Source: an optimization exercise on an open RTL-to-GDS flow (aim: small area, a short achievable clock period and few clock cycles). Production flows keep margins and buffers that such runs may drop. Where RTL was checked, it was by simulation tests only, not by an equivalence proof against the original. Not every run is shown, and edits may drop behaviour that the tests do not exercise. The RTL of runs 2, 3 and 9 to 11 was laid out without a check of its function.

<file path="flow/run.sh">
#!/bin/bash
# synth_recipe.tcl (not shown) runs the flow's synth.tcl, then flattens the netlist and writes it again
# the make line also repeats each setting of config.mk as NAME=value (left out here)
make -C /OpenROAD-flow-scripts/flow DESIGN_CONFIG=/design/flow/config.mk WORK_HOME=/design/flow/orfs CLKGATE_MAP_FILE= SYNTH_SCRIPT=/design/flow/synth_recipe.tcl finish
</file>
<file path="flow/config.mk">
export PLATFORM = sky130hd
export DESIGN_NAME = Freq_Counter
export DESIGN_NICKNAME = Freq_Counter
export VERILOG_FILES = /design/flow/design.v
export SDC_FILE = /design/flow/constraint.sdc
export NUM_CORES = 8
export LEC_CHECK = 0
export CAP_MARGIN = 20
export CORE_MARGIN = 2
export CORE_UTILIZATION = 40
export SLEW_MARGIN = 20
</file>
<file path="flow/constraint.sdc">
create_clock -name core_clock -period 11.0 [get_ports {clock}]
set_input_delay 2.2000 -clock core_clock [delete_from_list [all_inputs] [get_ports {clock}]]
set_output_delay 2.2000 -clock core_clock [all_outputs]
set_load 0.01 [all_outputs]
</file>
<file path="flow/design.v">
module Freq_Counter (clock, iReset_N, SW1, iValid, iPixel, oReady, oValid, iPixel_new);
input	clock, iReset_N;		 
input	SW1;					 
input	iValid;
input	[7:0] iPixel;
output	oReady;
output reg oValid;
output reg [7:0] iPixel_new;
parameter AREA = 16384;
localparam [13:0] LAST_PIXEL = AREA - 1;
localparam S_CLEAR = 3'd0;		 
localparam S_COUNT = 3'd1;		 
localparam S_DRAIN = 3'd2;		 
localparam S_CDF   = 3'd3;		 
localparam S_CALC  = 3'd4;		 
reg [14:0] count [0:255];
reg [14:0] CDF [0:255];
(* fsm_encoding = "none" *)
reg [2:0]  state;
reg [13:0] pixel_count;
reg [7:0]  idx;
reg        lut_valid;			 
reg        p_valid;
reg        p_sw;
reg [7:0]  p_pixel;
reg [14:0] CDF_temp;
reg [14:0] CDF_min;
reg        min_found;
reg        div_busy;
reg [3:0]  div_step;
reg [21:0] div_rem;
reg [21:0] div_den;
reg [7:0]  div_quo;
reg        div_zero;
wire [14:0] cdf_sum = CDF_temp + count[idx];
wire [14:0] cdf_sub = CDF[idx] - CDF_min;
wire [21:0] div_num = {7'd0, cdf_sub} * 22'd255;
wire [14:0] area_sub = AREA - CDF_min;
wire        div_ge = (div_rem >= div_den);
assign oReady = (state == S_COUNT);
always @(posedge clock)
begin
	if (!iReset_N)
		p_valid <= 1'b0;
	else
		p_valid <= iValid & oReady;
	p_sw    <= SW1;
	p_pixel <= iPixel;
end
always @(posedge clock)
begin
	if (!iReset_N)
		oValid <= 1'b0;
	else
		oValid <= p_valid;
	if (p_sw && lut_valid)
		iPixel_new <= CDF[p_pixel][7:0];
	else
		iPixel_new <= p_pixel;
end
always @(posedge clock)
begin
	if (!iReset_N)
	begin
		state       <= S_CLEAR;
		idx         <= 8'd0;
		pixel_count <= 14'd0;
		lut_valid   <= 1'b0;
		div_busy    <= 1'b0;
	end
	else
	begin
		case (state)
		S_CLEAR:
		begin
			idx <= idx + 8'd1;
			if (idx == 8'd255)
			begin
				state       <= S_COUNT;
				pixel_count <= 14'd0;
			end
		end
		S_COUNT:
		begin
			if (iValid)
			begin
				pixel_count <= pixel_count + 14'd1;
				if (pixel_count == LAST_PIXEL)
					state <= S_DRAIN;
			end
		end
		S_DRAIN:
		begin
			state     <= S_CDF;
			idx       <= 8'd0;
			CDF_temp  <= 15'd0;
			min_found <= 1'b0;
		end
		S_CDF:
		begin
			CDF_temp <= cdf_sum;
			if (!min_found && count[idx] != 15'd0)
			begin
				CDF_min   <= count[idx];
				min_found <= 1'b1;
			end
			idx <= idx + 8'd1;
			if (idx == 8'd255)
			begin
				state    <= S_CALC;
				div_busy <= 1'b0;
			end
		end
		S_CALC:
		begin
			if (!div_busy)
			begin
				div_busy <= 1'b1;
				div_step <= 4'd0;
				div_rem  <= div_num;
				div_den  <= {area_sub, 7'd0};
				div_quo  <= 8'd0;
				div_zero <= (CDF[idx] <= CDF_min);
			end
			else
			begin
				if (div_ge)
					div_rem <= div_rem - div_den;
				div_quo  <= {div_quo[6:0], div_ge};
				div_den  <= div_den >> 1;
				div_step <= div_step + 4'd1;
				if (div_step == 4'd7)
				begin
					div_busy <= 1'b0;
					idx      <= idx + 8'd1;
					if (idx == 8'd255)
					begin
						state       <= S_COUNT;
						pixel_count <= 14'd0;
						lut_valid   <= 1'b1;
					end
				end
			end
		end
		default:
			state <= S_CLEAR;
		endcase
	end
end
always @(posedge clock)
begin
	if (iReset_N && (state == S_CLEAR || state == S_CDF))
		count[idx] <= 15'd0;
	else if (iReset_N && p_valid)
		count[p_pixel] <= count[p_pixel] + 15'd1;
end
always @(posedge clock)
begin
	if (iReset_N && state == S_CDF)
		CDF[idx] <= cdf_sum;
	else if (iReset_N && state == S_CALC && div_busy && div_step == 4'd7)
		CDF[idx] <= div_zero ? 15'd0 : {7'd0, div_quo[6:0], div_ge};
end
endmodule
</file>
==> run_1/clocks.png <==
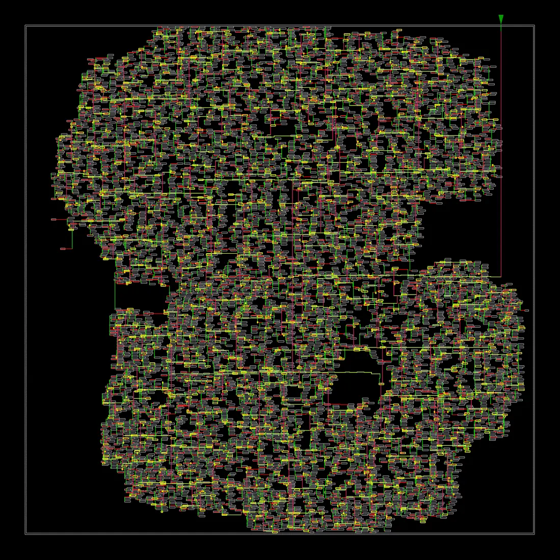
Num CTS Buffers: 805
Sink Count: 7,821
worst skew pair latency: 1250 ps
clock buffers: 973

==> run_1/detail.png <==
Region (695, 695) to (720, 720) um. Cells in gray, sequential cells in the stronger gray; small squares are vias.
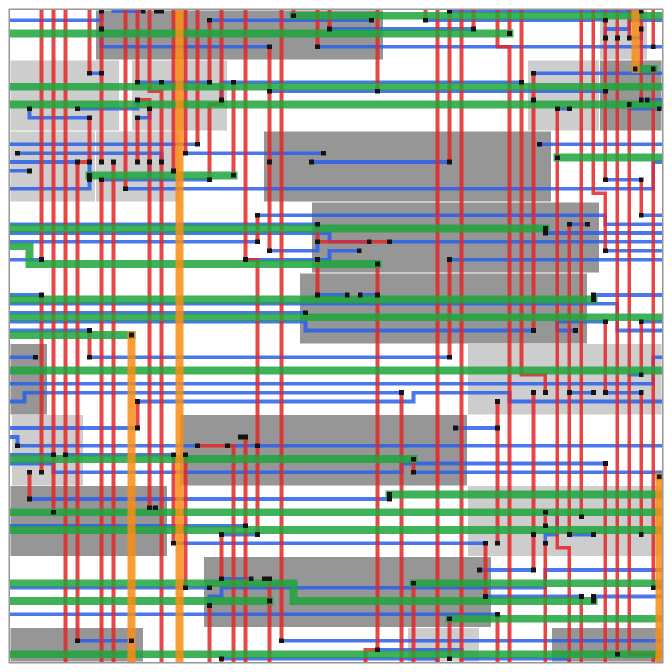
legend:
  green:
    layer: metal 3
  red:
    layer: metal 2
  orange:
    layer: metal 4
  blue:
    layer: metal 1
netlist names of flops here include: `count` (7)
cells with their middle in the window: 16
most frequent: edfxtp_1 (7), mux4_2 (3), mux2i_1 (2)
sequential cells in the window: 7

==> run_1/io_fan.png <==
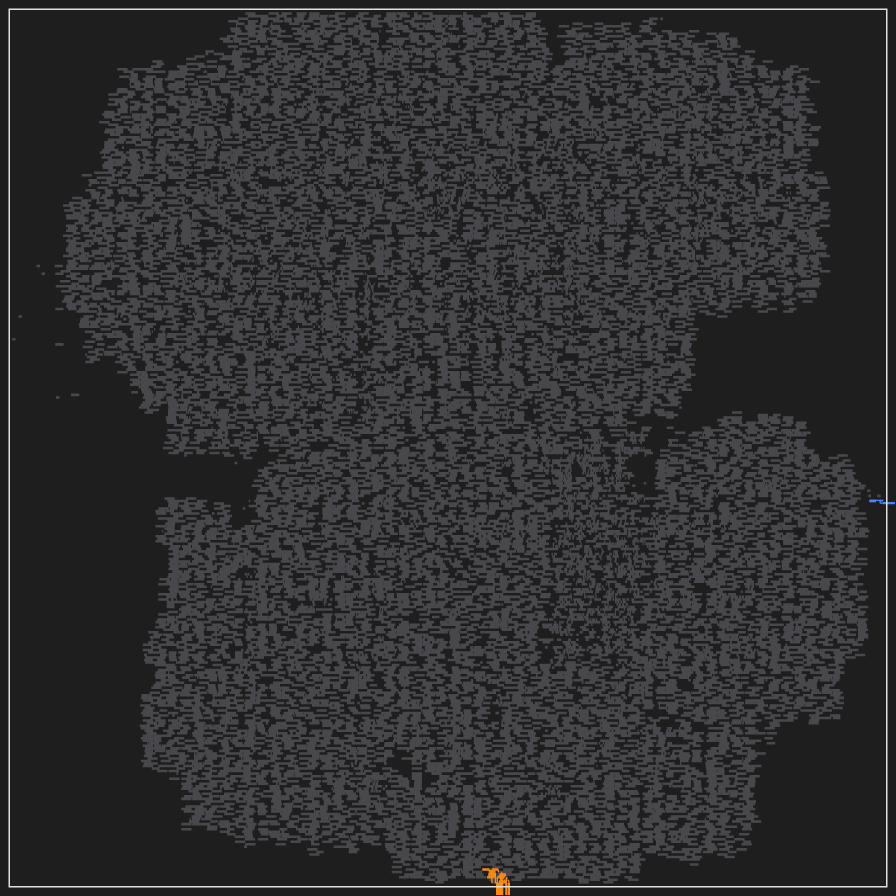
legend:
  blue:
    port: `SW1`
    bits: 1
    direction: input
    end_cells: 1
    wire: 22.1 um
  orange:
    port: `iPixel_new`
    bits: 8
    direction: output
    end_cells: 8
    wire: 125 um

==> metrics.md, run 1 <==
| Metric | Value |
|---|---|
| Top FF cell, synth | `edfxtp_1` |
| Netlist Area Pre-Place | `353,000 um^2` |
| Ant. Diodes | `69` |
| Final Hold Vio Count | `0` |
| Pins Over Slew Limit | `0` |
| Finished Core Util | `45.5%` |
| FP Rows | `345` |
| DR iter-0 viols | `29.6k` |
| Async S/R FF share, synth | `0%` |
| Startpoint types | `flop` |
| Via count | `195k` |
| Post-CTS Hold Buffers | `0` |
| FILL cells | `73.3k` |
| Setup TNS | `0 ps` |
| Critical path's most frequent cell | `mux4_2` |
| Met3 WL post-DR | `150 mm` |
| Largest net degree at the start of global routing | `209` |
| Max cap viols | `0` |
| Uppermost layer routed | `met5` |
| Crit path buffers/inverters | `5` |
| Final clock-cell share | `6.61%` |
| Dpl ws | `813 ps` |
| Global route hottest layer | `met2` |
| Post-synthesis simple-gate area fraction | `1.98%` |
| Fmax achieved | `0.0965 GHz` |
| Cell count after placement | `28.1k` |
| Crit. End Element | `flop` |
| Final period util | `94.2%` |
| Fraction of area in multi-input gates | `28.4%` |
| Largest family of logic cells by synthesized area | `multiplexers` |
| Well-tap cell count | `11.8k` |
| Worst Min Path Start | `pixel_count[13]` |
| Least-Margin Pin Slew | `1310 ps` |
| Yosys reg bits | `7,821` |
| Synth-to-layout area growth | `13.5%` |
| Fin crit period | `10,370 ps` |
| CTS resizes | `0` |
| CTS tree | `built` |
| Post-synthesis mux area share | `27.0%` |
| Synth top area cells | `edfxtp_1 (66%), mux4_2 (25%), mux2i_1 (0.96%), nor2_1 (0.77%), mux4_1 (0.62%)` |
| Port Buf Inserts | `21` |
| WL/cell | `39.3 um` |
| Gpl congestion | `0.929` |
| CP Depth | `29` |
| Commonest cells post-synth | `edfxtp_1 (7,767), mux4_2 (3,938), nor2_1 (725)` |
| Final setup viols | `0` |
| Setup CP Type | `flop to flop` |
| Htree depth | `6` |
| #MultiIn Comb | `7,221` |
| Count leader, synth | `edfxtp_1` |
| Die width | `944 um` |
| Die Ht | `944 um` |
| Post-Synth XOR/XNOR Area | `0.341%` |
| Commonest cells after routing, fill and taps aside | `edfxtp_1 (7,767), mux4_2 (3,938), buf_4 (972), clkbuf_16 (810), nor2_2 (397)` |
| Final non-filler cell total | `29.7k` |
| Compound-Gate Fraction of Synth Area | `1.75%` |
| Status | `timing/DRC/antenna clean` |
| Worst endpoint data arrival time | `11,260 ps` |
| Inverter count | `156` |
| Reg-to-reg endpoint | `div_rem[21]` |
| Final Hold Slack | `485 ps` |
| Met1 GRT Util | `35.7%` |
| Crit path max-delay family | `multiplexers` |
| Grt total ovfl | `0` |
| GR Util All Layers | `25.6%` |
| Root buf cell | `clkbuf_16` |
| Number of synthesized flops with an enable pin | `7,767` |
| Worst path slowest cell | `mux4_2` |
Testbench counts for the RTL of run 1, summed over its fixed seeds: cycles 739,376.
==> run_1/placement_by_type.png <==
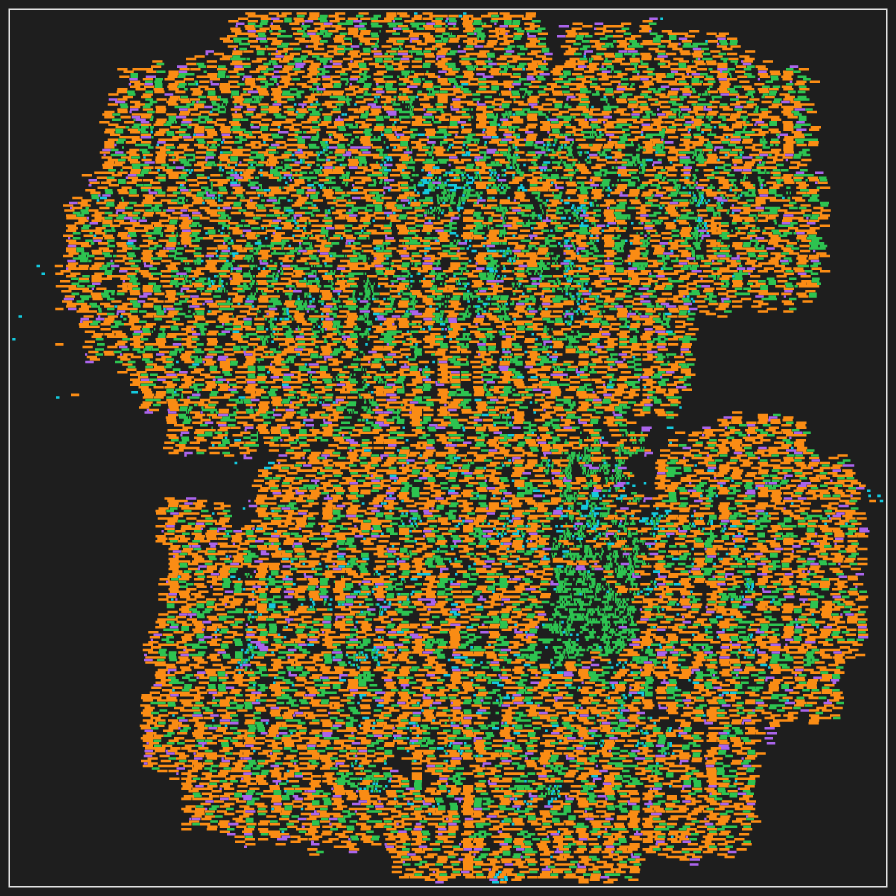

--- run 2 (changed files replaced; the others as in run 1) ---
==> flow/design.v <==
module Freq_Counter (clock, iReset_N, SW1, iValid, iPixel, oReady, oValid, iPixel_new);
input	clock, iReset_N;
input	SW1;
input	iValid;
input	[7:0] iPixel;
output	oReady;
output reg oValid;
output reg [7:0] iPixel_new;
localparam S_CLEAR = 3'd0;		 
localparam S_COUNT = 3'd1;		 
localparam S_DRAIN = 3'd2;		 
localparam S_PASS  = 3'd3;		 
localparam S_WAIT  = 3'd4;		 
(* fsm_encoding = "none" *)
reg [2:0]  state;
reg        rdy;
reg [3:0]  ph;					 
reg [3:0]  tr;					 
reg [13:0] pixel_count;
reg        drain_first;
reg        lut_valid;
assign oReady = rdy;
reg        v1, s1;
reg [7:0]  p1;
reg        v2, s2;
reg [7:0]  p2;
reg [7:0]  a2;
reg [7:0]  tb1;				 
reg [15:0] rs;					 
reg [15:0] ps;					 
wire [3:0] pos_n = p1[3:0] - ph - 4'd1;
reg [2047:0] tq;				 
wire [7:0]  tq_rd = tq[{a2, 3'b000} +: 8];
always @(posedge clock)
begin
	v1 <= iReset_N & iValid & rdy;
	s1 <= SW1;
	p1 <= iPixel;
	v2 <= iReset_N & v1;
	s2 <= s1 & lut_valid;
	p2 <= p1;
	a2 <= p1 + tb1;
	oValid <= iReset_N & v2;
	iPixel_new <= s2 ? tq_rd : p2;
	rs <= (iReset_N & v1) ? (16'd1 << p1[7:4]) : 16'd0;
	ps <= 16'd1 << pos_n;
end
always @(posedge clock)
begin
	if (!iReset_N)
	begin
		state       <= S_CLEAR;
		rdy         <= 1'b0;
		ph          <= 4'd14;
		pixel_count <= 14'd0;
		lut_valid   <= 1'b0;
	end
	else
	begin
		ph <= ph + 4'd1;
		if (ph == 4'd15)
			tr <= tr + 4'd1;
		case (state)
		S_CLEAR:
			if (ph == 4'd13)
			begin
				state <= S_COUNT;
				rdy   <= 1'b1;
			end
		S_COUNT:
			if (iValid)
			begin
				pixel_count <= pixel_count + 14'd1;
				if (pixel_count == 14'd16383)
				begin
					state       <= S_DRAIN;
					rdy         <= 1'b0;
					drain_first <= 1'b1;
				end
			end
		S_DRAIN:
		begin
			drain_first <= 1'b0;
			tr <= 4'd0;
			if (ph == 4'd15 && !drain_first)
				state <= S_PASS;
		end
		S_PASS:
			if (ph == 4'd15 && tr == 4'd15)
				state <= S_WAIT;
		S_WAIT:
			if (ph == 4'd13)
			begin
				state     <= S_COUNT;
				rdy       <= 1'b1;
				lut_valid <= 1'b1;
			end
		default:
			state <= S_CLEAR;
		endcase
	end
end
wire [16*10-1:0] head_cnt;		 
wire [15:0]      head_ovf;		 
wire             sweep_en = (state == S_COUNT) || (state == S_DRAIN) || (state == S_WAIT);
genvar r, j;
generate
for (r = 0; r < 16; r = r + 1)
begin : ring
	reg  [12*16-1:0] q;
	wire [12*16-1:0] d;
	wire clr = (state == S_CLEAR) || (state == S_PASS && tr == r);
	wire swp = sweep_en && (tr == r);
	for (j = 0; j < 16; j = j + 1)
	begin : pos
		wire       o  = q[12*j + 11];
		wire       c  = q[12*j + 10];
		wire [5:0] hi = q[12*j + 4 +: 6];
		wire [3:0] lo = q[12*j +: 4];
		wire       e  = rs[r] & ps[j];
		wire [4:0] lo_n = {1'b0, lo} + {4'd0, e};
		if (j == 0)
		begin : head
			wire [6:0] hi_n = {1'b0, hi} + {6'd0, c};
			wire       o_n  = o | hi_n[6];
			assign d[12*15 +: 12] = clr ? 12'd0 : {o_n & ~swp, lo_n[4], hi_n[5:0], lo_n[3:0]};
			assign head_cnt[10*r +: 10] = {hi_n[5:0], lo};
			assign head_ovf[r] = o_n;
		end
		else
		begin : body
			assign d[12*(j-1) +: 12] = {o, c | lo_n[4], hi, lo_n[3:0]};
		end
	end
	always @(posedge clock)
		q <= d;
end
endgenerate
reg  [15:0] xv;					 
reg  [7:0]  xtag [0:15];
reg  [3:0]  xext [0:15];
wire [7:0]  xkey = {tr, ph};		 
wire [15:0] xhit;
wire [15:0] xfree_lo;			 
reg  [3:0]  xrd;
integer k;
generate
for (r = 0; r < 16; r = r + 1)
begin : xs
	assign xhit[r] = xv[r] && (xtag[r] == xkey);
	if (r == 0)
		assign xfree_lo[r] = !xv[r];
	else
		assign xfree_lo[r] = !xv[r] && (&xv[r-1:0]);
end
endgenerate
always @(*)
begin
	xrd = 4'd0;
	for (k = 0; k < 16; k = k + 1)
		xrd = xrd | (xhit[k] ? xext[k] : 4'd0);
end
wire x_inc = sweep_en && head_ovf[tr];
always @(posedge clock)
begin
	for (k = 0; k < 16; k = k + 1)
	begin
		if (state == S_CLEAR || (state == S_PASS && tr == 4'd15 && ph == 4'd15))
			xv[k] <= 1'b0;
		else if (x_inc && xhit[k])
			xext[k] <= xext[k] + 4'd1;
		else if (x_inc && !(|xhit) && xfree_lo[k])
		begin
			xv[k]   <= 1'b1;
			xtag[k] <= xkey;
			xext[k] <= 4'd1;
		end
	end
end
reg        hval, hfirst;
reg [13:0] hcnt;
reg        found;
reg [13:0] D;
reg [13:0] N;
reg        nval, nfirst;
reg [21:0] X;
reg        xval, xfirst;
wire [9:0] hsel = head_cnt[10*tr +: 10];
always @(posedge clock)
begin
	hval   <= iReset_N && state == S_PASS;
	hfirst <= (tr == 4'd0) && (ph == 4'd0);
	hcnt   <= {xrd + {3'd0, head_ovf[tr]}, hsel};
	nval   <= iReset_N & hval;
	nfirst <= hfirst;
	if (hval)
	begin
		if (hfirst || !found)
		begin
			found <= (hcnt != 14'd0);
			D     <= (hcnt == 14'd0) ? 14'h3fff : 14'd0 - hcnt;
			N     <= 14'd0;
		end
		else
			N <= N + hcnt;
	end
	xval   <= iReset_N & nval;
	xfirst <= nfirst;
	X      <= {N, 8'd0} - {8'd0, N};
end
wire [14:0] D15 = {1'b0, D};
wire [14:0] t7  = X[21:7];
wire        g7  = t7 >= D15;
wire [20:0] x7  = {g7 ? t7[13:0] - D : t7[13:0], X[6:0]};
wire [14:0] t6  = x7[20:6];
wire        g6  = t6 >= D15;
wire [19:0] x6  = {g6 ? t6[13:0] - D : t6[13:0], x7[5:0]};
reg  [19:0] X1;
reg  [1:0]  q1;
reg         v1d, f1d;
always @(posedge clock)
begin
	X1 <= x6; q1 <= {g7, g6}; v1d <= iReset_N & xval; f1d <= xfirst;
end
wire [14:0] t5  = X1[19:5];
wire        g5  = t5 >= D15;
wire [18:0] x5  = {g5 ? t5[13:0] - D : t5[13:0], X1[4:0]};
wire [14:0] t4  = x5[18:4];
wire        g4  = t4 >= D15;
wire [17:0] x4  = {g4 ? t4[13:0] - D : t4[13:0], x5[3:0]};
reg  [17:0] X2;
reg  [3:0]  q2;
reg         v2d, f2d;
always @(posedge clock)
begin
	X2 <= x4; q2 <= {q1, g5, g4}; v2d <= iReset_N & v1d; f2d <= f1d;
end
wire [14:0] t3  = X2[17:3];
wire        g3  = t3 >= D15;
wire [16:0] x3  = {g3 ? t3[13:0] - D : t3[13:0], X2[2:0]};
wire [14:0] t2  = x3[16:2];
wire        g2  = t2 >= D15;
wire [15:0] x2  = {g2 ? t2[13:0] - D : t2[13:0], x3[1:0]};
reg  [15:0] X3;
reg  [5:0]  q3;
reg         v3d, f3d;
always @(posedge clock)
begin
	X3 <= x2; q3 <= {q2, g3, g2}; v3d <= iReset_N & v2d; f3d <= f2d;
end
wire [14:0] t1  = X3[15:1];
wire        g1  = t1 >= D15;
wire [14:0] x1  = {g1 ? t1[13:0] - D : t1[13:0], X3[0]};
wire        g0  = x1 >= D15;
wire [7:0]  t_new = {q3, g1, g0};
always @(posedge clock)
begin
	tq    <= {v3d ? t_new : tq[7:0], tq[2047:8]};
	tb1 <= (v3d && f3d) ? 8'd254 : tb1 - 8'd1;
end
endmodule
==> flow/config.mk <==
export PLATFORM = sky130hd
export DESIGN_NAME = Freq_Counter
export DESIGN_NICKNAME = Freq_Counter
export VERILOG_FILES = /design/flow/design.v
export SDC_FILE = /design/flow/constraint.sdc
export NUM_CORES = 8
export LEC_CHECK = 0
export ABC_CLOCK_PERIOD_IN_PS = 3500
export CAP_MARGIN = 20
export CORE_MARGIN = 2
export CORE_UTILIZATION = 40
export SLEW_MARGIN = 20
==> run_2/placement_by_type.png <==
(1 px per um)
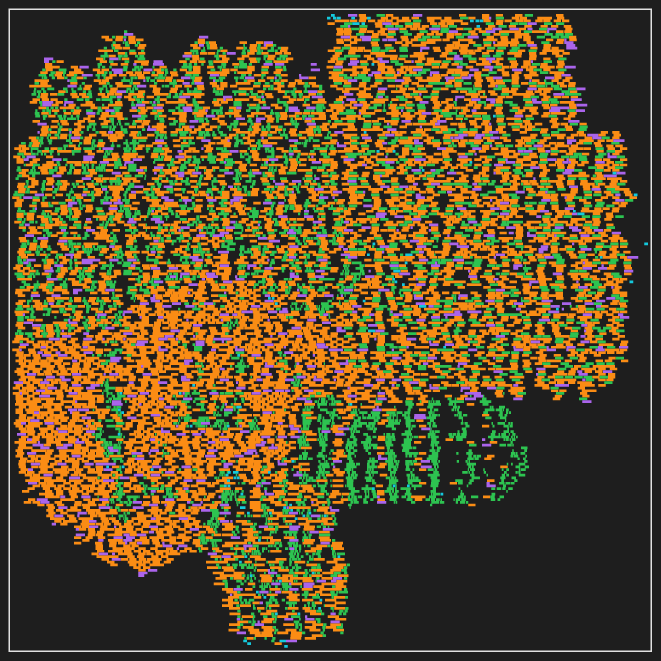
legend:
  purple:
    class: clock drivers and dummy loads
    cells: 983
  orange:
    class: flops
    cells: 5,576
  cyan:
    class: other buffers and delay cells
    cells: 103
  green:
    class: combinational and other logic
    cells: 4,713
Finished Core Util: 46.5%
core area: 403,000 um^2
Design Area, Final: 187,000 um^2
Seq area share: 60.8%

==> run 2 against run 1 <==
  * Routed wire length down 75%
  * Count of clock-buffer cells in the layout fell by 185
  * Via count fell by 60%
  * Still clean on timing, DRC and antenna
  * Register-to-register slack improved by 3800 ps
==> metrics.md, run 2 <==
| Metric | Value |
|---|---|
| Final clock-cell share | `9.92%` |
| Fmax achieved | `0.152 GHz` |
| Async S/R FF share, synth | `0%` |
| Max cap viols | `0` |
| Dpl ws | `4290 ps` |
| Inverter count | `103` |
| Setup CP Type | `flop to flop` |
| Pins Over Slew Limit | `0` |
| CTS resizes | `0` |
| Clock buffers | `788` |
| Num CTS Buffers | `544` |
| FP Rows | `233` |
| GR Util All Layers | `14.3%` |
| Port Buf Inserts | `21` |
| CP Depth | `22` |
| Yosys reg bits | `5,576` |
| Largest family of logic cells by synthesized area | `multiplexers` |
| Netlist Area Pre-Place | `162,000 um^2` |
| Number of synthesized flops with an enable pin | `226` |
| Post-Synth XOR/XNOR Area | `4.74%` |
| Status | `timing/DRC/antenna clean` |
| Post-synthesis mux area share | `10.6%` |
| Post-CTS Hold Buffers | `0` |
| Crit path max-delay family | `compound AO/OA/AOI/OAI gates` |
| Final non-filler cell total | `16.8k` |
| Die Ht | `641 um` |
| Worst path slowest cell | `a2111oi_4` |
| Synth top area cells | `dfxtp_1 (66%), mux4_2 (9.8%), ha_1 (5.5%), edfxtp_1 (4.2%), xnor2_1 (2.7%)` |
| Global route hottest layer | `met2` |
| Final setup viols | `0` |
| Startpoint types | `flop` |
| Final Hold Vio Count | `0` |
| Commonest cells after routing, fill and taps aside | `dfxtp_1 (5,325), ha_1 (714), mux4_2 (706), clkbuf_16 (549), xnor2_1 (506)` |
| Compound-Gate Fraction of Synth Area | `3.10%` |
| Grt total ovfl | `0` |
| Least-Margin Pin Slew | `1100 ps` |
| Crit. End Element | `flop` |
| Met3 WL post-DR | `10.9 mm` |
==> run_2/io_fan.png <==
(1 px per um)
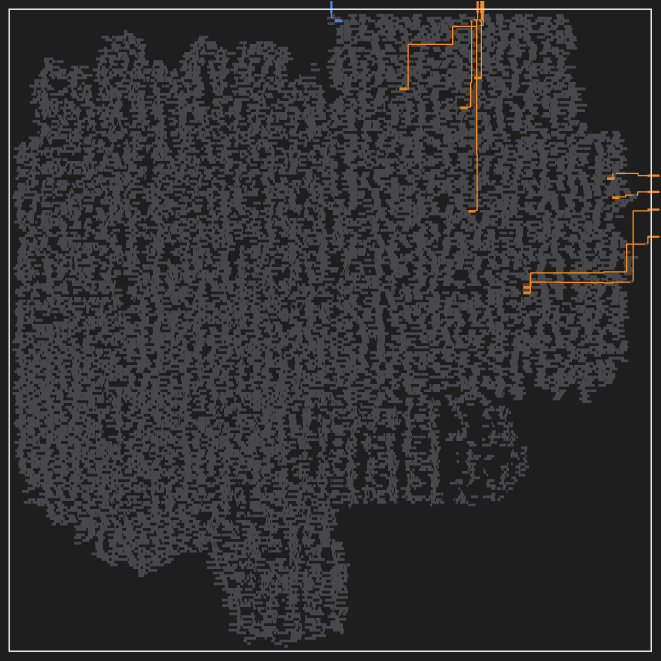
legend:
  orange:
    port: `iPixel_new`
    bits: 8
    direction: output
    end_cells: 8
    wire: 970 um
  blue:
    port: `SW1`
    bits: 1
    direction: input
    end_cells: 1
    wire: 11.9 um

==> run_2/layout.png <==
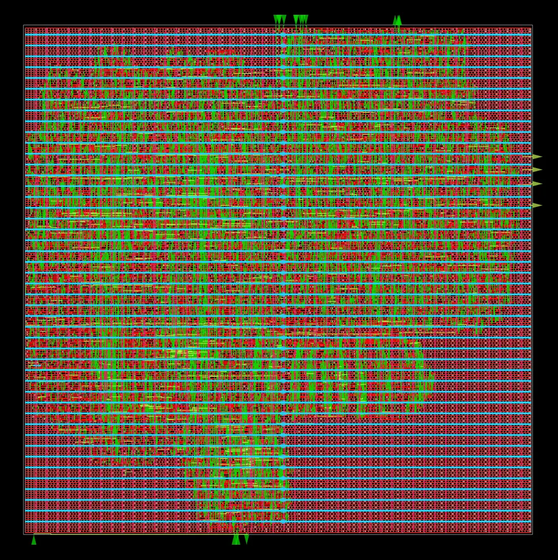

==> run 3, diff against run 2 <==
--- a/flow/config.mk
+++ b/flow/config.mk
@@ -11,2 +11,5 @@
 export CORE_UTILIZATION = 40
+export CTS_CLUSTER_DIAMETER = 60
+export CTS_CLUSTER_SIZE = 30
+export SETUP_SLACK_MARGIN = 5
 export SLEW_MARGIN = 20
==> run_3/layout.png <==
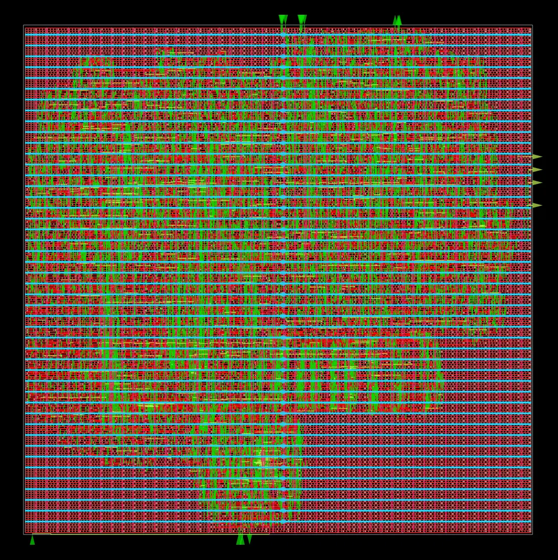
Finished Core Util: 45.2%
Design Area, Final: 182,000 um^2
io pins: 22
Die Ht: 641 um
FP Rows: 233

==> run_3/placement_by_type.png <==
(1 px per um)
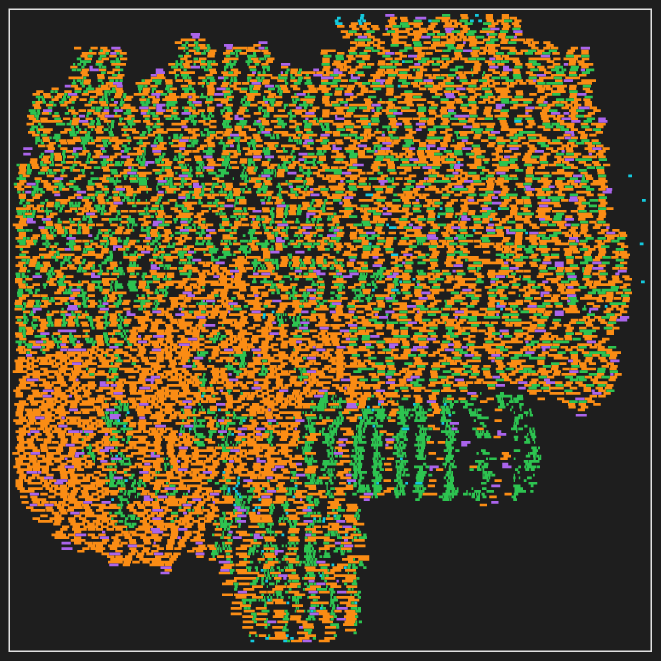
legend:
  cyan:
    class: other buffers and delay cells
    cells: 110
  purple:
    class: clock drivers and dummy loads
    cells: 657
  orange:
    class: flops
    cells: 5,576
  green:
    class: combinational and other logic
    cells: 4,714
Seq area share: 62.5%

==> run 3 against run 2 <==
  * Still clean
  * Via count fell by 1.8%
  * Maximum frequency rose by 14%
  * Area after synthesis did not move
  * Worst hold slack got worse by 6.0 ps
==> metrics.md, run 3 <==
| Metric | Value |
|---|---|
| Status | `timing/DRC/antenna clean` |
| Yosys reg bits | `5,576` |
| Global route hottest layer | `met2` |
| WL/cell | `17.5 um` |
| Ant. Diodes | `19` |
| Number of synthesized flops with an enable pin | `226` |
| Final Hold Vio Count | `0` |
| Least-Margin Pin Slew | `1070 ps` |
| Root buf cell | `clkbuf_16` |
| Dpl ws | `4060 ps` |
| Post-Synth XOR/XNOR Area | `4.74%` |
| CP Depth | `22` |
| Synth-to-layout area growth | `12.5%` |
| Setup CP Type | `flop to flop` |
| Commonest cells after routing, fill and taps aside | `dfxtp_1 (5,325), ha_1 (713), mux4_2 (706), xnor2_1 (506), nand3_1 (393)` |
| Fraction of area in multi-input gates | `25.7%` |
| Inverter count | `103` |
| Setup TNS | `0 ps` |
| Commonest cells post-synth | `dfxtp_1 (5,350), ha_1 (714), mux4_2 (706)` |
| Compound-Gate Fraction of Synth Area | `3.10%` |
| Count leader, synth | `dfxtp_1` |
| Async S/R FF share, synth | `0%` |
| Well-tap cell count | `5,405` |
| Final setup viols | `0` |
| Final clock-cell share | `7.32%` |
| Final Hold Slack | `287 ps` |
| Uppermost layer routed | `met4` |
| Post-CTS Hold Buffers | `0` |
| Num CTS Buffers | `353` |
| Netlist Area Pre-Place | `162,000 um^2` |
| Clock buffers | `376` |
| #MultiIn Comb | `4,611` |
| Fin crit period | `5730 ps` |
| Sink Count | `5,576` |
| Die width | `641 um` |
| Gpl congestion | `0.804` |
| Cell count after placement | `15.8k` |
| Critical path's most frequent cell | `o31a_1` |
| Synth top area cells | `dfxtp_1 (66%), mux4_2 (9.8%), ha_1 (5.5%), edfxtp_1 (4.2%), xnor2_1 (2.7%)` |
| CTS resizes | `10` |
| Crit path buffers/inverters | `4` |
| Top FF cell, synth | `dfxtp_1` |
==> run_3/clocks.png <==
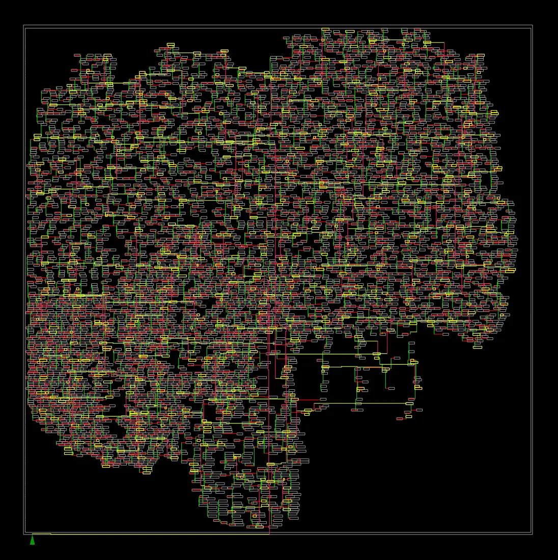

==> run 4, diff against run 3 <==
--- a/flow/design.v
+++ b/flow/design.v
@@ -27,3 +27,3 @@
 reg [7:0]  a2;
-reg [7:0]  tb1;				 
+reg [7:0]  tb1;					 
 reg [15:0] rs;					 
@@ -102,3 +102,3 @@
 end
-wire [16*10-1:0] head_cnt;		 
+wire [16*12-1:0] head_q;		 
 wire [15:0]      head_ovf;		 
@@ -126,3 +126,3 @@
 			assign d[12*15 +: 12] = clr ? 12'd0 : {o_n & ~swp, lo_n[4], hi_n[5:0], lo_n[3:0]};
-			assign head_cnt[10*r +: 10] = {hi_n[5:0], lo};
+			assign head_q[12*r +: 12] = q[11:0];
 			assign head_ovf[r] = o_n;
@@ -141,3 +141,3 @@
 reg  [3:0]  xext [0:15];
-wire [7:0]  xkey = {tr, ph};		 
+wire [7:0]  xkey = {tr, ph};	 
 wire [15:0] xhit;
@@ -145,2 +145,5 @@
 reg  [3:0]  xrd;
+reg         sw_inc;				 
+reg  [15:0] sw_hit;
+reg  [7:0]  sw_key;
 integer k;
@@ -162,5 +165,7 @@
 end
-wire x_inc = sweep_en && head_ovf[tr];
-always @(posedge clock)
-begin
+always @(posedge clock)
+begin
+	sw_inc <= iReset_N && sweep_en && head_ovf[tr];
+	sw_hit <= xhit;
+	sw_key <= xkey;
 	for (k = 0; k < 16; k = k + 1)
@@ -169,8 +174,8 @@
 			xv[k] <= 1'b0;
-		else if (x_inc && xhit[k])
+		else if (sw_inc && sw_hit[k])
 			xext[k] <= xext[k] + 4'd1;
-		else if (x_inc && !(|xhit) && xfree_lo[k])
+		else if (sw_inc && !(|sw_hit) && xfree_lo[k])
 		begin
 			xv[k]   <= 1'b1;
-			xtag[k] <= xkey;
+			xtag[k] <= sw_key;
 			xext[k] <= 4'd1;
@@ -179,3 +184,6 @@
 end
-reg        hval, hfirst;
+reg        rval, rfirst;			 
+reg [11:0] hraw;
+reg [3:0]  hext;
+reg        hval, hfirst;			 
 reg [13:0] hcnt;
@@ -187,8 +195,12 @@
 reg        xval, xfirst;
-wire [9:0] hsel = head_cnt[10*tr +: 10];
-always @(posedge clock)
-begin
-	hval   <= iReset_N && state == S_PASS;
-	hfirst <= (tr == 4'd0) && (ph == 4'd0);
-	hcnt   <= {xrd + {3'd0, head_ovf[tr]}, hsel};
+wire [6:0] hraw_hi = {1'b0, hraw[9:4]} + {6'd0, hraw[10]};
+always @(posedge clock)
+begin
+	rval   <= iReset_N && state == S_PASS;
+	rfirst <= (tr == 4'd0) && (ph == 4'd0);
+	hraw   <= head_q[12*tr +: 12];
+	hext   <= xrd;
+	hval   <= iReset_N & rval;
+	hfirst <= rfirst;
+	hcnt   <= {hext + {3'd0, hraw[11]} + {3'd0, hraw_hi[6]}, hraw_hi[5:0], hraw[3:0]};
 	nval   <= iReset_N & hval;
@@ -210,51 +222,64 @@
 end
+localparam [7:0] REG = 8'b1111_1110;
 wire [14:0] D15 = {1'b0, D};
-wire [14:0] t7  = X[21:7];
-wire        g7  = t7 >= D15;
-wire [20:0] x7  = {g7 ? t7[13:0] - D : t7[13:0], X[6:0]};
-wire [14:0] t6  = x7[20:6];
-wire        g6  = t6 >= D15;
-wire [19:0] x6  = {g6 ? t6[13:0] - D : t6[13:0], x7[5:0]};
-reg  [19:0] X1;
-reg  [1:0]  q1;
-reg         v1d, f1d;
-always @(posedge clock)
-begin
-	X1 <= x6; q1 <= {g7, g6}; v1d <= iReset_N & xval; f1d <= xfirst;
-end
-wire [14:0] t5  = X1[19:5];
-wire        g5  = t5 >= D15;
-wire [18:0] x5  = {g5 ? t5[13:0] - D : t5[13:0], X1[4:0]};
-wire [14:0] t4  = x5[18:4];
-wire        g4  = t4 >= D15;
-wire [17:0] x4  = {g4 ? t4[13:0] - D : t4[13:0], x5[3:0]};
-reg  [17:0] X2;
-reg  [3:0]  q2;
-reg         v2d, f2d;
-always @(posedge clock)
-begin
-	X2 <= x4; q2 <= {q1, g5, g4}; v2d <= iReset_N & v1d; f2d <= f1d;
-end
-wire [14:0] t3  = X2[17:3];
-wire        g3  = t3 >= D15;
-wire [16:0] x3  = {g3 ? t3[13:0] - D : t3[13:0], X2[2:0]};
-wire [14:0] t2  = x3[16:2];
-wire        g2  = t2 >= D15;
-wire [15:0] x2  = {g2 ? t2[13:0] - D : t2[13:0], x3[1:0]};
-reg  [15:0] X3;
-reg  [5:0]  q3;
-reg         v3d, f3d;
-always @(posedge clock)
-begin
-	X3 <= x2; q3 <= {q2, g3, g2}; v3d <= iReset_N & v2d; f3d <= f2d;
-end
-wire [14:0] t1  = X3[15:1];
-wire        g1  = t1 >= D15;
-wire [14:0] x1  = {g1 ? t1[13:0] - D : t1[13:0], X3[0]};
-wire        g0  = x1 >= D15;
-wire [7:0]  t_new = {q3, g1, g0};
-always @(posedge clock)
-begin
-	tq    <= {v3d ? t_new : tq[7:0], tq[2047:8]};
-	tb1 <= (v3d && f3d) ? 8'd254 : tb1 - 8'd1;
+generate
+for (j = 7; j >= 0; j = j - 1)
+begin : dv
+	wire [j+14:0] xin;			 
+	wire [7-j:0]  qin;			 
+	wire          vin, fin;
+	wire [14:0]   top = xin[j+14:j];
+	wire          ge  = top >= D15;
+	wire [13:0]   sub = top[13:0] - D;
+	wire [j+13:0] xout;			 
+	wire [8-j:0]  qout = {qin, ge};
+	if (j > 0)
+	begin : lowbits
+		assign xout = {ge ? sub : top[13:0], xin[j-1:0]};
+	end
+	else
+	begin : nolow
+		assign xout = ge ? sub : top[13:0];
+	end
+	if (j == 7)
+	begin : first
+		assign xin = X;
+		assign qin = 1'b0;
+		assign vin = xval;
+		assign fin = xfirst;
+	end
+	else
+	begin : next
+		assign xin = dv[j+1].xo;
+		assign qin = dv[j+1].qo;
+		assign vin = dv[j+1].vo;
+		assign fin = dv[j+1].fo;
+	end
+	wire [j+13:0] xo;
+	wire [8-j:0]  qo;
+	wire          vo, fo;
+	if (REG[j])
+	begin : r
+		reg [j+13:0] xr;
+		reg [8-j:0]  qr;
+		reg          vr, fr;
+		always @(posedge clock)
+		begin
+			xr <= xout; qr <= qout; vr <= iReset_N & vin; fr <= fin;
+		end
+		assign xo = xr; assign qo = qr; assign vo = vr; assign fo = fr;
+	end
+	else
+	begin : w
+		assign xo = xout; assign qo = qout; assign vo = vin; assign fo = fin;
+	end
+end
+endgenerate
+wire [7:0] t_new = dv[0].qo[7:0];
+wire       t_we  = dv[0].vo;
+wire       t_first = dv[0].fo;
+always @(posedge clock)
+begin
+	tq  <= {t_we ? t_new : tq[7:0], tq[2047:8]};
+	tb1 <= (t_we && t_first) ? 8'd254 : tb1 - 8'd1;
 end
==> run_4/clocks.png <==
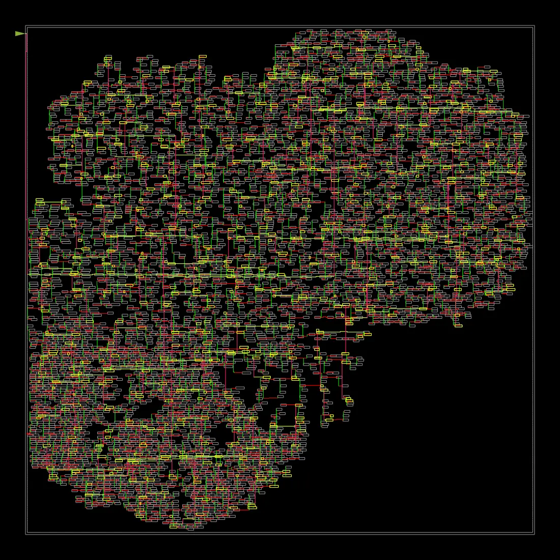
Sink Count: 5,715
Num CTS Buffers: 361

==> run_4/io_fan.png <==
(1 px per um)
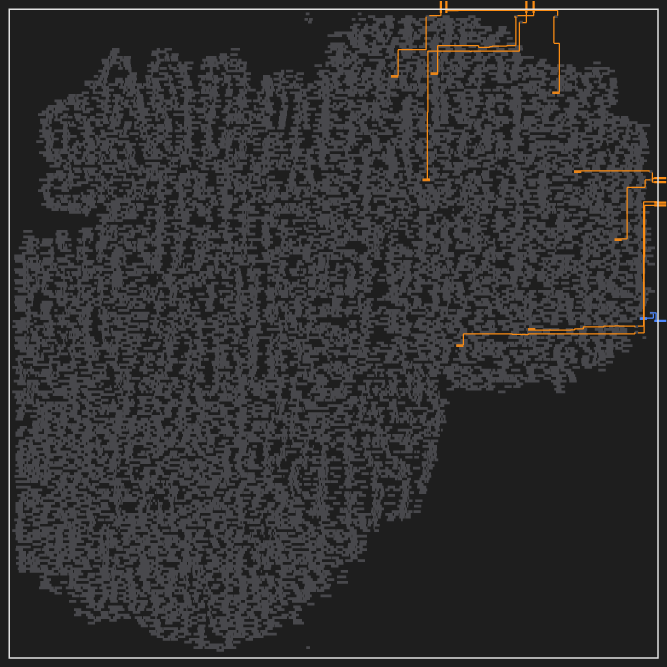
legend:
  blue:
    port: `SW1`
    bits: 1
    direction: input
    end_cells: 1
    wire: 30.7 um
  orange:
    port: `iPixel_new`
    bits: 8
    direction: output
    end_cells: 8
    wire: 1,490 um

==> run 4 against run 3 <==
  * Via count rose by 6.0%
  * Cell area rose by 1.7%
  * Global-route usage rose by 1.1 points
  * Area after synthesis rose by 2.1%
  * Critical path depth fell by 14
  * Count of clock-buffer cells in the layout rose by 12
  * Maximum frequency rose by 23%
  * Worst hold slack improved by 16 ps
  * Setup slack improved by 1100 ps
  * Critical endpoint is now iPixel_new[0]
==> metrics.md, run 4 <==
| Metric | Value |
|---|---|
| Reg-to-reg endpoint | `iPixel_new[0]` |
| Yosys reg bits | `5,715` |
| CTS tree | `built` |
| Async S/R FF share, synth | `0%` |
| Well-tap cell count | `5,474` |
| Largest net degree at the start of global routing | `136` |
| Setup TNS | `0 ps` |
| Dpl ws | `6230 ps` |
| Via count | `81.7k` |
| Inverter count | `94` |
| CTS resizes | `0` |
| Top FF cell, synth | `dfxtp_1` |
| FILL cells | `36.0k` |
| Grt total ovfl | `0` |
| Io pins | `22` |
| Die width | `647 um` |
| Commonest cells after routing, fill and taps aside | `dfxtp_1 (5,470), ha_1 (715), mux4_2 (560), xnor2_1 (459), xor2_1 (413)` |
| Crit path max-delay family | `buffers and inverters` |
| Core area | `413,000 um^2` |
| Final Hold Slack | `303 ps` |
| Netlist Area Pre-Place | `165,000 um^2` |
| Final setup viols | `0` |
| Finished Core Util | `44.9%` |
| DR iter-0 viols | `4,504` |
| Worst Min Path Start | `ring[0].q[68]` |
| Fin crit period | `4660 ps` |
| Status | `timing/DRC/antenna clean` |
| Post-CTS Hold Buffers | `0` |
| Design Area, Final | `185,000 um^2` |
| Fmax achieved | `0.215 GHz` |
| Commonest cells post-synth | `dfxtp_1 (5,489), ha_1 (715), mux4_2 (560)` |
| Fraction of area in multi-input gates | `25.5%` |
| Crit path buffers/inverters | `2` |
| Max cap viols | `0` |
| Final Hold Vio Count | `0` |
| Setup CP Type | `flop to flop` |
| #MultiIn Comb | `4,991` |
| Root buf cell | `clkbuf_16` |
| Worst skew pair latency | `980 ps` |
| Ant. Diodes | `28` |
| Met3 WL post-DR | `10.2 mm` |
| Met1 GRT Util | `20.0%` |
| Least-Margin Pin Slew | `1090 ps` |
| Post-synthesis mux area share | `8.90%` |
| Synth-to-layout area growth | `12.0%` |
| Crit. End Element | `flop` |
| GR Util All Layers | `15.1%` |
| Final period util | `42.3%` |
| Die Ht | `647 um` |
| WL/cell | `18.8 um` |
| Post-synthesis simple-gate area fraction | `5.19%` |
Testbench counts for the RTL of run 4, summed over its fixed seeds: cycles 664,216.
==> run_4/placement_by_type.png <==
(1 px per um)
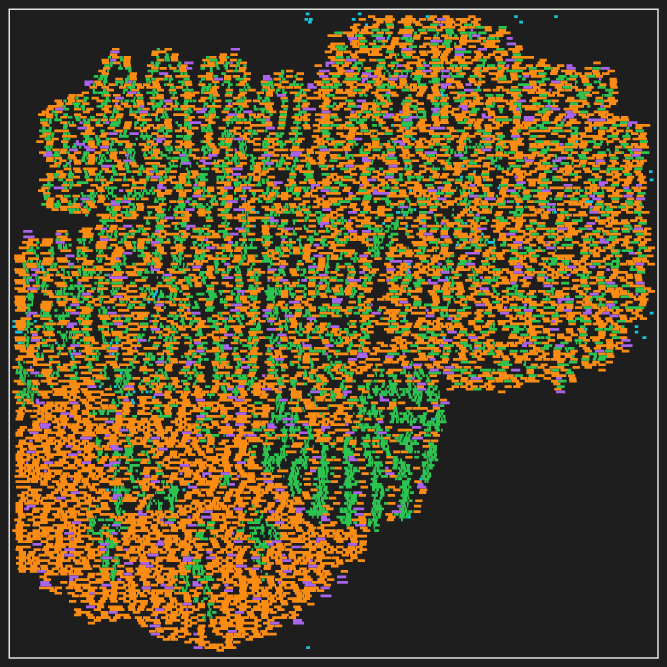

==> run 5, diff against run 4 <==
==> flow/flow/run.sh (new file) <==
#!/bin/bash
set -euo pipefail
bash standard.sh SETUP_SLACK_MARGIN=7 finish > standard_flow.log 2>&1
==> flow/standard.sh (new file) <==
#!/bin/bash
# synth_recipe.tcl (not shown) runs the flow's synth.tcl, then flattens the netlist and writes it again
# the make line also repeats each setting of config.mk as NAME=value (left out here)
make -C /OpenROAD-flow-scripts/flow DESIGN_CONFIG=/design/flow/config.mk WORK_HOME=/design/flow/orfs CLKGATE_MAP_FILE= SYNTH_SCRIPT=/design/flow/synth_recipe.tcl "${@:-finish}"
--- a/flow/config.mk
+++ b/flow/config.mk
@@ -13,3 +13,2 @@
 export CTS_CLUSTER_SIZE = 30
-export SETUP_SLACK_MARGIN = 5
 export SLEW_MARGIN = 20
removed: flow/run.sh
==> run_5/placement_by_type.png <==
(1 px per um)
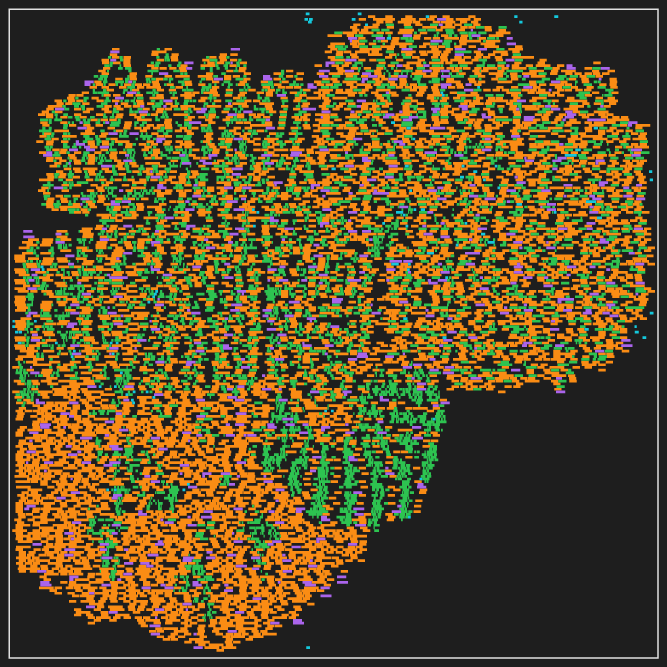
legend:
  orange:
    class: flops
    cells: 5,715
  purple:
    class: clock drivers and dummy loads
    cells: 669
  cyan:
    class: other buffers and delay cells
    cells: 98
  green:
    class: combinational and other logic
    cells: 5,086
Finished Core Util: 45.0%
Seq area share: 62.9%
Design Area, Final: 186,000 um^2
core area: 413,000 um^2
FP Rows: 236

==> run 5 against run 4 <==
  * Non-clock buffer count rose by 5
  * Cell count barely moved
  * Worst hold slack barely moved
  * Utilization rose by 0.055 points
  * Register-to-register slack improved by 770 ps
  * Critical endpoint is now iPixel_new[1]
  * Highest routed layer unchanged
==> metrics.md, run 5 <==
| Metric | Value |
|---|---|
| Status | `timing/DRC/antenna clean` |
| Well-tap cell count | `5,474` |
| Startpoint types | `flop` |
| Gpl congestion | `0.815` |
| CTS resizes | `39` |
| Count leader, synth | `dfxtp_1` |
| Met3 WL post-DR | `10.9 mm` |
| Worst Min Path Start | `ring[0].q[68]` |
| Post-synthesis mux area share | `8.90%` |
| Cell count after placement | `16.4k` |
| Number of synthesized flops with an enable pin | `226` |
| Num CTS Buffers | `361` |
| Uppermost layer routed | `met5` |
| Yosys reg bits | `5,715` |
| CTS tree | `built` |
| Final setup viols | `0` |
| Fin crit period | `3900 ps` |
| Final non-filler cell total | `17.1k` |
| Worst endpoint data arrival time | `1700 ps` |
| Clock buffers | `388` |
| Final Hold Vio Count | `0` |
| Met1 GRT Util | `20.1%` |
| #MultiIn Comb | `4,992` |
| Final clock-cell share | `7.21%` |
| Fmax achieved | `0.256 GHz` |
| Htree depth | `5` |
| Final period util | `35.5%` |
| Max cap viols | `0` |
| Reg-to-reg endpoint | `iPixel_new[0]` |
| Grt total ovfl | `0` |
| Worst skew pair latency | `980 ps` |
| GR Util All Layers | `15.2%` |
| Port Buf Inserts | `21` |
| Inverter count | `94` |
| Post-Synth XOR/XNOR Area | `4.62%` |
| Async S/R FF share, synth | `0%` |
| Fraction of area in multi-input gates | `25.5%` |
| Synth-to-layout area growth | `12.2%` |
| Least-Margin Pin Slew | `1090 ps` |
| Crit path buffers/inverters | `1` |
| Dpl ws | `6230 ps` |
| Root buf cell | `clkbuf_16` |
| Die width | `647 um` |
| Crit. End Element | `primary output` |
| Post-CTS Hold Buffers | `0` |
| Global route hottest layer | `met2` |
| Top FF cell, synth | `dfxtp_1` |
| Setup TNS | `0 ps` |
| Synth top area cells | `dfxtp_1 (66%), mux4_2 (7.6%), ha_1 (5.4%), edfxtp_1 (4.1%), xnor2_1 (2.4%)` |
==> run_5/detail.png <==
Region (473, 473) to (498, 498) um. Cells in gray, sequential cells in the stronger gray; small squares are vias.
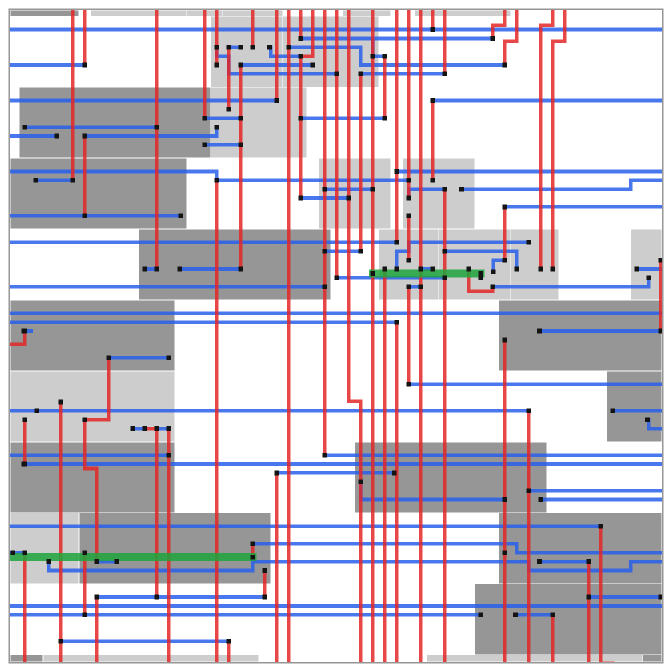
legend:
  blue:
    layer: metal 1
  green:
    layer: metal 3
  red:
    layer: metal 2
sequential cells in the window: 10
most frequent: dfxtp_1 (10), a22oi_1 (3)
netlist names of flops here include: `tq` (10)
cells with their middle in the window: 20

==> run_5/layout.png <==
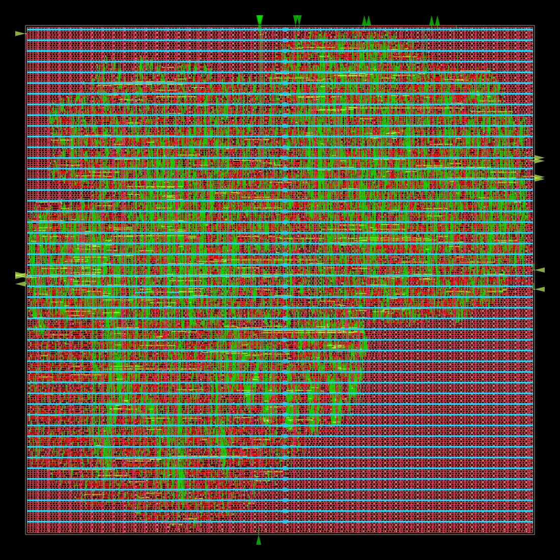

==> run 6, diff against run 5 <==
--- a/flow/design.v
+++ b/flow/design.v
@@ -18,7 +18,8 @@
 reg [3:0]  tr;					 
-reg [13:0] pixel_count;
+reg [13:0] pixel_count;			 
 reg        drain_first;
 reg        lut_valid;
+reg        v1, s1;
 assign oReady = rdy;
-reg        v1, s1;
+wire last_left = v1 ? (pixel_count == 14'd16382) : (pixel_count == 14'd16383);
 reg [7:0]  p1;
@@ -60,2 +61,4 @@
 		ph <= ph + 4'd1;
+		if (v1)
+			pixel_count <= pixel_count + 14'd1;
 		if (ph == 4'd15)
@@ -70,6 +73,4 @@
 		S_COUNT:
-			if (iValid)
+			if (iValid && last_left)
 			begin
-				pixel_count <= pixel_count + 14'd1;
-				if (pixel_count == 14'd16383)
 				begin
@@ -147,3 +148,5 @@
 reg  [15:0] sw_hit;
+reg  [15:0] sw_alloc;
 reg  [7:0]  sw_key;
+wire [15:0] xfree = ~xv & ~(sw_alloc & {16{sw_inc}});
 integer k;
@@ -154,5 +157,5 @@
 	if (r == 0)
-		assign xfree_lo[r] = !xv[r];
-	else
-		assign xfree_lo[r] = !xv[r] && (&xv[r-1:0]);
+		assign xfree_lo[r] = xfree[r];
+	else
+		assign xfree_lo[r] = xfree[r] && !(|xfree[r-1:0]);
 end
@@ -169,2 +172,3 @@
 	sw_hit <= xhit;
+	sw_alloc <= (|xhit) ? 16'd0 : xfree_lo;
 	sw_key <= xkey;
@@ -176,3 +180,3 @@
 			xext[k] <= xext[k] + 4'd1;
-		else if (sw_inc && !(|sw_hit) && xfree_lo[k])
+		else if (sw_inc && sw_alloc[k])
 		begin
==> flow/flow/run.sh (replaced) <==
#!/bin/bash
set -euo pipefail
bash standard.sh SETUP_SLACK_MARGIN=8 "BUFFER_PORTS_ARGS=-buffer_cell sky130_fd_sc_hd__buf_4" finish > standard_flow.log 2>&1
==> run_6/layout.png <==
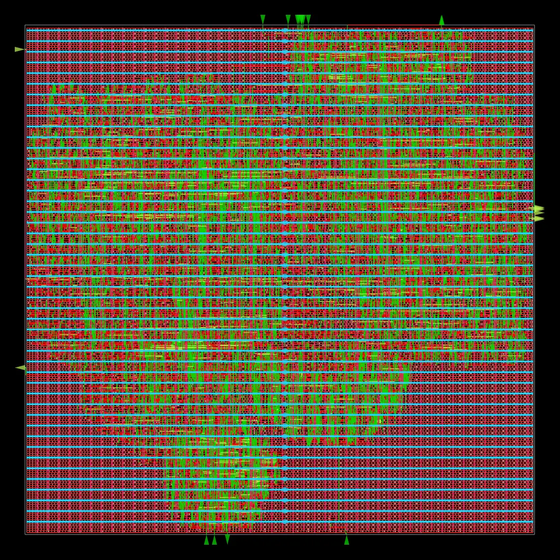
Design Area, Final: 191,000 um^2
final wirelength: 313 mm
Die Ht: 649 um
die area: 421,000 um^2
die width: 649 um

==> run 6 against run 5 <==
  * Via count shrank 0.69%
  * Flip-flop and latch count grew 16
  * Cell count grew 0.11%
  * Synthesized cell count shrank 1.7%
  * Routed wire length shrank 2.9%
  * Area after synthesis grew 0.52%
  * First-iteration DRC count shrank 5.7%
  * Non-clock buffer count grew 178
  * Worst hold slack lost 5.9 ps
  * Critical endpoint is now iPixel_new[0]
==> metrics.md, run 6 <==
| Metric | Value |
|---|---|
| Core area | `414,000 um^2` |
| WL/cell | `18.3 um` |
| Crit. End Element | `primary output` |
| Setup TNS | `0 ps` |
| Number of synthesized flops with an enable pin | `226` |
| Crit path buffers/inverters | `1` |
| Largest family of logic cells by synthesized area | `multiplexers` |
| Setup CP Type | `flop to primary output` |
| Post-CTS Hold Buffers | `0` |
| Fraction of area in multi-input gates | `25.4%` |
| Worst Min Path Start | `ring[15].q[143]` |
| Fmax achieved | `0.269 GHz` |
| Final setup viols | `0` |
| Final Hold Slack | `297 ps` |
| Final Hold Vio Count | `0` |
| Final non-filler cell total | `17.1k` |
| Status | `timing/DRC/antenna clean` |
| Finished Core Util | `46.1%` |
| Pins Over Slew Limit | `0` |
| Post-synthesis mux area share | `10.1%` |
| Cell count after placement | `16.2k` |
| Root buf cell | `clkbuf_16` |
| Worst skew pair latency | `990 ps` |
| Dpl ws | `6190 ps` |
| Io pins | `22` |
| Compound-Gate Fraction of Synth Area | `3.33%` |
| CTS tree | `built` |
| Ant. Diodes | `14` |
| CTS resizes | `182` |
| FILL cells | `35.5k` |
| Yosys reg bits | `5,731` |
| FF-to-FF Start | `D[2]` |
| Via count | `81.1k` |
| Startpoint types | `flop` |
| Gpl congestion | `0.788` |
| Met1 GRT Util | `19.2%` |
| Top FF cell, synth | `dfxtp_1` |
| Worst endpoint data arrival time | `1510 ps` |
| CP Depth | `1` |
| Netlist Area Pre-Place | `166,000 um^2` |
| Crit path max-delay family | `flip-flops` |
| Post-synthesis simple-gate area fraction | `4.97%` |
| Well-tap cell count | `5,474` |
| Commonest cells post-synth | `dfxtp_1 (5,505), ha_1 (715), mux4_2 (669)` |
| Final period util | `33.8%` |
| Port Buf Inserts | `21` |
| Uppermost layer routed | `met4` |
| Max cap viols | `0` |
| #MultiIn Comb | `4,792` |
| Final clock-cell share | `7.25%` |
| Fin crit period | `3710 ps` |
| FP Rows | `236` |
| Htree depth | `5` |
| Sink Count | `5,731` |
| Global route hottest layer | `met2` |
| Post-Synth XOR/XNOR Area | `4.62%` |
| GR Util All Layers | `14.4%` |
| Clock buffers | `395` |
| Synth top area cells | `dfxtp_1 (66%), mux4_2 (9.1%), ha_1 (5.4%), edfxtp_1 (4.1%), xnor2_1 (2.8%)` |
| Worst path slowest cell | `dfxtp_4` |
| Largest net degree at the start of global routing | `149` |
| Inverter count | `113` |
Testbench counts for the RTL of run 6, summed over its fixed seeds: cycles 664,216.
==> run_6/placement_by_type.png <==
(1 px per um)
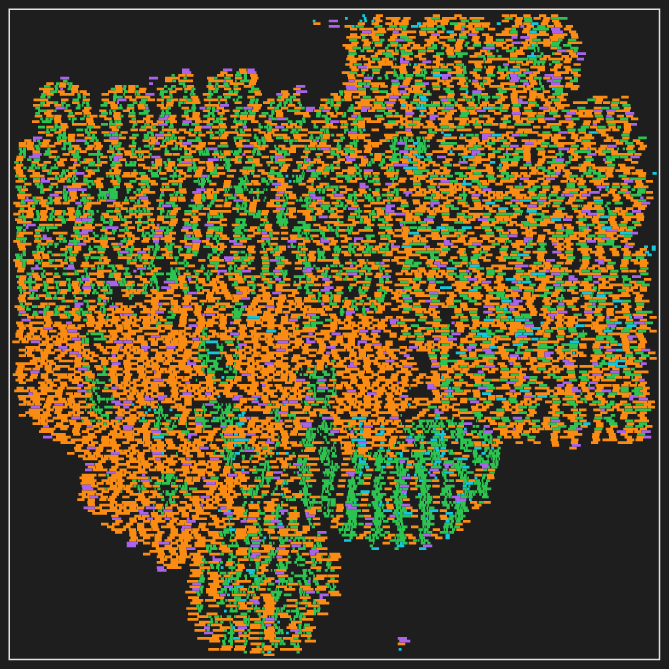
legend:
  purple:
    class: clock drivers and dummy loads
    cells: 687
  green:
    class: combinational and other logic
    cells: 4,905
  orange:
    class: flops
    cells: 5,731
  cyan:
    class: other buffers and delay cells
    cells: 276

==> run_6/detail.png <==
Region (474, 474) to (499, 499) um. Cells in gray, sequential cells in the stronger gray; small squares are vias.
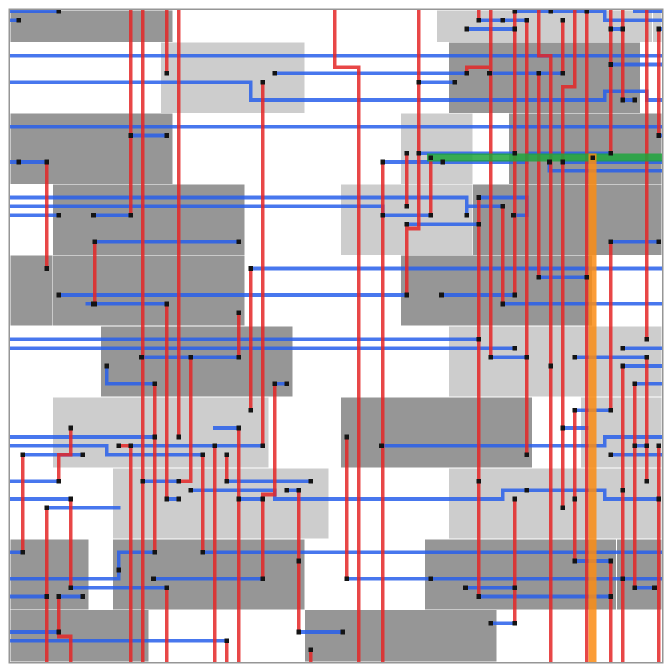

==> run 7, diff against run 6 <==
==> flow/flow/run.sh (replaced) <==
#!/bin/bash
set -euo pipefail
bash standard.sh SETUP_SLACK_MARGIN=7.4 \
  "BUFFER_PORTS_ARGS=-buffer_cell sky130_fd_sc_hd__buf_4" \
  "CTS_ARGS=-sink_clustering_enable -repair_clock_nets -sink_clustering_size 30 -sink_clustering_max_diameter 60 -dont_use_dummy_load" \
  finish > standard_flow.log 2>&1
--- a/flow/config.mk
+++ b/flow/config.mk
@@ -10,5 +10,3 @@
 export CORE_MARGIN = 2
-export CORE_UTILIZATION = 40
-export CTS_CLUSTER_DIAMETER = 60
-export CTS_CLUSTER_SIZE = 30
+export CORE_UTILIZATION = 60
 export SLEW_MARGIN = 20
==> run_7/detail.png <==
Region (385, 385) to (410, 410) um. Cells in gray, sequential cells in the stronger gray; small squares are vias.
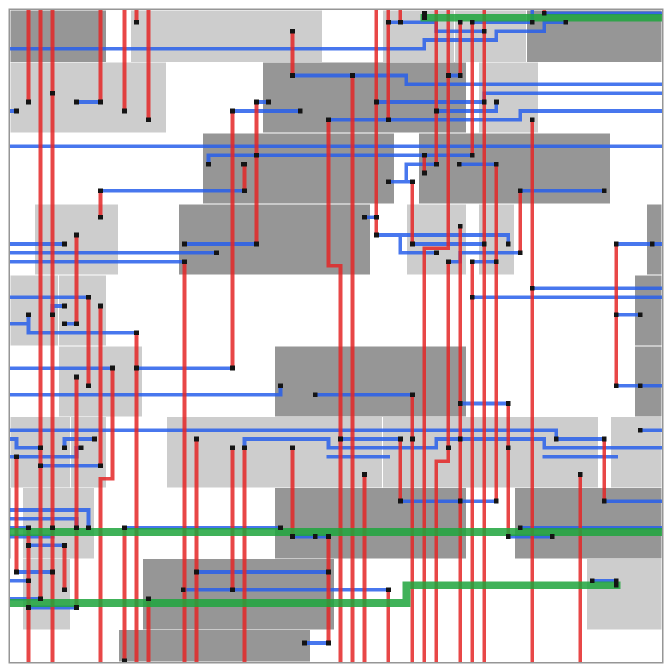
legend:
  green:
    layer: metal 3
  blue:
    layer: metal 1
  red:
    layer: metal 2
cells with their middle in the window: 26
most frequent: dfxtp_1 (9), mux4_2 (3)
sequential cells in the window: 10
netlist names of flops here include: `tq` (6), `a2` (3)

==> run_7/clocks.png <==
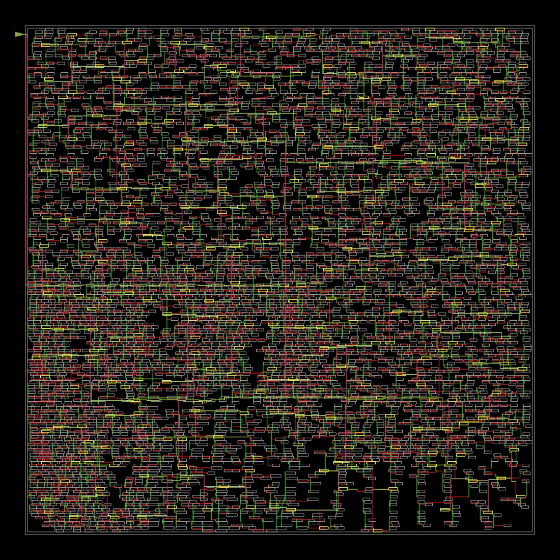
final setup skew: 72.0 ps
Num CTS Buffers: 293
worst skew pair latency: 920 ps

==> run 7 against run 6 <==
  * Via count is 3.1% lower
  * Non-clock buffer count is 178 lower
  * Register-to-register slack worse by 220 ps
  * Critical path depth stayed put
  * Critical path type unchanged
  * Critical endpoint unchanged
  * Highest routed layer unchanged
==> metrics.md, run 7 <==
| Metric | Value |
|---|---|
| Status | `timing/DRC/antenna clean` |
| CTS tree | `built` |
| Startpoint types | `flop` |
| Clock buffers | `293` |
| Port Buf Inserts | `21` |
| Mapped Avg Cell Area | `15.2 um^2` |
| Worst setup path end | `iPixel_new[0]` |
| Final Net Count | `11.8k` |
| Pins Over Slew Limit | `0` |
| Fmax achieved | `0.276 GHz` |
| Fin crit period | `3620 ps` |
| Via count | `78.6k` |
| Final non-filler cell total | `14.8k` |
| Synth-to-layout area growth | `7.20%` |
| FILL cells | `20.1k` |
| Final period util | `32.9%` |
| Ant. Diodes | `25` |
| Final clock-cell share | `4.11%` |
| Final setup viols | `0` |
| Core area | `276,000 um^2` |
| Crit. End Element | `primary output` |
| Sink Count | `5,731` |
| WL/cell | `19.9 um` |
| Final wirelength | `293 mm` |
| CP Depth | `1` |
| Io pins | `22` |
| Met3 WL post-DR | `10.8 mm` |
| Well-tap cell count | `3,705` |
| CTS resizes | `66` |
| Finished Core Util | `64.6%` |
| Grt total ovfl | `0` |
| Fraction of area in multi-input gates | `26.7%` |
| Commonest cells post-synth | `dfxtp_1 (5,505), ha_1 (715), mux4_2 (669)` |
| Post-Synth XOR/XNOR Area | `4.62%` |
| Global route hottest layer | `met2` |
| Async S/R FF share, synth | `0%` |
| Top FF cell, synth | `dfxtp_1` |
| Least-Margin Pin Slew | `1130 ps` |
| Commonest cells after routing, fill and taps aside | `dfxtp_1 (5,474), ha_1 (715), mux4_2 (669), xnor2_1 (532), nand3_1 (387)` |
| Die Ht | `531 um` |
| Post-route ant nets | `0` |
| Dpl ws | `6280 ps` |
| Setup TNS | `0 ps` |
| Post-synthesis mux area share | `10.1%` |
| #MultiIn Comb | `4,792` |
| Placed inst area | `170,000 um^2` |
| Compound-Gate Fraction of Synth Area | `3.33%` |
| Root buf cell | `clkbuf_16` |
| Final Hold Vio Count | `0` |
| Netlist Area Pre-Place | `166,000 um^2` |
| Gpl congestion | `0.819` |
| Uppermost layer routed | `met4` |
| Synth unique cells | `71` |
| Reg-to-reg endpoint | `iPixel_new[4]` |
| Met1 GRT Util | `29.2%` |
| DR iter-0 viols | `3,841` |
| Design Area, Final | `178,000 um^2` |
| Largest net degree at the start of global routing | `101` |
| GR Util All Layers | `20.9%` |
| Count leader, synth | `dfxtp_1` |
| FF-to-FF Start | `a2[1]` |
| Post-synthesis simple-gate area fraction | `4.97%` |
| FP Rows | `193` |
| Setup CP Type | `flop to primary output` |
| Seq area share | `65.7%` |
| Residual DRC | `0` |
| Worst path slowest cell | `dfxtp_4` |
| Synth top area cells | `dfxtp_1 (66%), mux4_2 (9.1%), ha_1 (5.4%), edfxtp_1 (4.1%), xnor2_1 (2.8%)` |
| Crit path buffers/inverters | `1` |
| Inverter count | `113` |
| Yosys reg bits | `5,731` |
| Number of synthesized flops with an enable pin | `226` |
| Worst Min Path Start | `ring[12].q[148]` |
| Cell count after placement | `14.4k` |
| Final Hold Slack | `264 ps` |
| Htree depth | `5` |
| Crit path max-delay family | `flip-flops` |
| Die width | `531 um` |
==> run_7/layout.png <==
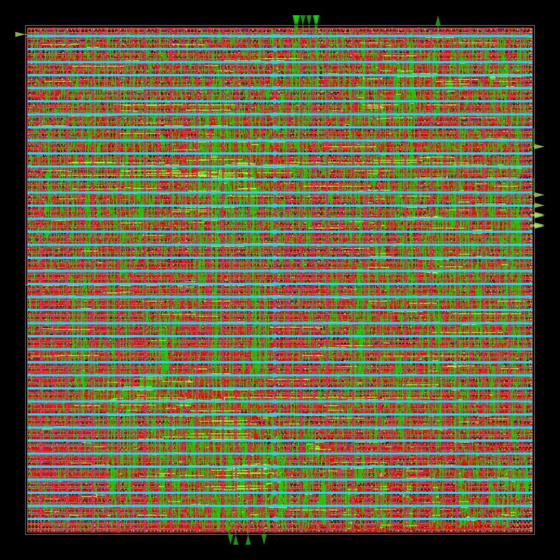

==> run 8, diff against run 7 <==
--- a/flow/config.mk
+++ b/flow/config.mk
@@ -10,3 +10,3 @@
 export CORE_MARGIN = 2
-export CORE_UTILIZATION = 60
+export CORE_UTILIZATION = 70
 export SLEW_MARGIN = 20
==> run_8/layout.png <==
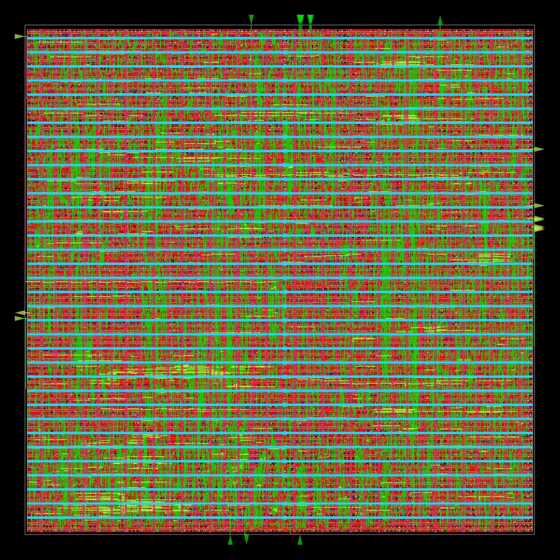
final wirelength: 288 mm
die width: 491 um

==> run_8/placement_by_type.png <==
(1.5 px per um)
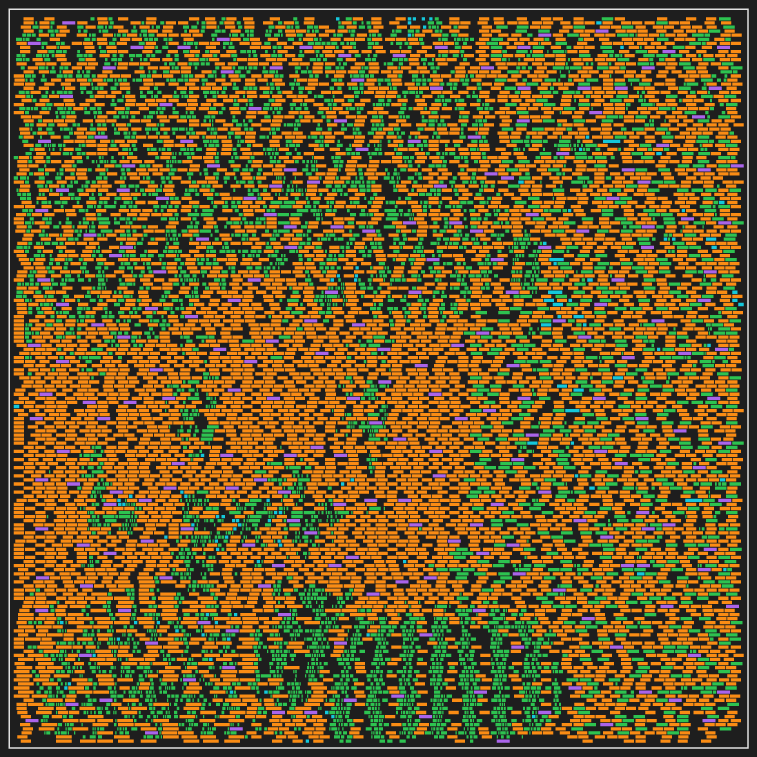
legend:
  purple:
    class: clock drivers
    cells: 235
  green:
    class: combinational and other logic
    cells: 4,905
  orange:
    class: flops
    cells: 5,731
  cyan:
    class: other buffers and delay cells
    cells: 106
Seq area share: 66.5%
core area: 236,000 um^2
Finished Core Util: 74.6%
Design Area, Final: 176,000 um^2

==> run 8 against run 7 <==
  * Sequential share of layout area increased by 0.84 points
  * Cell area decreased by 1.3%
  * Die area decreased by 14%
  * Critical endpoint is now oReady
==> metrics.md, run 8 <==
| Metric | Value |
|---|---|
| #MultiIn Comb | `4,792` |
| Post-synthesis adder-cell area fraction | `5.52%` |
| Setup TNS | `0 ps` |
| Pins Over Slew Limit | `0` |
| Crit Path Max Fanout | `2` |
| Via density | `5.58` |
| Clock buffers | `235` |
| Largest net degree at the start of global routing | `160` |
| Final period util | `33.0%` |
| Worst skew pair latency | `910 ps` |
| CP Depth | `1` |
| Uppermost layer routed | `met4` |
| Final setup skew | `64.7 ps` |
| Post-CTS Hold Buffers | `0` |
| Gpl congestion | `0.851` |
| Number of synthesized flops with an enable pin | `226` |
| Final Net Count | `11.7k` |
| Port Buf Inserts | `21` |
| Worst path slowest cell | `dfxtp_4` |
| Cell count after placement | `13.9k` |
| Synth unique cells | `71` |
| Num CTS Buffers | `235` |
| FP Rows | `178` |
| Crit path buffers/inverters | `1` |
| Io pins | `22` |
| Dpl ws | `5940 ps` |
| Worst Min Path Start | `dv[4].r.xr[2]` |
| Final clock-cell share | `3.34%` |
| WL/cell | `20.4 um` |
| FILL cells | `14.4k` |
| Worst endpoint data arrival time | `1430 ps` |
| Startpoint types | `flop` |
| GR Util All Layers | `23.7%` |
| Post-synthesis mux area share | `10.1%` |
| Fin crit period | `3630 ps` |
| Ant. Diodes | `25` |
| Largest family of logic cells by synthesized area | `multiplexers` |
| Reg-to-reg endpoint | `iPixel_new[4]` |
| Fraction of area in multi-input gates | `27.0%` |
| Final non-filler cell total | `14.2k` |
| Grt total ovfl | `0` |
| Final Hold Slack | `289 ps` |
| Status | `timing/DRC/antenna clean` |
| Sink Count | `5,731` |
| Post-Synth XOR/XNOR Area | `4.62%` |
| Placed inst area | `170,000 um^2` |
| Commonest cells after routing, fill and taps aside | `dfxtp_1 (5,478), ha_1 (715), mux4_2 (669), xnor2_1 (532), nand3_1 (387)` |
| Met3 WL post-DR | `10.8 mm` |
| Top FF cell, synth | `dfxtp_1` |
| Post-route ant nets | `0` |
| Commonest cells post-synth | `dfxtp_1 (5,505), ha_1 (715), mux4_2 (669)` |
| Async S/R FF share, synth | `0%` |
| Residual DRC | `0` |
| Final Hold Vio Count | `0` |
| Met1 GRT Util | `32.7%` |
| Fmax achieved | `0.276 GHz` |
| DR iter-0 viols | `4,782` |
| Crit path max-delay family | `flip-flops` |
| Netlist Area Pre-Place | `166,000 um^2` |
| Final setup viols | `0` |
| CTS resizes | `63` |
| Yosys reg bits | `5,731` |
| Root buf cell | `clkbuf_16` |
| Mapped Avg Cell Area | `15.2 um^2` |
| Inverter count | `113` |
| Die area | `242,000 um^2` |
| Worst setup path end | `oReady` |
| Crit. End Element | `primary output` |
| Via count | `79.0k` |
| FF-to-FF Start | `a2[1]` |
| CTS tree | `built` |
| Well-tap cell count | `3,150` |
| Synth top area cells | `dfxtp_1 (66%), mux4_2 (9.1%), ha_1 (5.4%), edfxtp_1 (4.1%), xnor2_1 (2.8%)` |
| Least-Margin Pin Slew | `1130 ps` |
| Synth-to-layout area growth | `5.84%` |
| Max cap viols | `0` |
==> run_8/detail.png <==
Region (356, 356) to (381, 381) um. Cells in gray, sequential cells in the stronger gray; small squares are vias.
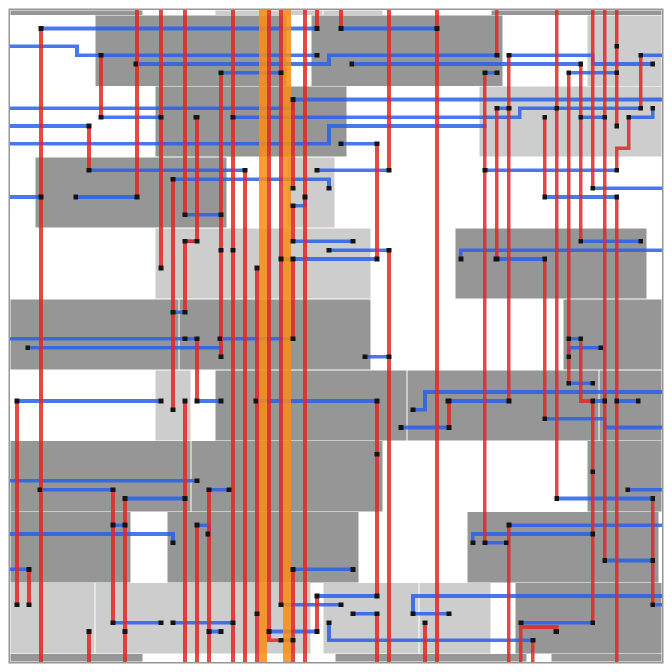

==> run 9, diff against run 8 <==
--- a/flow/design.v
+++ b/flow/design.v
@@ -27,3 +27,4 @@
 reg [7:0]  p2;
-reg [7:0]  a2;
+reg [15:0] a2_lo;				 
+reg [15:0] a2_hi;
 reg [7:0]  tb1;					 
@@ -33,3 +34,11 @@
 reg [2047:0] tq;				 
-wire [7:0]  tq_rd = tq[{a2, 3'b000} +: 8];
+reg  [7:0]  tq_rd;
+integer m;
+always @(*)
+begin
+	tq_rd = 8'd0;
+	for (m = 0; m < 256; m = m + 1)
+		tq_rd = tq_rd | (tq[8*m +: 8] & {8{a2_hi[m >> 4] & a2_lo[m & 15]}});
+end
+wire [7:0] a1 = p1 + tb1;
 always @(posedge clock)
@@ -42,3 +51,4 @@
 	p2 <= p1;
-	a2 <= p1 + tb1;
+	a2_lo <= 16'd1 << a1[3:0];
+	a2_hi <= 16'd1 << a1[7:4];
 	oValid <= iReset_N & v2;
--- a/flow/config.mk
+++ b/flow/config.mk
@@ -10,3 +10,3 @@
 export CORE_MARGIN = 2
-export CORE_UTILIZATION = 70
+export CORE_UTILIZATION = 60
 export SLEW_MARGIN = 20
==> run_9/detail.png <==
Region (383, 383) to (408, 408) um. Cells in gray, sequential cells in the stronger gray; small squares are vias.
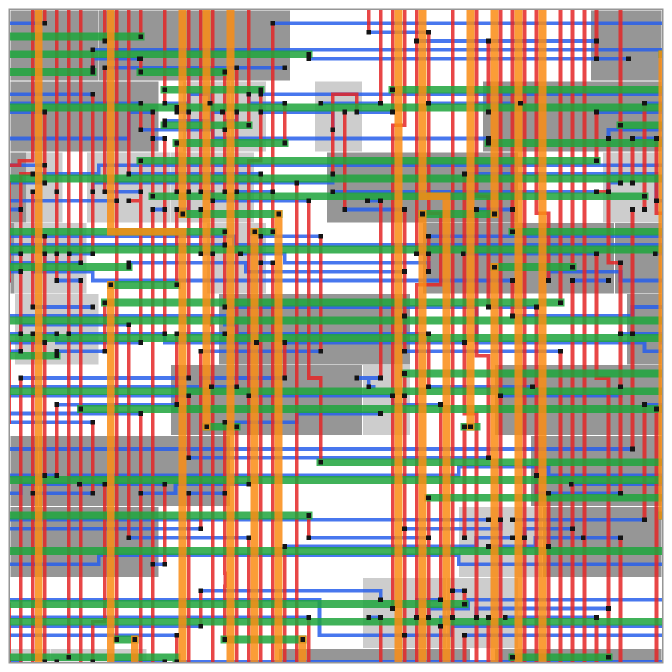
legend:
  green:
    layer: metal 3
  red:
    layer: metal 2
  orange:
    layer: metal 4
  blue:
    layer: metal 1
cells with their middle in the window: 26
sequential cells in the window: 12
netlist names of flops here include: `tq` (12)
most frequent: dfxtp_1 (12), nand3_1 (3), a32oi_1 (3)

==> run 9 against run 8 <==
  * Still clean
  * Die area rose by 15%
  * Global-route usage rose by 11 points
  * Flip-flop and latch count rose by 24
  * Largest cell class unchanged
  * Highest routed layer is now met5
==> metrics.md, run 9 <==
| Metric | Value |
|---|---|
| Status | `timing/DRC/antenna clean` |
| Setup CP Type | `flop to flop` |
| Cell count after placement | `15.5k` |
| Post-synthesis adder-cell area fraction | `5.57%` |
| DR iter-0 viols | `12.0k` |
| Synth-to-layout area growth | `7.26%` |
| Commonest cells after routing, fill and taps aside | `dfxtp_1 (5,471), ha_1 (715), nand3_1 (631), xnor2_1 (532), nor2_1 (381)` |
| #MultiIn Comb | `5,812` |
| Io pins | `22` |
| Port Buf Inserts | `21` |
| Gpl congestion | `1.04` |
| Reg-to-reg endpoint | `iPixel_new[5]` |
| Final Hold Slack | `286 ps` |
| Fin crit period | `3820 ps` |
| Worst path slowest cell | `and2_1` |
| Final clock-cell share | `4.07%` |
| Netlist Area Pre-Place | `165,000 um^2` |
| Final Net Count | `12.9k` |
| Post-route ant nets | `0` |
| Ant. Diodes | `59` |
| Compound-Gate Fraction of Synth Area | `8.33%` |
| Die area | `278,000 um^2` |
| Post-Synth XOR/XNOR Area | `4.74%` |
| Sink Count | `5,755` |
| Clock buffers | `287` |
| Final setup skew | `83.7 ps` |
| GR Util All Layers | `34.7%` |
| Num CTS Buffers | `287` |
| FF-to-FF Start | `a2_lo[5]` |
| Inverter count | `115` |
| Layout cell share with drive strength beyond 1 | `7.81%` |
| Dpl ws | `6750 ps` |
| Post-synthesis simple-gate area fraction | `7.43%` |
| Worst setup path end | `iPixel_new[5]` |
| Final wirelength | `494 mm` |
| Core area | `273,000 um^2` |
| Global route hottest layer | `met2` |
| Via density | `6.19` |
| Final setup viols | `0` |
| Number of synthesized flops with an enable pin | `226` |
| Worst endpoint data arrival time | `4660 ps` |
| WL/cell | `31.2 um` |
| CP Depth | `8` |
| Synth unique cells | `77` |
| Seq area share | `66.6%` |
| Well-tap cell count | `3,589` |
| Grt total ovfl | `0` |
| Async S/R FF share, synth | `0%` |
| Pins Over Slew Limit | `0` |
| CTS resizes | `45` |
| Met1 GRT Util | `43.8%` |
| Finished Core Util | `64.6%` |
| Crit path buffers/inverters | `1` |
| Uppermost layer routed | `met5` |
| Commonest cells post-synth | `dfxtp_1 (5,529), ha_1 (715), nand3_1 (631)` |
| FP Rows | `192` |
| Met3 WL post-DR | `48.6 mm` |
| Worst Min Path Start | `ring[15].q[137]` |
| Post-CTS Hold Buffers | `0` |
| Post-synthesis mux area share | `1.09%` |
| Residual DRC | `0` |
| Fmax achieved | `0.262 GHz` |
| Fraction of area in multi-input gates | `25.5%` |
| Largest net degree at the start of global routing | `84` |
| Setup TNS | `0 ps` |
| Count leader, synth | `dfxtp_1` |
| FILL cells | `20.0k` |
| Crit Path Max Fanout | `31` |
| Worst skew pair latency | `940 ps` |
| Top FF cell, synth | `dfxtp_1` |
| Startpoint types | `flop` |
| Crit. End Element | `flop` |
| Die Ht | `528 um` |
| Synth top area cells | `dfxtp_1 (67%), ha_1 (5.4%), edfxtp_1 (4.1%), xnor2_1 (2.8%), nand3_1 (1.9%)` |
| Via count | `97.9k` |
| Final non-filler cell total | `15.8k` |
| Least-Margin Pin Slew | `1420 ps` |
| Yosys reg bits | `5,755` |
| Final Hold Vio Count | `0` |
| Design Area, Final | `177,000 um^2` |
| Crit path max-delay family | `simple AND/OR/NAND/NOR gates` |
| Largest family of logic cells by synthesized area | `compound AO/OA/AOI/OAI gates` |
| Max cap viols | `0` |
==> run_9/placement_by_type.png <==
(1 px per um)
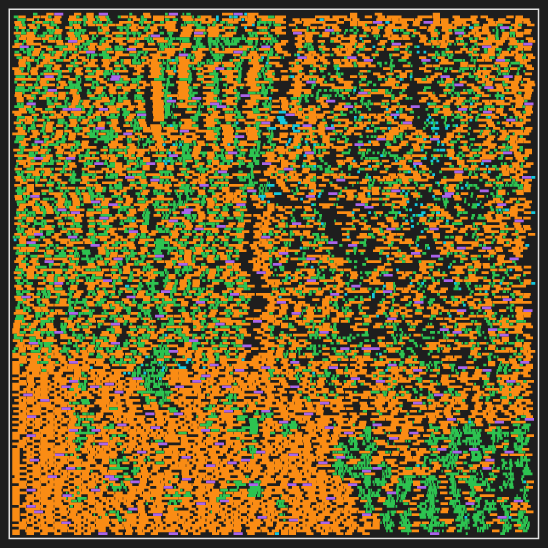
legend:
  green:
    class: combinational and other logic
    cells: 5,927
  purple:
    class: clock drivers
    cells: 287
  orange:
    class: flops
    cells: 5,755
  cyan:
    class: other buffers and delay cells
    cells: 204

==> run_9/clocks.png <==
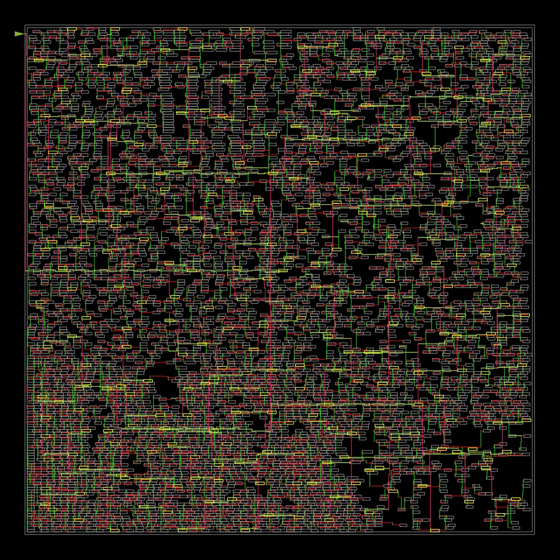

==> run 10, diff against run 9 <==
--- a/flow/design.v
+++ b/flow/design.v
@@ -27,4 +27,7 @@
 reg [7:0]  p2;
-reg [15:0] a2_lo;				 
-reg [15:0] a2_hi;
+reg [7:0]  a2;
+reg        v3, s3;
+reg [7:0]  p3;
+reg [1:0]  a3;
+reg [31:0] t3;					 
 reg [7:0]  tb1;					 
@@ -34,11 +37,12 @@
 reg [2047:0] tq;				 
-reg  [7:0]  tq_rd;
-integer m;
-always @(*)
-begin
-	tq_rd = 8'd0;
-	for (m = 0; m < 256; m = m + 1)
-		tq_rd = tq_rd | (tq[8*m +: 8] & {8{a2_hi[m >> 4] & a2_lo[m & 15]}});
+wire [31:0] tq_q;
+generate
+genvar g;
+for (g = 0; g < 4; g = g + 1)
+begin : tqr
+	wire [511:0] part = tq[512*g +: 512];
+	assign tq_q[8*g +: 8] = part[{a2[5:0], 3'b000} +: 8];
 end
-wire [7:0] a1 = p1 + tb1;
+endgenerate
+wire [7:0]  tq_rd = t3[{a3, 3'b000} +: 8];
 always @(posedge clock)
@@ -51,6 +55,10 @@
 	p2 <= p1;
-	a2_lo <= 16'd1 << a1[3:0];
-	a2_hi <= 16'd1 << a1[7:4];
-	oValid <= iReset_N & v2;
-	iPixel_new <= s2 ? tq_rd : p2;
+	a2 <= p1 + tb1;
+	v3 <= iReset_N & v2;
+	s3 <= s2;
+	p3 <= p2;
+	a3 <= a2[7:6];
+	t3 <= tq_q;
+	oValid <= iReset_N & v3;
+	iPixel_new <= s3 ? tq_rd : p3;
 	rs <= (iReset_N & v1) ? (16'd1 << p1[7:4]) : 16'd0;
==> run_10/clocks.png <==
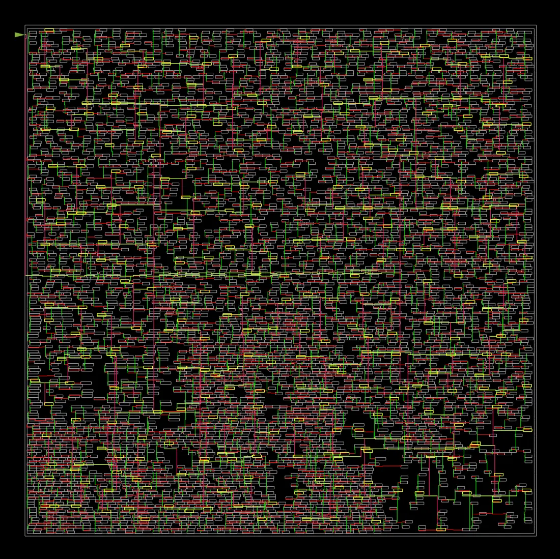
clock buffers: 301

==> run 10 against run 9 <==
  * Still clean
  * Flip-flop and latch count up 20
  * Setup slack better by 180 ps
  * Routed wire length down 42%
  * Count of clock-buffer cells in the layout up 14
  * Worst hold slack worse by 15 ps
  * Die area up 1.4%
  * Area after synthesis up 1.4%
  * Via count down 21%
  * Clock skew up 3.4 ps
  * Critical path type is now flop to primary output
  * Critical endpoint is now oReady
==> metrics.md, run 10 <==
| Metric | Value |
|---|---|
| Setup CP Type | `flop to primary output` |
| Crit Path Max Fanout | `2` |
| Yosys reg bits | `5,775` |
| Pins Over Slew Limit | `0` |
| CP Depth | `1` |
| Ant. Diodes | `14` |
| Setup TNS | `0 ps` |
| Sink Count | `5,775` |
| Crit path buffers/inverters | `1` |
| Design Area, Final | `179,000 um^2` |
| FILL cells | `20.0k` |
| Fin crit period | `3630 ps` |
| Largest net degree at the start of global routing | `164` |
| Die width | `531 um` |
| Crit. End Element | `primary output` |
| Async S/R FF share, synth | `0%` |
| FF-to-FF Start | `a2[1]` |
| Netlist Area Pre-Place | `167,000 um^2` |
| Synth unique cells | `66` |
| Worst setup path end | `oReady` |
| Fraction of area in multi-input gates | `26.5%` |
| Core area | `276,000 um^2` |
| Die Ht | `531 um` |
| Dpl ws | `6390 ps` |
| Final Hold Vio Count | `0` |
| Num CTS Buffers | `301` |
| Post-synthesis adder-cell area fraction | `5.49%` |
| Crit path max-delay family | `flip-flops` |
| Final setup skew | `87.1 ps` |
| Top FF cell, synth | `dfxtp_1` |
| Worst path slowest cell | `dfxtp_4` |
| Max cap viols | `0` |
| Layout cell share with drive strength beyond 1 | `14.2%` |
| Final non-filler cell total | `14.6k` |
| Final Hold Slack | `271 ps` |
| Worst Min Path Start | `ring[13].q[16]` |
| Htree depth | `5` |
| Count leader, synth | `dfxtp_1` |
| Via density | `5.30` |
| Gpl congestion | `0.810` |
| Placed inst area | `171,000 um^2` |
| Mapped Avg Cell Area | `15.5 um^2` |
| Final clock-cell share | `4.21%` |
| Global route hottest layer | `met2` |
| Die area | `282,000 um^2` |
| Met3 WL post-DR | `9.00 mm` |
| Commonest cells post-synth | `dfxtp_1 (5,549), mux4_2 (745), ha_1 (715)` |
| Post-synthesis mux area share | `10.8%` |
| Commonest cells after routing, fill and taps aside | `dfxtp_1 (5,520), mux4_2 (745), ha_1 (715), xnor2_1 (529), nand3_1 (409)` |
| Port Buf Inserts | `21` |
| Least-Margin Pin Slew | `1130 ps` |
| Reg-to-reg endpoint | `t3[12]` |
| Synth-to-layout area growth | `7.21%` |
| Io pins | `22` |
| Met1 GRT Util | `28.2%` |
| Worst skew pair latency | `920 ps` |
| Startpoint types | `flop` |
| Status | `timing/DRC/antenna clean` |
| Final period util | `33.0%` |
| Post-synthesis simple-gate area fraction | `4.70%` |
| Post-route ant nets | `0` |
| Final Net Count | `11.6k` |
| GR Util All Layers | `20.5%` |
==> run_10/placement_by_type.png <==
(1 px per um)
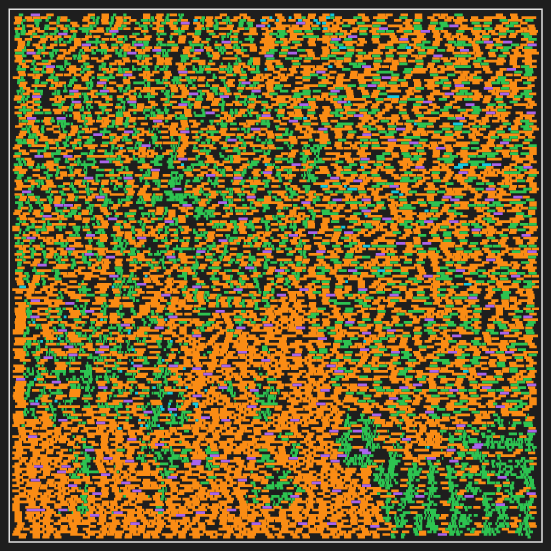
legend:
  orange:
    class: flops
    cells: 5,775
  purple:
    class: clock drivers
    cells: 301
  cyan:
    class: other buffers and delay cells
    cells: 86
  green:
    class: combinational and other logic
    cells: 4,704

==> run_10/io_fan.png <==
(1 px per um)
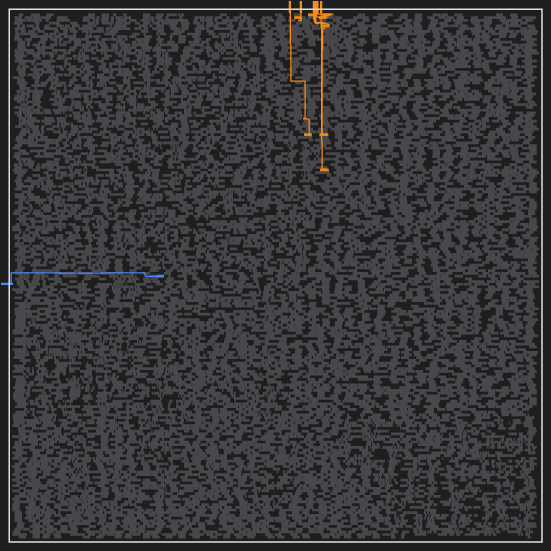

==> run 11, diff against run 10 <==
--- a/flow/design.v
+++ b/flow/design.v
@@ -19,3 +19,3 @@
 reg [13:0] pixel_count;			 
-reg        drain_first;
+reg [1:0]  drain_wait;
 reg        lut_valid;
@@ -28,21 +28,14 @@
 reg [7:0]  a2;
-reg        v3, s3;
-reg [7:0]  p3;
-reg [1:0]  a3;
-reg [31:0] t3;					 
 reg [7:0]  tb1;					 
-reg [15:0] rs;					 
-reg [15:0] ps;					 
-wire [3:0] pos_n = p1[3:0] - ph - 4'd1;
+reg [15:0] xr, yr;				 
+reg [7:0]  xq, yq;				 
+reg        x2;					 
+reg        pd_v;				 
+reg [7:0]  pd_p;
+reg [2:0]  pd_q;
+wire [3:0] pos_n = p1[3:0] - ph - 4'd1;	 
+wire       y_go  = v1 & ~pos_n[0];
+wire       merge = pd_v & v1 & (pd_p == p1);
 reg [2047:0] tq;				 
-wire [31:0] tq_q;
-generate
-genvar g;
-for (g = 0; g < 4; g = g + 1)
-begin : tqr
-	wire [511:0] part = tq[512*g +: 512];
-	assign tq_q[8*g +: 8] = part[{a2[5:0], 3'b000} +: 8];
-end
-endgenerate
-wire [7:0]  tq_rd = t3[{a3, 3'b000} +: 8];
+wire [7:0]  tq_rd = tq[{a2, 3'b000} +: 8];
 always @(posedge clock)
@@ -56,11 +49,12 @@
 	a2 <= p1 + tb1;
-	v3 <= iReset_N & v2;
-	s3 <= s2;
-	p3 <= p2;
-	a3 <= a2[7:6];
-	t3 <= tq_q;
-	oValid <= iReset_N & v3;
-	iPixel_new <= s3 ? tq_rd : p3;
-	rs <= (iReset_N & v1) ? (16'd1 << p1[7:4]) : 16'd0;
-	ps <= 16'd1 << pos_n;
+	oValid <= iReset_N & v2;
+	iPixel_new <= s2 ? tq_rd : p2;
+	pd_v <= iReset_N & v1 & pos_n[0];
+	pd_p <= p1;
+	pd_q <= pos_n[3:1];
+	xr   <= (iReset_N & pd_v) ? (16'd1 << pd_p[7:4]) : 16'd0;
+	xq   <= 8'd1 << pd_q;
+	x2   <= merge;
+	yr   <= (iReset_N & y_go & ~merge) ? (16'd1 << p1[7:4]) : 16'd0;
+	yq   <= 8'd1 << pos_n[3:1];
 end
@@ -72,3 +66,3 @@
 		rdy         <= 1'b0;
-		ph          <= 4'd14;
+		ph          <= 4'd13;
 		pixel_count <= 14'd0;
@@ -85,3 +79,3 @@
 		S_CLEAR:
-			if (ph == 4'd13)
+			if (ph == 4'd12)
 			begin
@@ -96,3 +90,3 @@
 					rdy         <= 1'b0;
-					drain_first <= 1'b1;
+					drain_wait  <= 2'b11;
 				end
@@ -101,5 +95,5 @@
 		begin
-			drain_first <= 1'b0;
+			drain_wait <= {drain_wait[0], 1'b0};
 			tr <= 4'd0;
-			if (ph == 4'd15 && !drain_first)
+			if (ph == 4'd15 && drain_wait == 2'b00)
 				state <= S_PASS;
@@ -110,3 +104,3 @@
 		S_WAIT:
-			if (ph == 4'd13)
+			if (ph == 4'd12)
 			begin
@@ -138,4 +132,18 @@
 		wire [3:0] lo = q[12*j +: 4];
-		wire       e  = rs[r] & ps[j];
-		wire [4:0] lo_n = {1'b0, lo} + {4'd0, e};
+		wire [4:0] lo_n;
+		if (j % 2 == 0)
+		begin : inc
+			wire ex = xr[r] & xq[j/2];
+			wire ey = yr[r] & yq[j/2];
+			wire e1 = (ex & ~x2) | ey;
+			wire e2 = ex & x2;
+			wire k1 = (lo[0] & e1) | e2;
+			wire k2 = lo[1] & k1;
+			wire k3 = lo[2] & k2;
+			assign lo_n = {lo[3] & k3, lo[3] ^ k3, lo[2] ^ k2, lo[1] ^ k1, lo[0] ^ e1};
+		end
+		else
+		begin : noinc
+			assign lo_n = {1'b0, lo};
+		end
 		if (j == 0)
--- a/flow/config.mk
+++ b/flow/config.mk
@@ -10,3 +10,3 @@
 export CORE_MARGIN = 2
-export CORE_UTILIZATION = 60
+export CORE_UTILIZATION = 70
 export SLEW_MARGIN = 20
==> run_11/io_fan.png <==
(1 px per um)
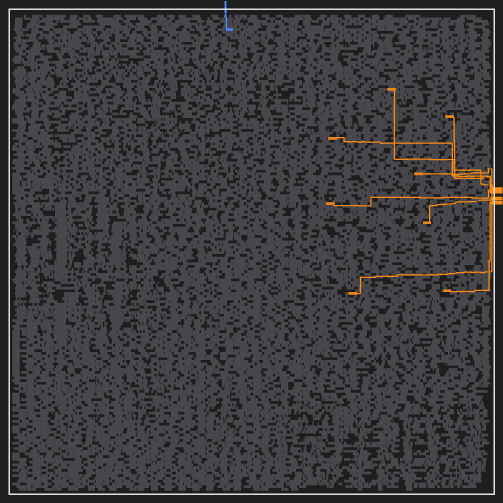
legend:
  blue:
    port: `SW1`
    bits: 1
    direction: input
    end_cells: 1
    wire: 21.6 um
  orange:
    port: `iPixel_new`
    bits: 8
    direction: output
    end_cells: 8
    wire: 1,240 um

==> run_11/detail.png <==
Region (350, 350) to (375, 375) um. Cells in gray, sequential cells in the stronger gray; small squares are vias.
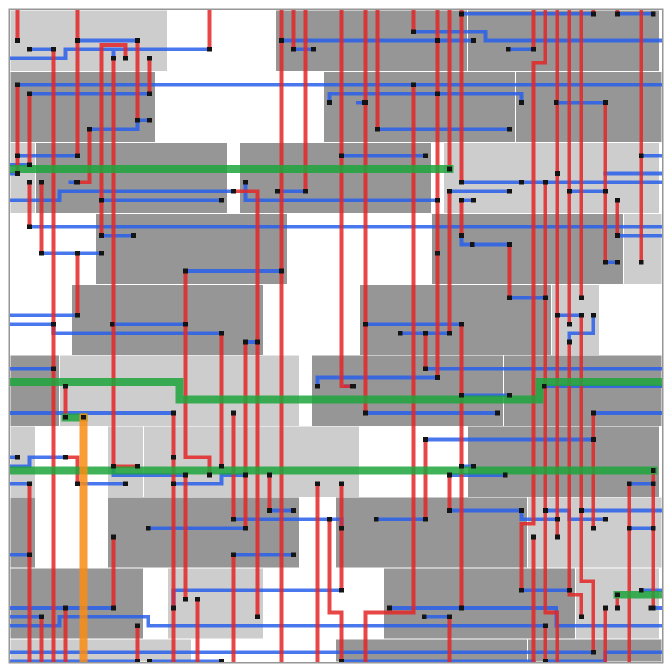
legend:
  green:
    layer: metal 3
  blue:
    layer: metal 1
  orange:
    layer: metal 4
  red:
    layer: metal 2
most frequent: dfxtp_1 (18), mux4_2 (4)
netlist names of flops here include: `tq` (18)
cells with their middle in the window: 27
sequential cells in the window: 18

==> run 11 against run 10 <==
  * Via count decreased by 2.6%
  * Die area is 17% lower
  * Maximum frequency increased by 0.54%
==> metrics.md, run 11 <==
| Metric | Value |
|---|---|
| Synth top area cells | `dfxtp_1 (69%), mux4_2 (8.1%), ha_1 (5.6%), edfxtp_1 (4.2%), xnor2_1 (1.6%)` |
| WL/cell | `22.1 um` |
| DR iter-0 viols | `4,957` |
| Multi-input gate area | `41,400 um^2` |
| Via count | `75.2k` |
| Post-synthesis adder-cell area fraction | `5.69%` |
| Hold path cells | `0` |
| Fraction of area in multi-input gates | `24.3%` |
| Max cap viols | `0` |
| Worst skew pair latency | `920 ps` |
| Final Hold Vio Count | `0` |
| CTS resizes | `62` |
| Io pins | `22` |
| Clock buffers | `232` |
| Most common cell after layout, fill and taps aside | `dfxtp_1` |
| Count leader, synth | `dfxtp_1` |
| CTS tree | `built` |
| GR Util All Layers | `25.1%` |
| Via density | `5.63` |
| Yosys reg bits | `5,753` |
| Synth-to-layout area growth | `5.88%` |
| Global route hottest layer | `met2` |
| Setup TNS | `0 ps` |
| Largest net degree at the start of global routing | `128` |
| FF-to-FF Start | `a2[1]` |
| Ant. Diodes | `2` |
| Crit Path Max Fanout | `2` |
| Inverter count | `111` |
| RSZ-0062 raised after global routing | `true` |
| Commonest cells after routing, fill and taps aside | `dfxtp_1 (5,510), ha_1 (714), mux4_2 (579), xnor2_1 (297), nor2_1 (292)` |
| Design Area, Final | `170,000 um^2` |
| Worst endpoint data arrival time | `1410 ps` |
| Crit. End Element | `primary output` |
| Setup CP Type | `flop to primary output` |
| Port Buf Inserts | `21` |
| CP Depth | `1` |
| Synth unique cells | `75` |
| Met3 WL post-DR | `12.8 mm` |
| Well-tap cell count | `3,009` |
| CP max stage delay | `420 ps` |
| Die width | `483 um` |
| Placed inst area | `164,000 um^2` |
| Final clock-cell share | `3.41%` |
| Fin crit period | `3610 ps` |
| Final non-filler cell total | `13.4k` |
| Final setup skew | `105 ps` |
| Root buf cell | `clkbuf_16` |
| Residual DRC | `0` |
| Cell count after placement | `13.1k` |
| Post-Synth XOR/XNOR Area | `2.03%` |
| Status | `timing/DRC/antenna clean` |
| Uppermost layer routed | `met5` |
| Number of synthesized flops with an enable pin | `227` |
| Commonest cells post-synth | `dfxtp_1 (5,526), ha_1 (714), mux4_2 (579)` |
| Num CTS Buffers | `232` |
| Final Net Count | `11.1k` |
| Finished Core Util | `74.7%` |
| Met1 GRT Util | `34.8%` |
| Die area | `234,000 um^2` |
| Crit path buffers/inverters | `1` |
| #MultiIn Comb | `4,118` |
| Post-synthesis simple-gate area fraction | `4.08%` |
| Worst setup path end | `oReady` |
| Dpl ws | `6660 ps` |
| Grt total ovfl | `0` |
| Crit path max-delay family | `flip-flops` |
| Post-CTS Hold Buffers | `0` |
| Worst Min Path Start | `ring[4].q[102]` |
| Largest family of logic cells by synthesized area | `multiplexers` |
| Worst path slowest cell | `dfxtp_4` |
| FILL cells | `13.8k` |
| Htree depth | `4` |
| Seq area share | `69.0%` |
| Final Hold Slack | `277 ps` |
| Mapped Avg Cell Area | `15.5 um^2` |
| Max reg flops | `3,072` |
| Sink Count | `5,753` |
| Compound-Gate Fraction of Synth Area | `4.06%` |
| Reg-to-reg endpoint | `iPixel_new[2]` |
| Core area | `228,000 um^2` |
| Post-synthesis mux area share | `9.75%` |
| Fmax achieved | `0.277 GHz` |
| Final setup viols | `0` |
| Startpoint types | `flop` |
| Pins Over Slew Limit | `0` |
| Gpl congestion | `0.857` |
| FP Rows | `175` |
| Final wirelength | `294 mm` |
| Least-Margin Pin Slew | `1280 ps` |
| Final period util | `32.8%` |
| Layout cell share with drive strength beyond 1 | `12.0%` |
| Async S/R FF share, synth | `0%` |
| Top FF cell, synth | `dfxtp_1` |
| Die Ht | `483 um` |
| Netlist Area Pre-Place | `161,000 um^2` |
| Post-route ant nets | `0` |
==> run_11/placement_by_type.png <==
(1.5 px per um)
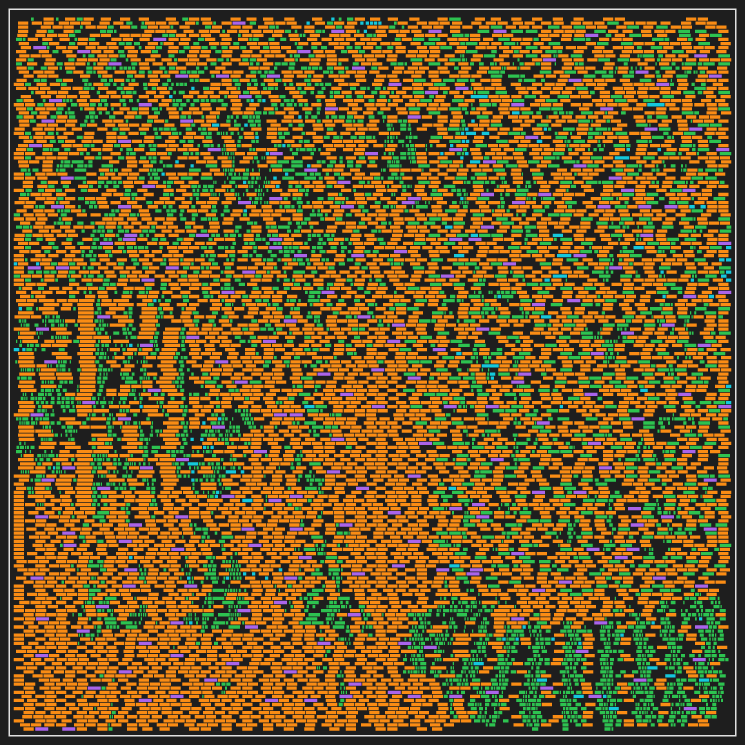

==> run 12, diff against run 11 <==
--- a/flow/design.v
+++ b/flow/design.v
@@ -22,3 +22,3 @@
 reg        v1, s1;
-assign oReady = rdy;
+assign oReady = rdy;			 
 wire last_left = v1 ? (pixel_count == 14'd16382) : (pixel_count == 14'd16383);
@@ -26,2 +26,4 @@
 reg        v2, s2;
+reg        v3;					 
+reg [7:0]  q3;
 reg [7:0]  p2;
@@ -42,3 +44,3 @@
 begin
-	v1 <= iReset_N & iValid & rdy;
+	v1 <= iReset_N & iValid & (state == S_COUNT);
 	s1 <= SW1;
@@ -49,4 +51,6 @@
 	a2 <= p1 + tb1;
-	oValid <= iReset_N & v2;
-	iPixel_new <= s2 ? tq_rd : p2;
+	v3 <= iReset_N & v2;
+	q3 <= s2 ? tq_rd : p2;
+	oValid <= iReset_N & v3;
+	iPixel_new <= q3;
 	pd_v <= iReset_N & v1 & pos_n[0];
==> run_12/placement_by_type.png <==
(1.5 px per um)
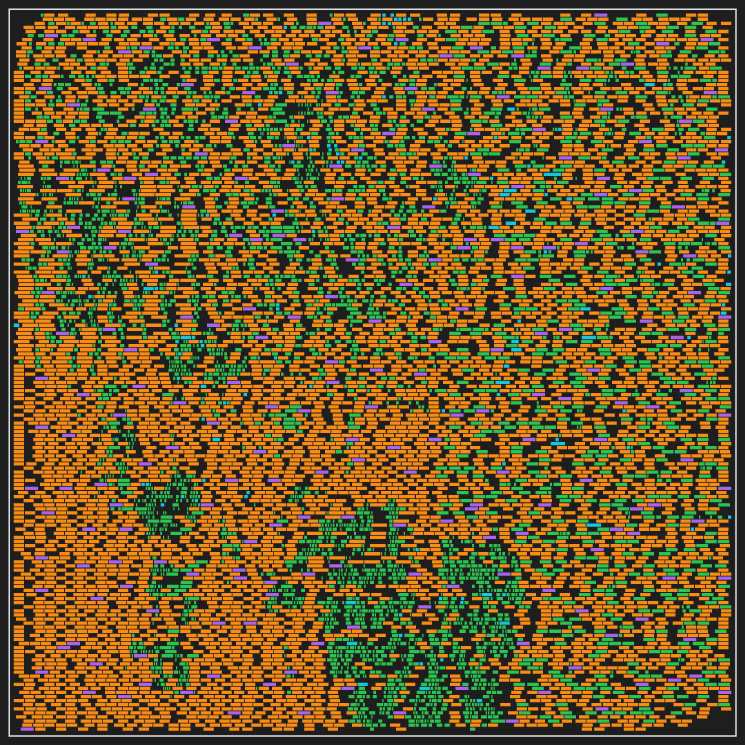
legend:
  orange:
    class: flops
    cells: 5,762
  purple:
    class: clock drivers
    cells: 231
  cyan:
    class: other buffers and delay cells
    cells: 118
  green:
    class: combinational and other logic
    cells: 4,060

==> run 12 against run 11 <==
  * Maximum frequency rose by 1.2%
  * Flip-flop and latch count rose by 9
  * Sequential share of layout area rose by 0.084 points
  * Highest routed layer unchanged
  * Global-route usage fell by 0.44 points
==> metrics.md, run 12 <==
| Metric | Value |
|---|---|
| Grt total ovfl | `0` |
| FILL cells | `14.0k` |
| Reg-to-reg endpoint | `q3[4]` |
| Met3 WL post-DR | `11.7 mm` |
| Compound-Gate Fraction of Synth Area | `3.47%` |
| Worst path slowest cell | `dfxtp_4` |
| Max cap viols | `0` |
| Port Buf Inserts | `21` |
| Well-tap cell count | `3,026` |
| Worst setup path end | `oReady` |
| Async S/R FF share, synth | `0%` |
| Final setup viols | `0` |
| Count leader, synth | `dfxtp_1` |
| FP Rows | `176` |
| Htree depth | `4` |
| Max reg flops | `3,072` |
| Root buf cell | `clkbuf_16` |
| Multi-input gate area | `41,500 um^2` |
| Synth unique cells | `78` |
| Crit Path Max Fanout | `2` |
| Core area | `229,000 um^2` |
| Die width | `484 um` |
| Status | `timing/DRC/antenna clean` |
| Met1 GRT Util | `34.1%` |
| Via density | `5.59` |
| Top FF cell, synth | `dfxtp_1` |
| Number of synthesized flops with an enable pin | `227` |
| Synth-to-layout area growth | `5.84%` |
| Post-CTS Hold Buffers | `0` |
| CTS tree | `built` |
| Hold path cells | `0` |
| Crit. End Element | `primary output` |
| FF-to-FF Start | `a2[0]` |
| Synth top area cells | `dfxtp_1 (69%), mux4_2 (9.4%), ha_1 (5.5%), edfxtp_1 (4.2%), xnor2_1 (1.6%)` |
| Post-synthesis adder-cell area fraction | `5.69%` |
| Mapped Avg Cell Area | `15.8 um^2` |
| Post-route ant nets | `0` |
| Uppermost layer routed | `met5` |
| Final Hold Vio Count | `0` |
| Post-Synth XOR/XNOR Area | `2.02%` |
| Io pins | `22` |
| Residual DRC | `0` |
| Gpl congestion | `0.878` |
| Final clock-cell share | `3.39%` |
| Final non-filler cell total | `13.2k` |
| Seq area share | `69.1%` |
Testbench counts for the RTL of run 12, summed over its fixed seeds: cycles 664,224.
==> run_12/clocks.png <==
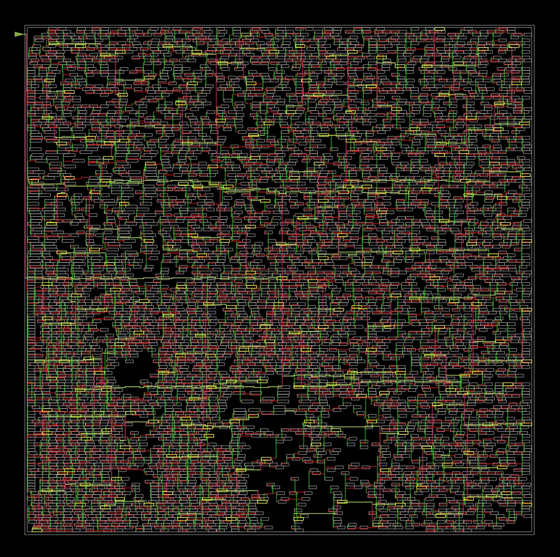
final setup skew: 92.9 ps
clock buffers: 231
Sink Count: 5,762

==> run_12/detail.png <==
Region (350, 350) to (375, 375) um. Cells in gray, sequential cells in the stronger gray; small squares are vias.
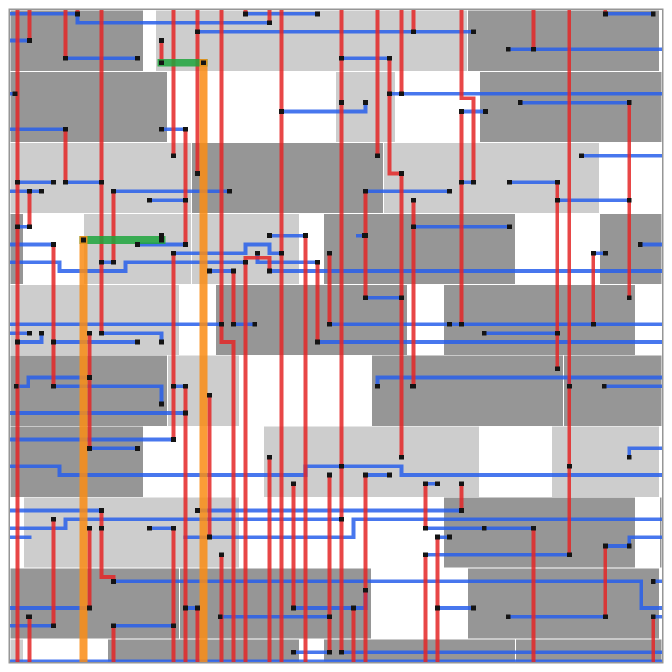

==> run 13, diff against run 12 <==
--- a/flow/flow/run.sh
+++ b/flow/flow/run.sh
@@ -2,3 +2,3 @@
 set -euo pipefail
-bash standard.sh SETUP_SLACK_MARGIN=7.4 \
+bash standard.sh SETUP_SLACK_MARGIN=7.6 \
   "BUFFER_PORTS_ARGS=-buffer_cell sky130_fd_sc_hd__buf_4" \
==> run_13/detail.png <==
Region (350, 350) to (375, 375) um. Cells in gray, sequential cells in the stronger gray; small squares are vias.
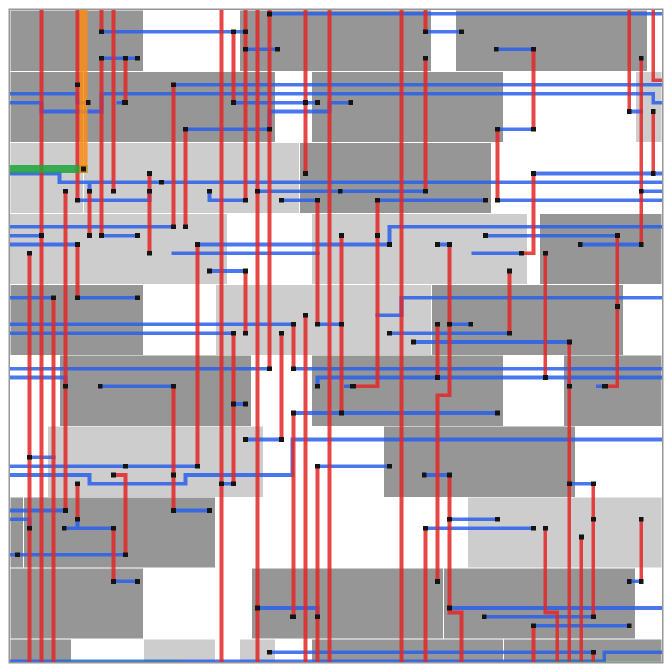
legend:
  orange:
    layer: metal 4
  red:
    layer: metal 2
  blue:
    layer: metal 1
  green:
    layer: metal 3
cells with their middle in the window: 24
most frequent: dfxtp_1 (17), mux4_2 (6), buf_6 (1)
netlist names of flops here include: `tq` (17)
sequential cells in the window: 17

==> run_13/placement_by_type.png <==
(1.5 px per um)
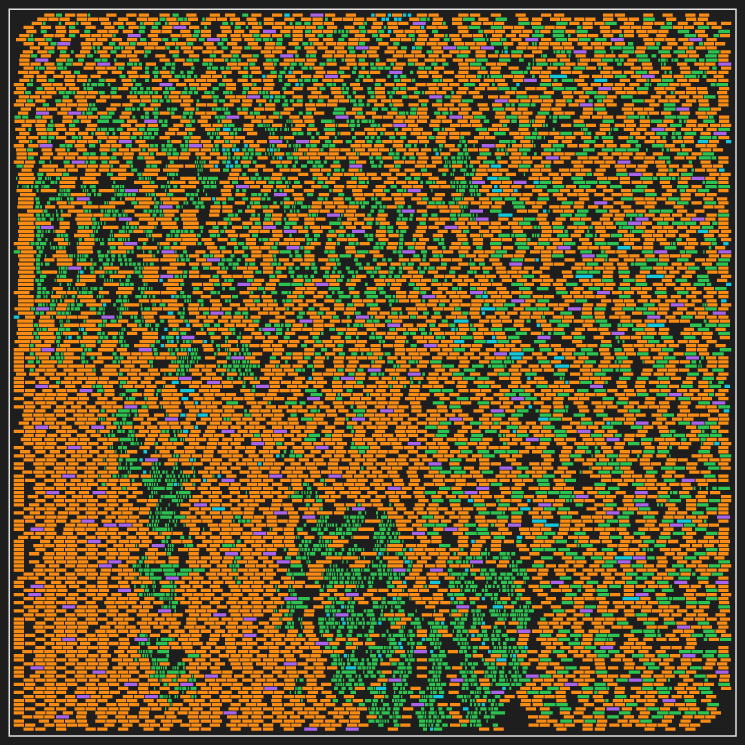
legend:
  green:
    class: combinational and other logic
    cells: 4,059
  orange:
    class: flops
    cells: 5,762
  purple:
    class: clock drivers
    cells: 235
  cyan:
    class: other buffers and delay cells
    cells: 158

==> run 13 against run 12 <==
  * First-iteration DRC count up 10%
  * Setup slack better by 24 ps
  * Area after synthesis unchanged
  * Register-to-register slack better by 160 ps
  * Synthesized cell count unchanged
  * Maximum frequency up 0.68%
  * Flip-flop and latch count unchanged
  * Critical path type unchanged
  * Critical endpoint unchanged
  * Largest cell class unchanged
  * Highest routed layer unchanged
==> metrics.md, run 13 <==
| Metric | Value |
|---|---|
| Yosys reg bits | `5,762` |
| Top FF cell, synth | `dfxtp_1` |
| Worst skew pair latency | `930 ps` |
| Crit path buffers/inverters | `1` |
| Setup TNS | `0 ps` |
| Die width | `484 um` |
| Crit path max-delay family | `flip-flops` |
| Gpl congestion | `0.850` |
| Count leader, synth | `dfxtp_1` |
| Cell count after placement | `12.9k` |
| CP max stage delay | `390 ps` |
| Hold path cells | `0` |
| Core area | `229,000 um^2` |
| Root buf cell | `clkbuf_16` |
| Final period util | `32.2%` |
| Commonest cells post-synth | `dfxtp_1 (5,535), ha_1 (714), mux4_2 (669)` |
| Worst Min Path Start | `ring[8].q[124]` |
| Final Net Count | `11.0k` |
| Ant. Diodes | `5` |
| GR Util All Layers | `24.9%` |
| Sink Count | `5,762` |
| Worst path slowest cell | `dfxtp_4` |
| Io pins | `22` |
| Post-synthesis simple-gate area fraction | `3.97%` |
| Status | `timing/DRC/antenna clean` |
| Compound-Gate Fraction of Synth Area | `3.47%` |
| Uppermost layer routed | `met5` |
| Multi-input gate area | `41,500 um^2` |
| Via density | `5.59` |
| Startpoint types | `flop` |
| Clock buffers | `235` |
| Design Area, Final | `171,000 um^2` |
| Reg-to-reg endpoint | `dv[4].r.xr[15]` |
| Dpl ws | `6120 ps` |
| Worst endpoint data arrival time | `1340 ps` |
| Netlist Area Pre-Place | `161,000 um^2` |
| Post-synthesis mux area share | `10.4%` |
| Met3 WL post-DR | `11.2 mm` |
| Seq area share | `68.7%` |
| Via count | `74.1k` |
| Num CTS Buffers | `235` |
| Final Hold Vio Count | `0` |
| Max reg flops | `3,072` |
| FF-to-FF Start | `D[2]` |
| Post-Synth XOR/XNOR Area | `2.02%` |

## Gallery

The whole layout, all layers.
Plate I
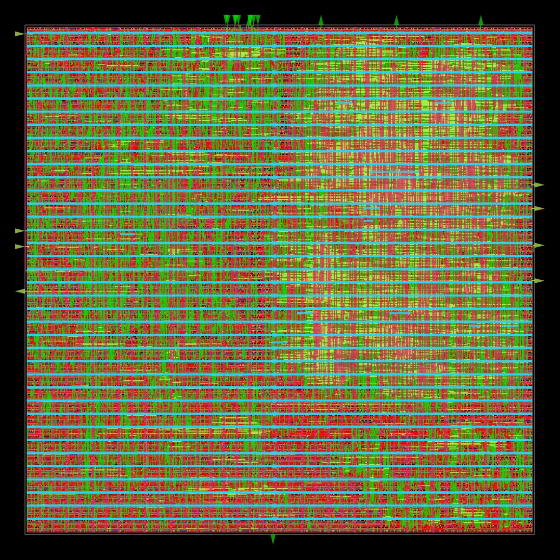
Plate II
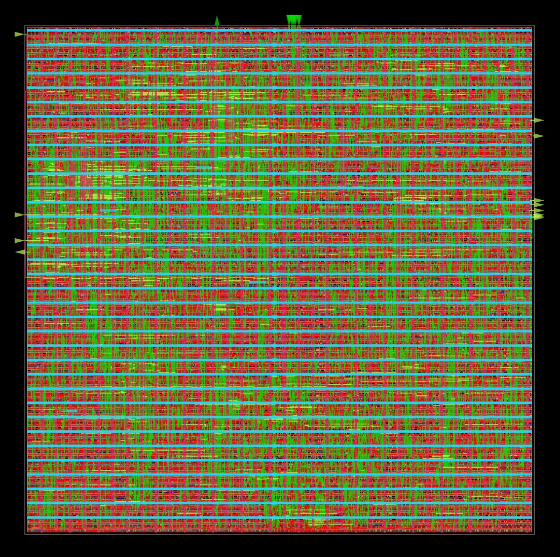
Plate III
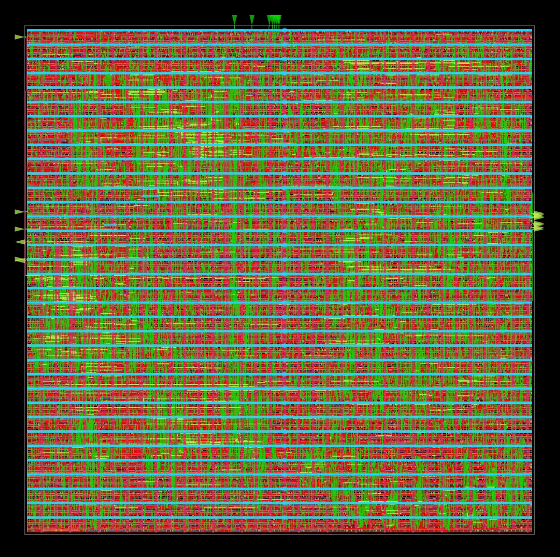
Plate IV
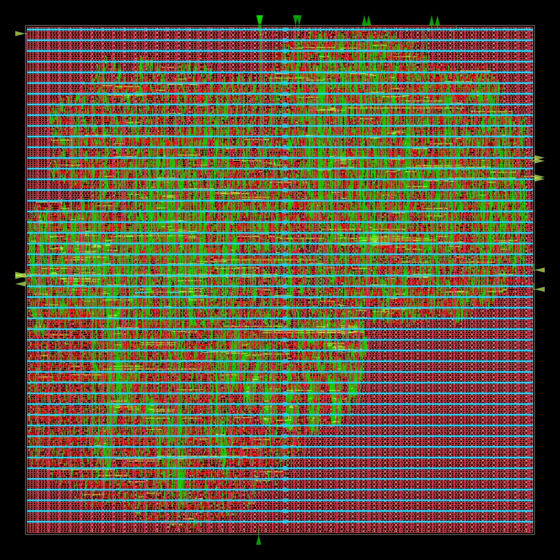
Plate V
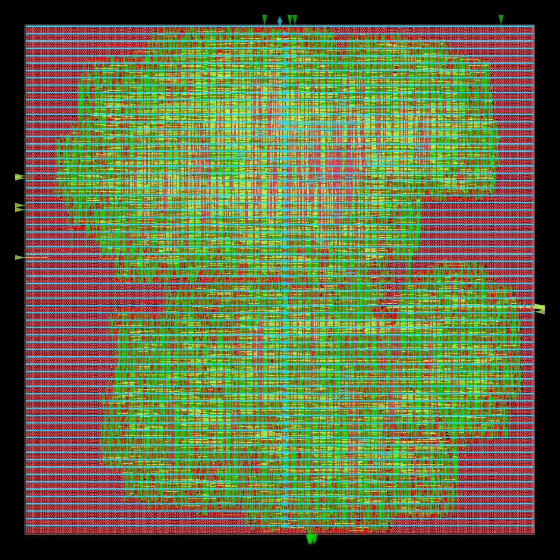
Plate VI
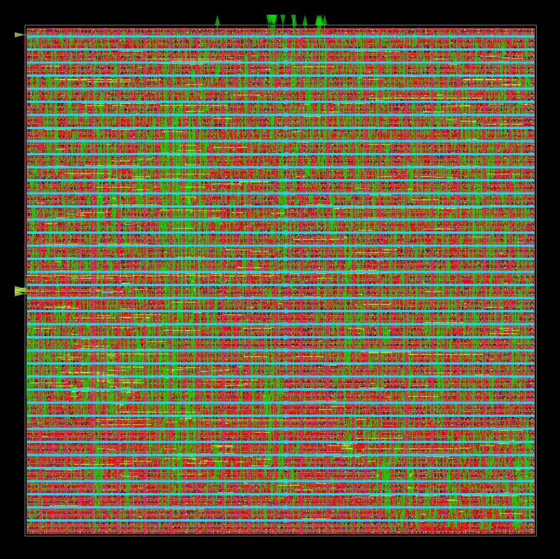
- run 12 = Plate II
- run 1 = Plate V
- run 4 = Plate IV
- run 9 = Plate I
- run 10 = Plate VI
- run 11 = Plate III
Of these, most cells: Plate V
Of these, largest die: Plate V

[static timing again, ports no longer ideal]
How much do the figures lean on ideal ports? The routed layouts below were timed once more, with nothing changed but the port constraints. Step 1 sets driving cells, clkbuf_16 on the clock port and buf_2 on the other inputs (assumed; they add their load-dependent delay and slew). Step 2 moves the port delays by t, midway between the first and last clock arrival at a register: inputs arrive t later, outputs are due t later. That takes back most of the time a late clock gives input paths. a / b / c = no drivers / after step 1 / after step 2; a / b = the first two.
run	t, ns	slack for setup (ns)	hold WS [ns]	worst setup path at the end	cell pins on the clock port's net
run 1	1.338	0.634 / 0.634 / 0.634	0.485 / 0.485 / 0.485	register to register	1
run 2	1.083	4.442 / 4.442 / 4.442	0.293 / 0.293 / 0.293	register to register	1
run 3	1.023	5.270 / 5.270 / 5.270	0.287 / 0.287 / 0.287	register to register	1
run 4	1.059	6.343 / 6.343 / 6.343	0.303 / 0.303 / 0.303	register to register	1
run 5	1.056	7.099 / 6.992 / 6.696	0.303 / 0.303 / 0.303	input to register	1
run 6	1.060	7.286 / 7.179 / 7.234	0.297 / 0.297 / 0.297	input to register	1
run 7	0.968	7.376 / 7.284 / 7.153	0.264 / 0.264 / 0.264	input to register	1
run 8	0.955	7.371 / 7.283 / 7.151	0.289 / 0.289 / 0.289	input to register	1
run 9	1.002	7.183 / 7.183 / 7.041	0.286 / 0.286 / 0.286	input to register	1
run 10	0.963	7.368 / 7.275 / 6.812	0.271 / 0.271 / 0.271	input to register	1
run 11	0.949	7.387 / 7.298 / 7.334	0.277 / 0.277 / 0.277	input to register	1
run 12	0.946	7.431 / 7.342 / 7.103	0.264 / 0.264 / 0.264	input to register	1
run 13	0.952	7.455 / 7.366 / 7.156	0.258 / 0.258 / 0.258	input to register	1
After both steps every run listed still meets setup and hold. The setup slack of run 10, which loses most, moves by -0.093 ns with the drivers and by -0.556 ns with both steps.
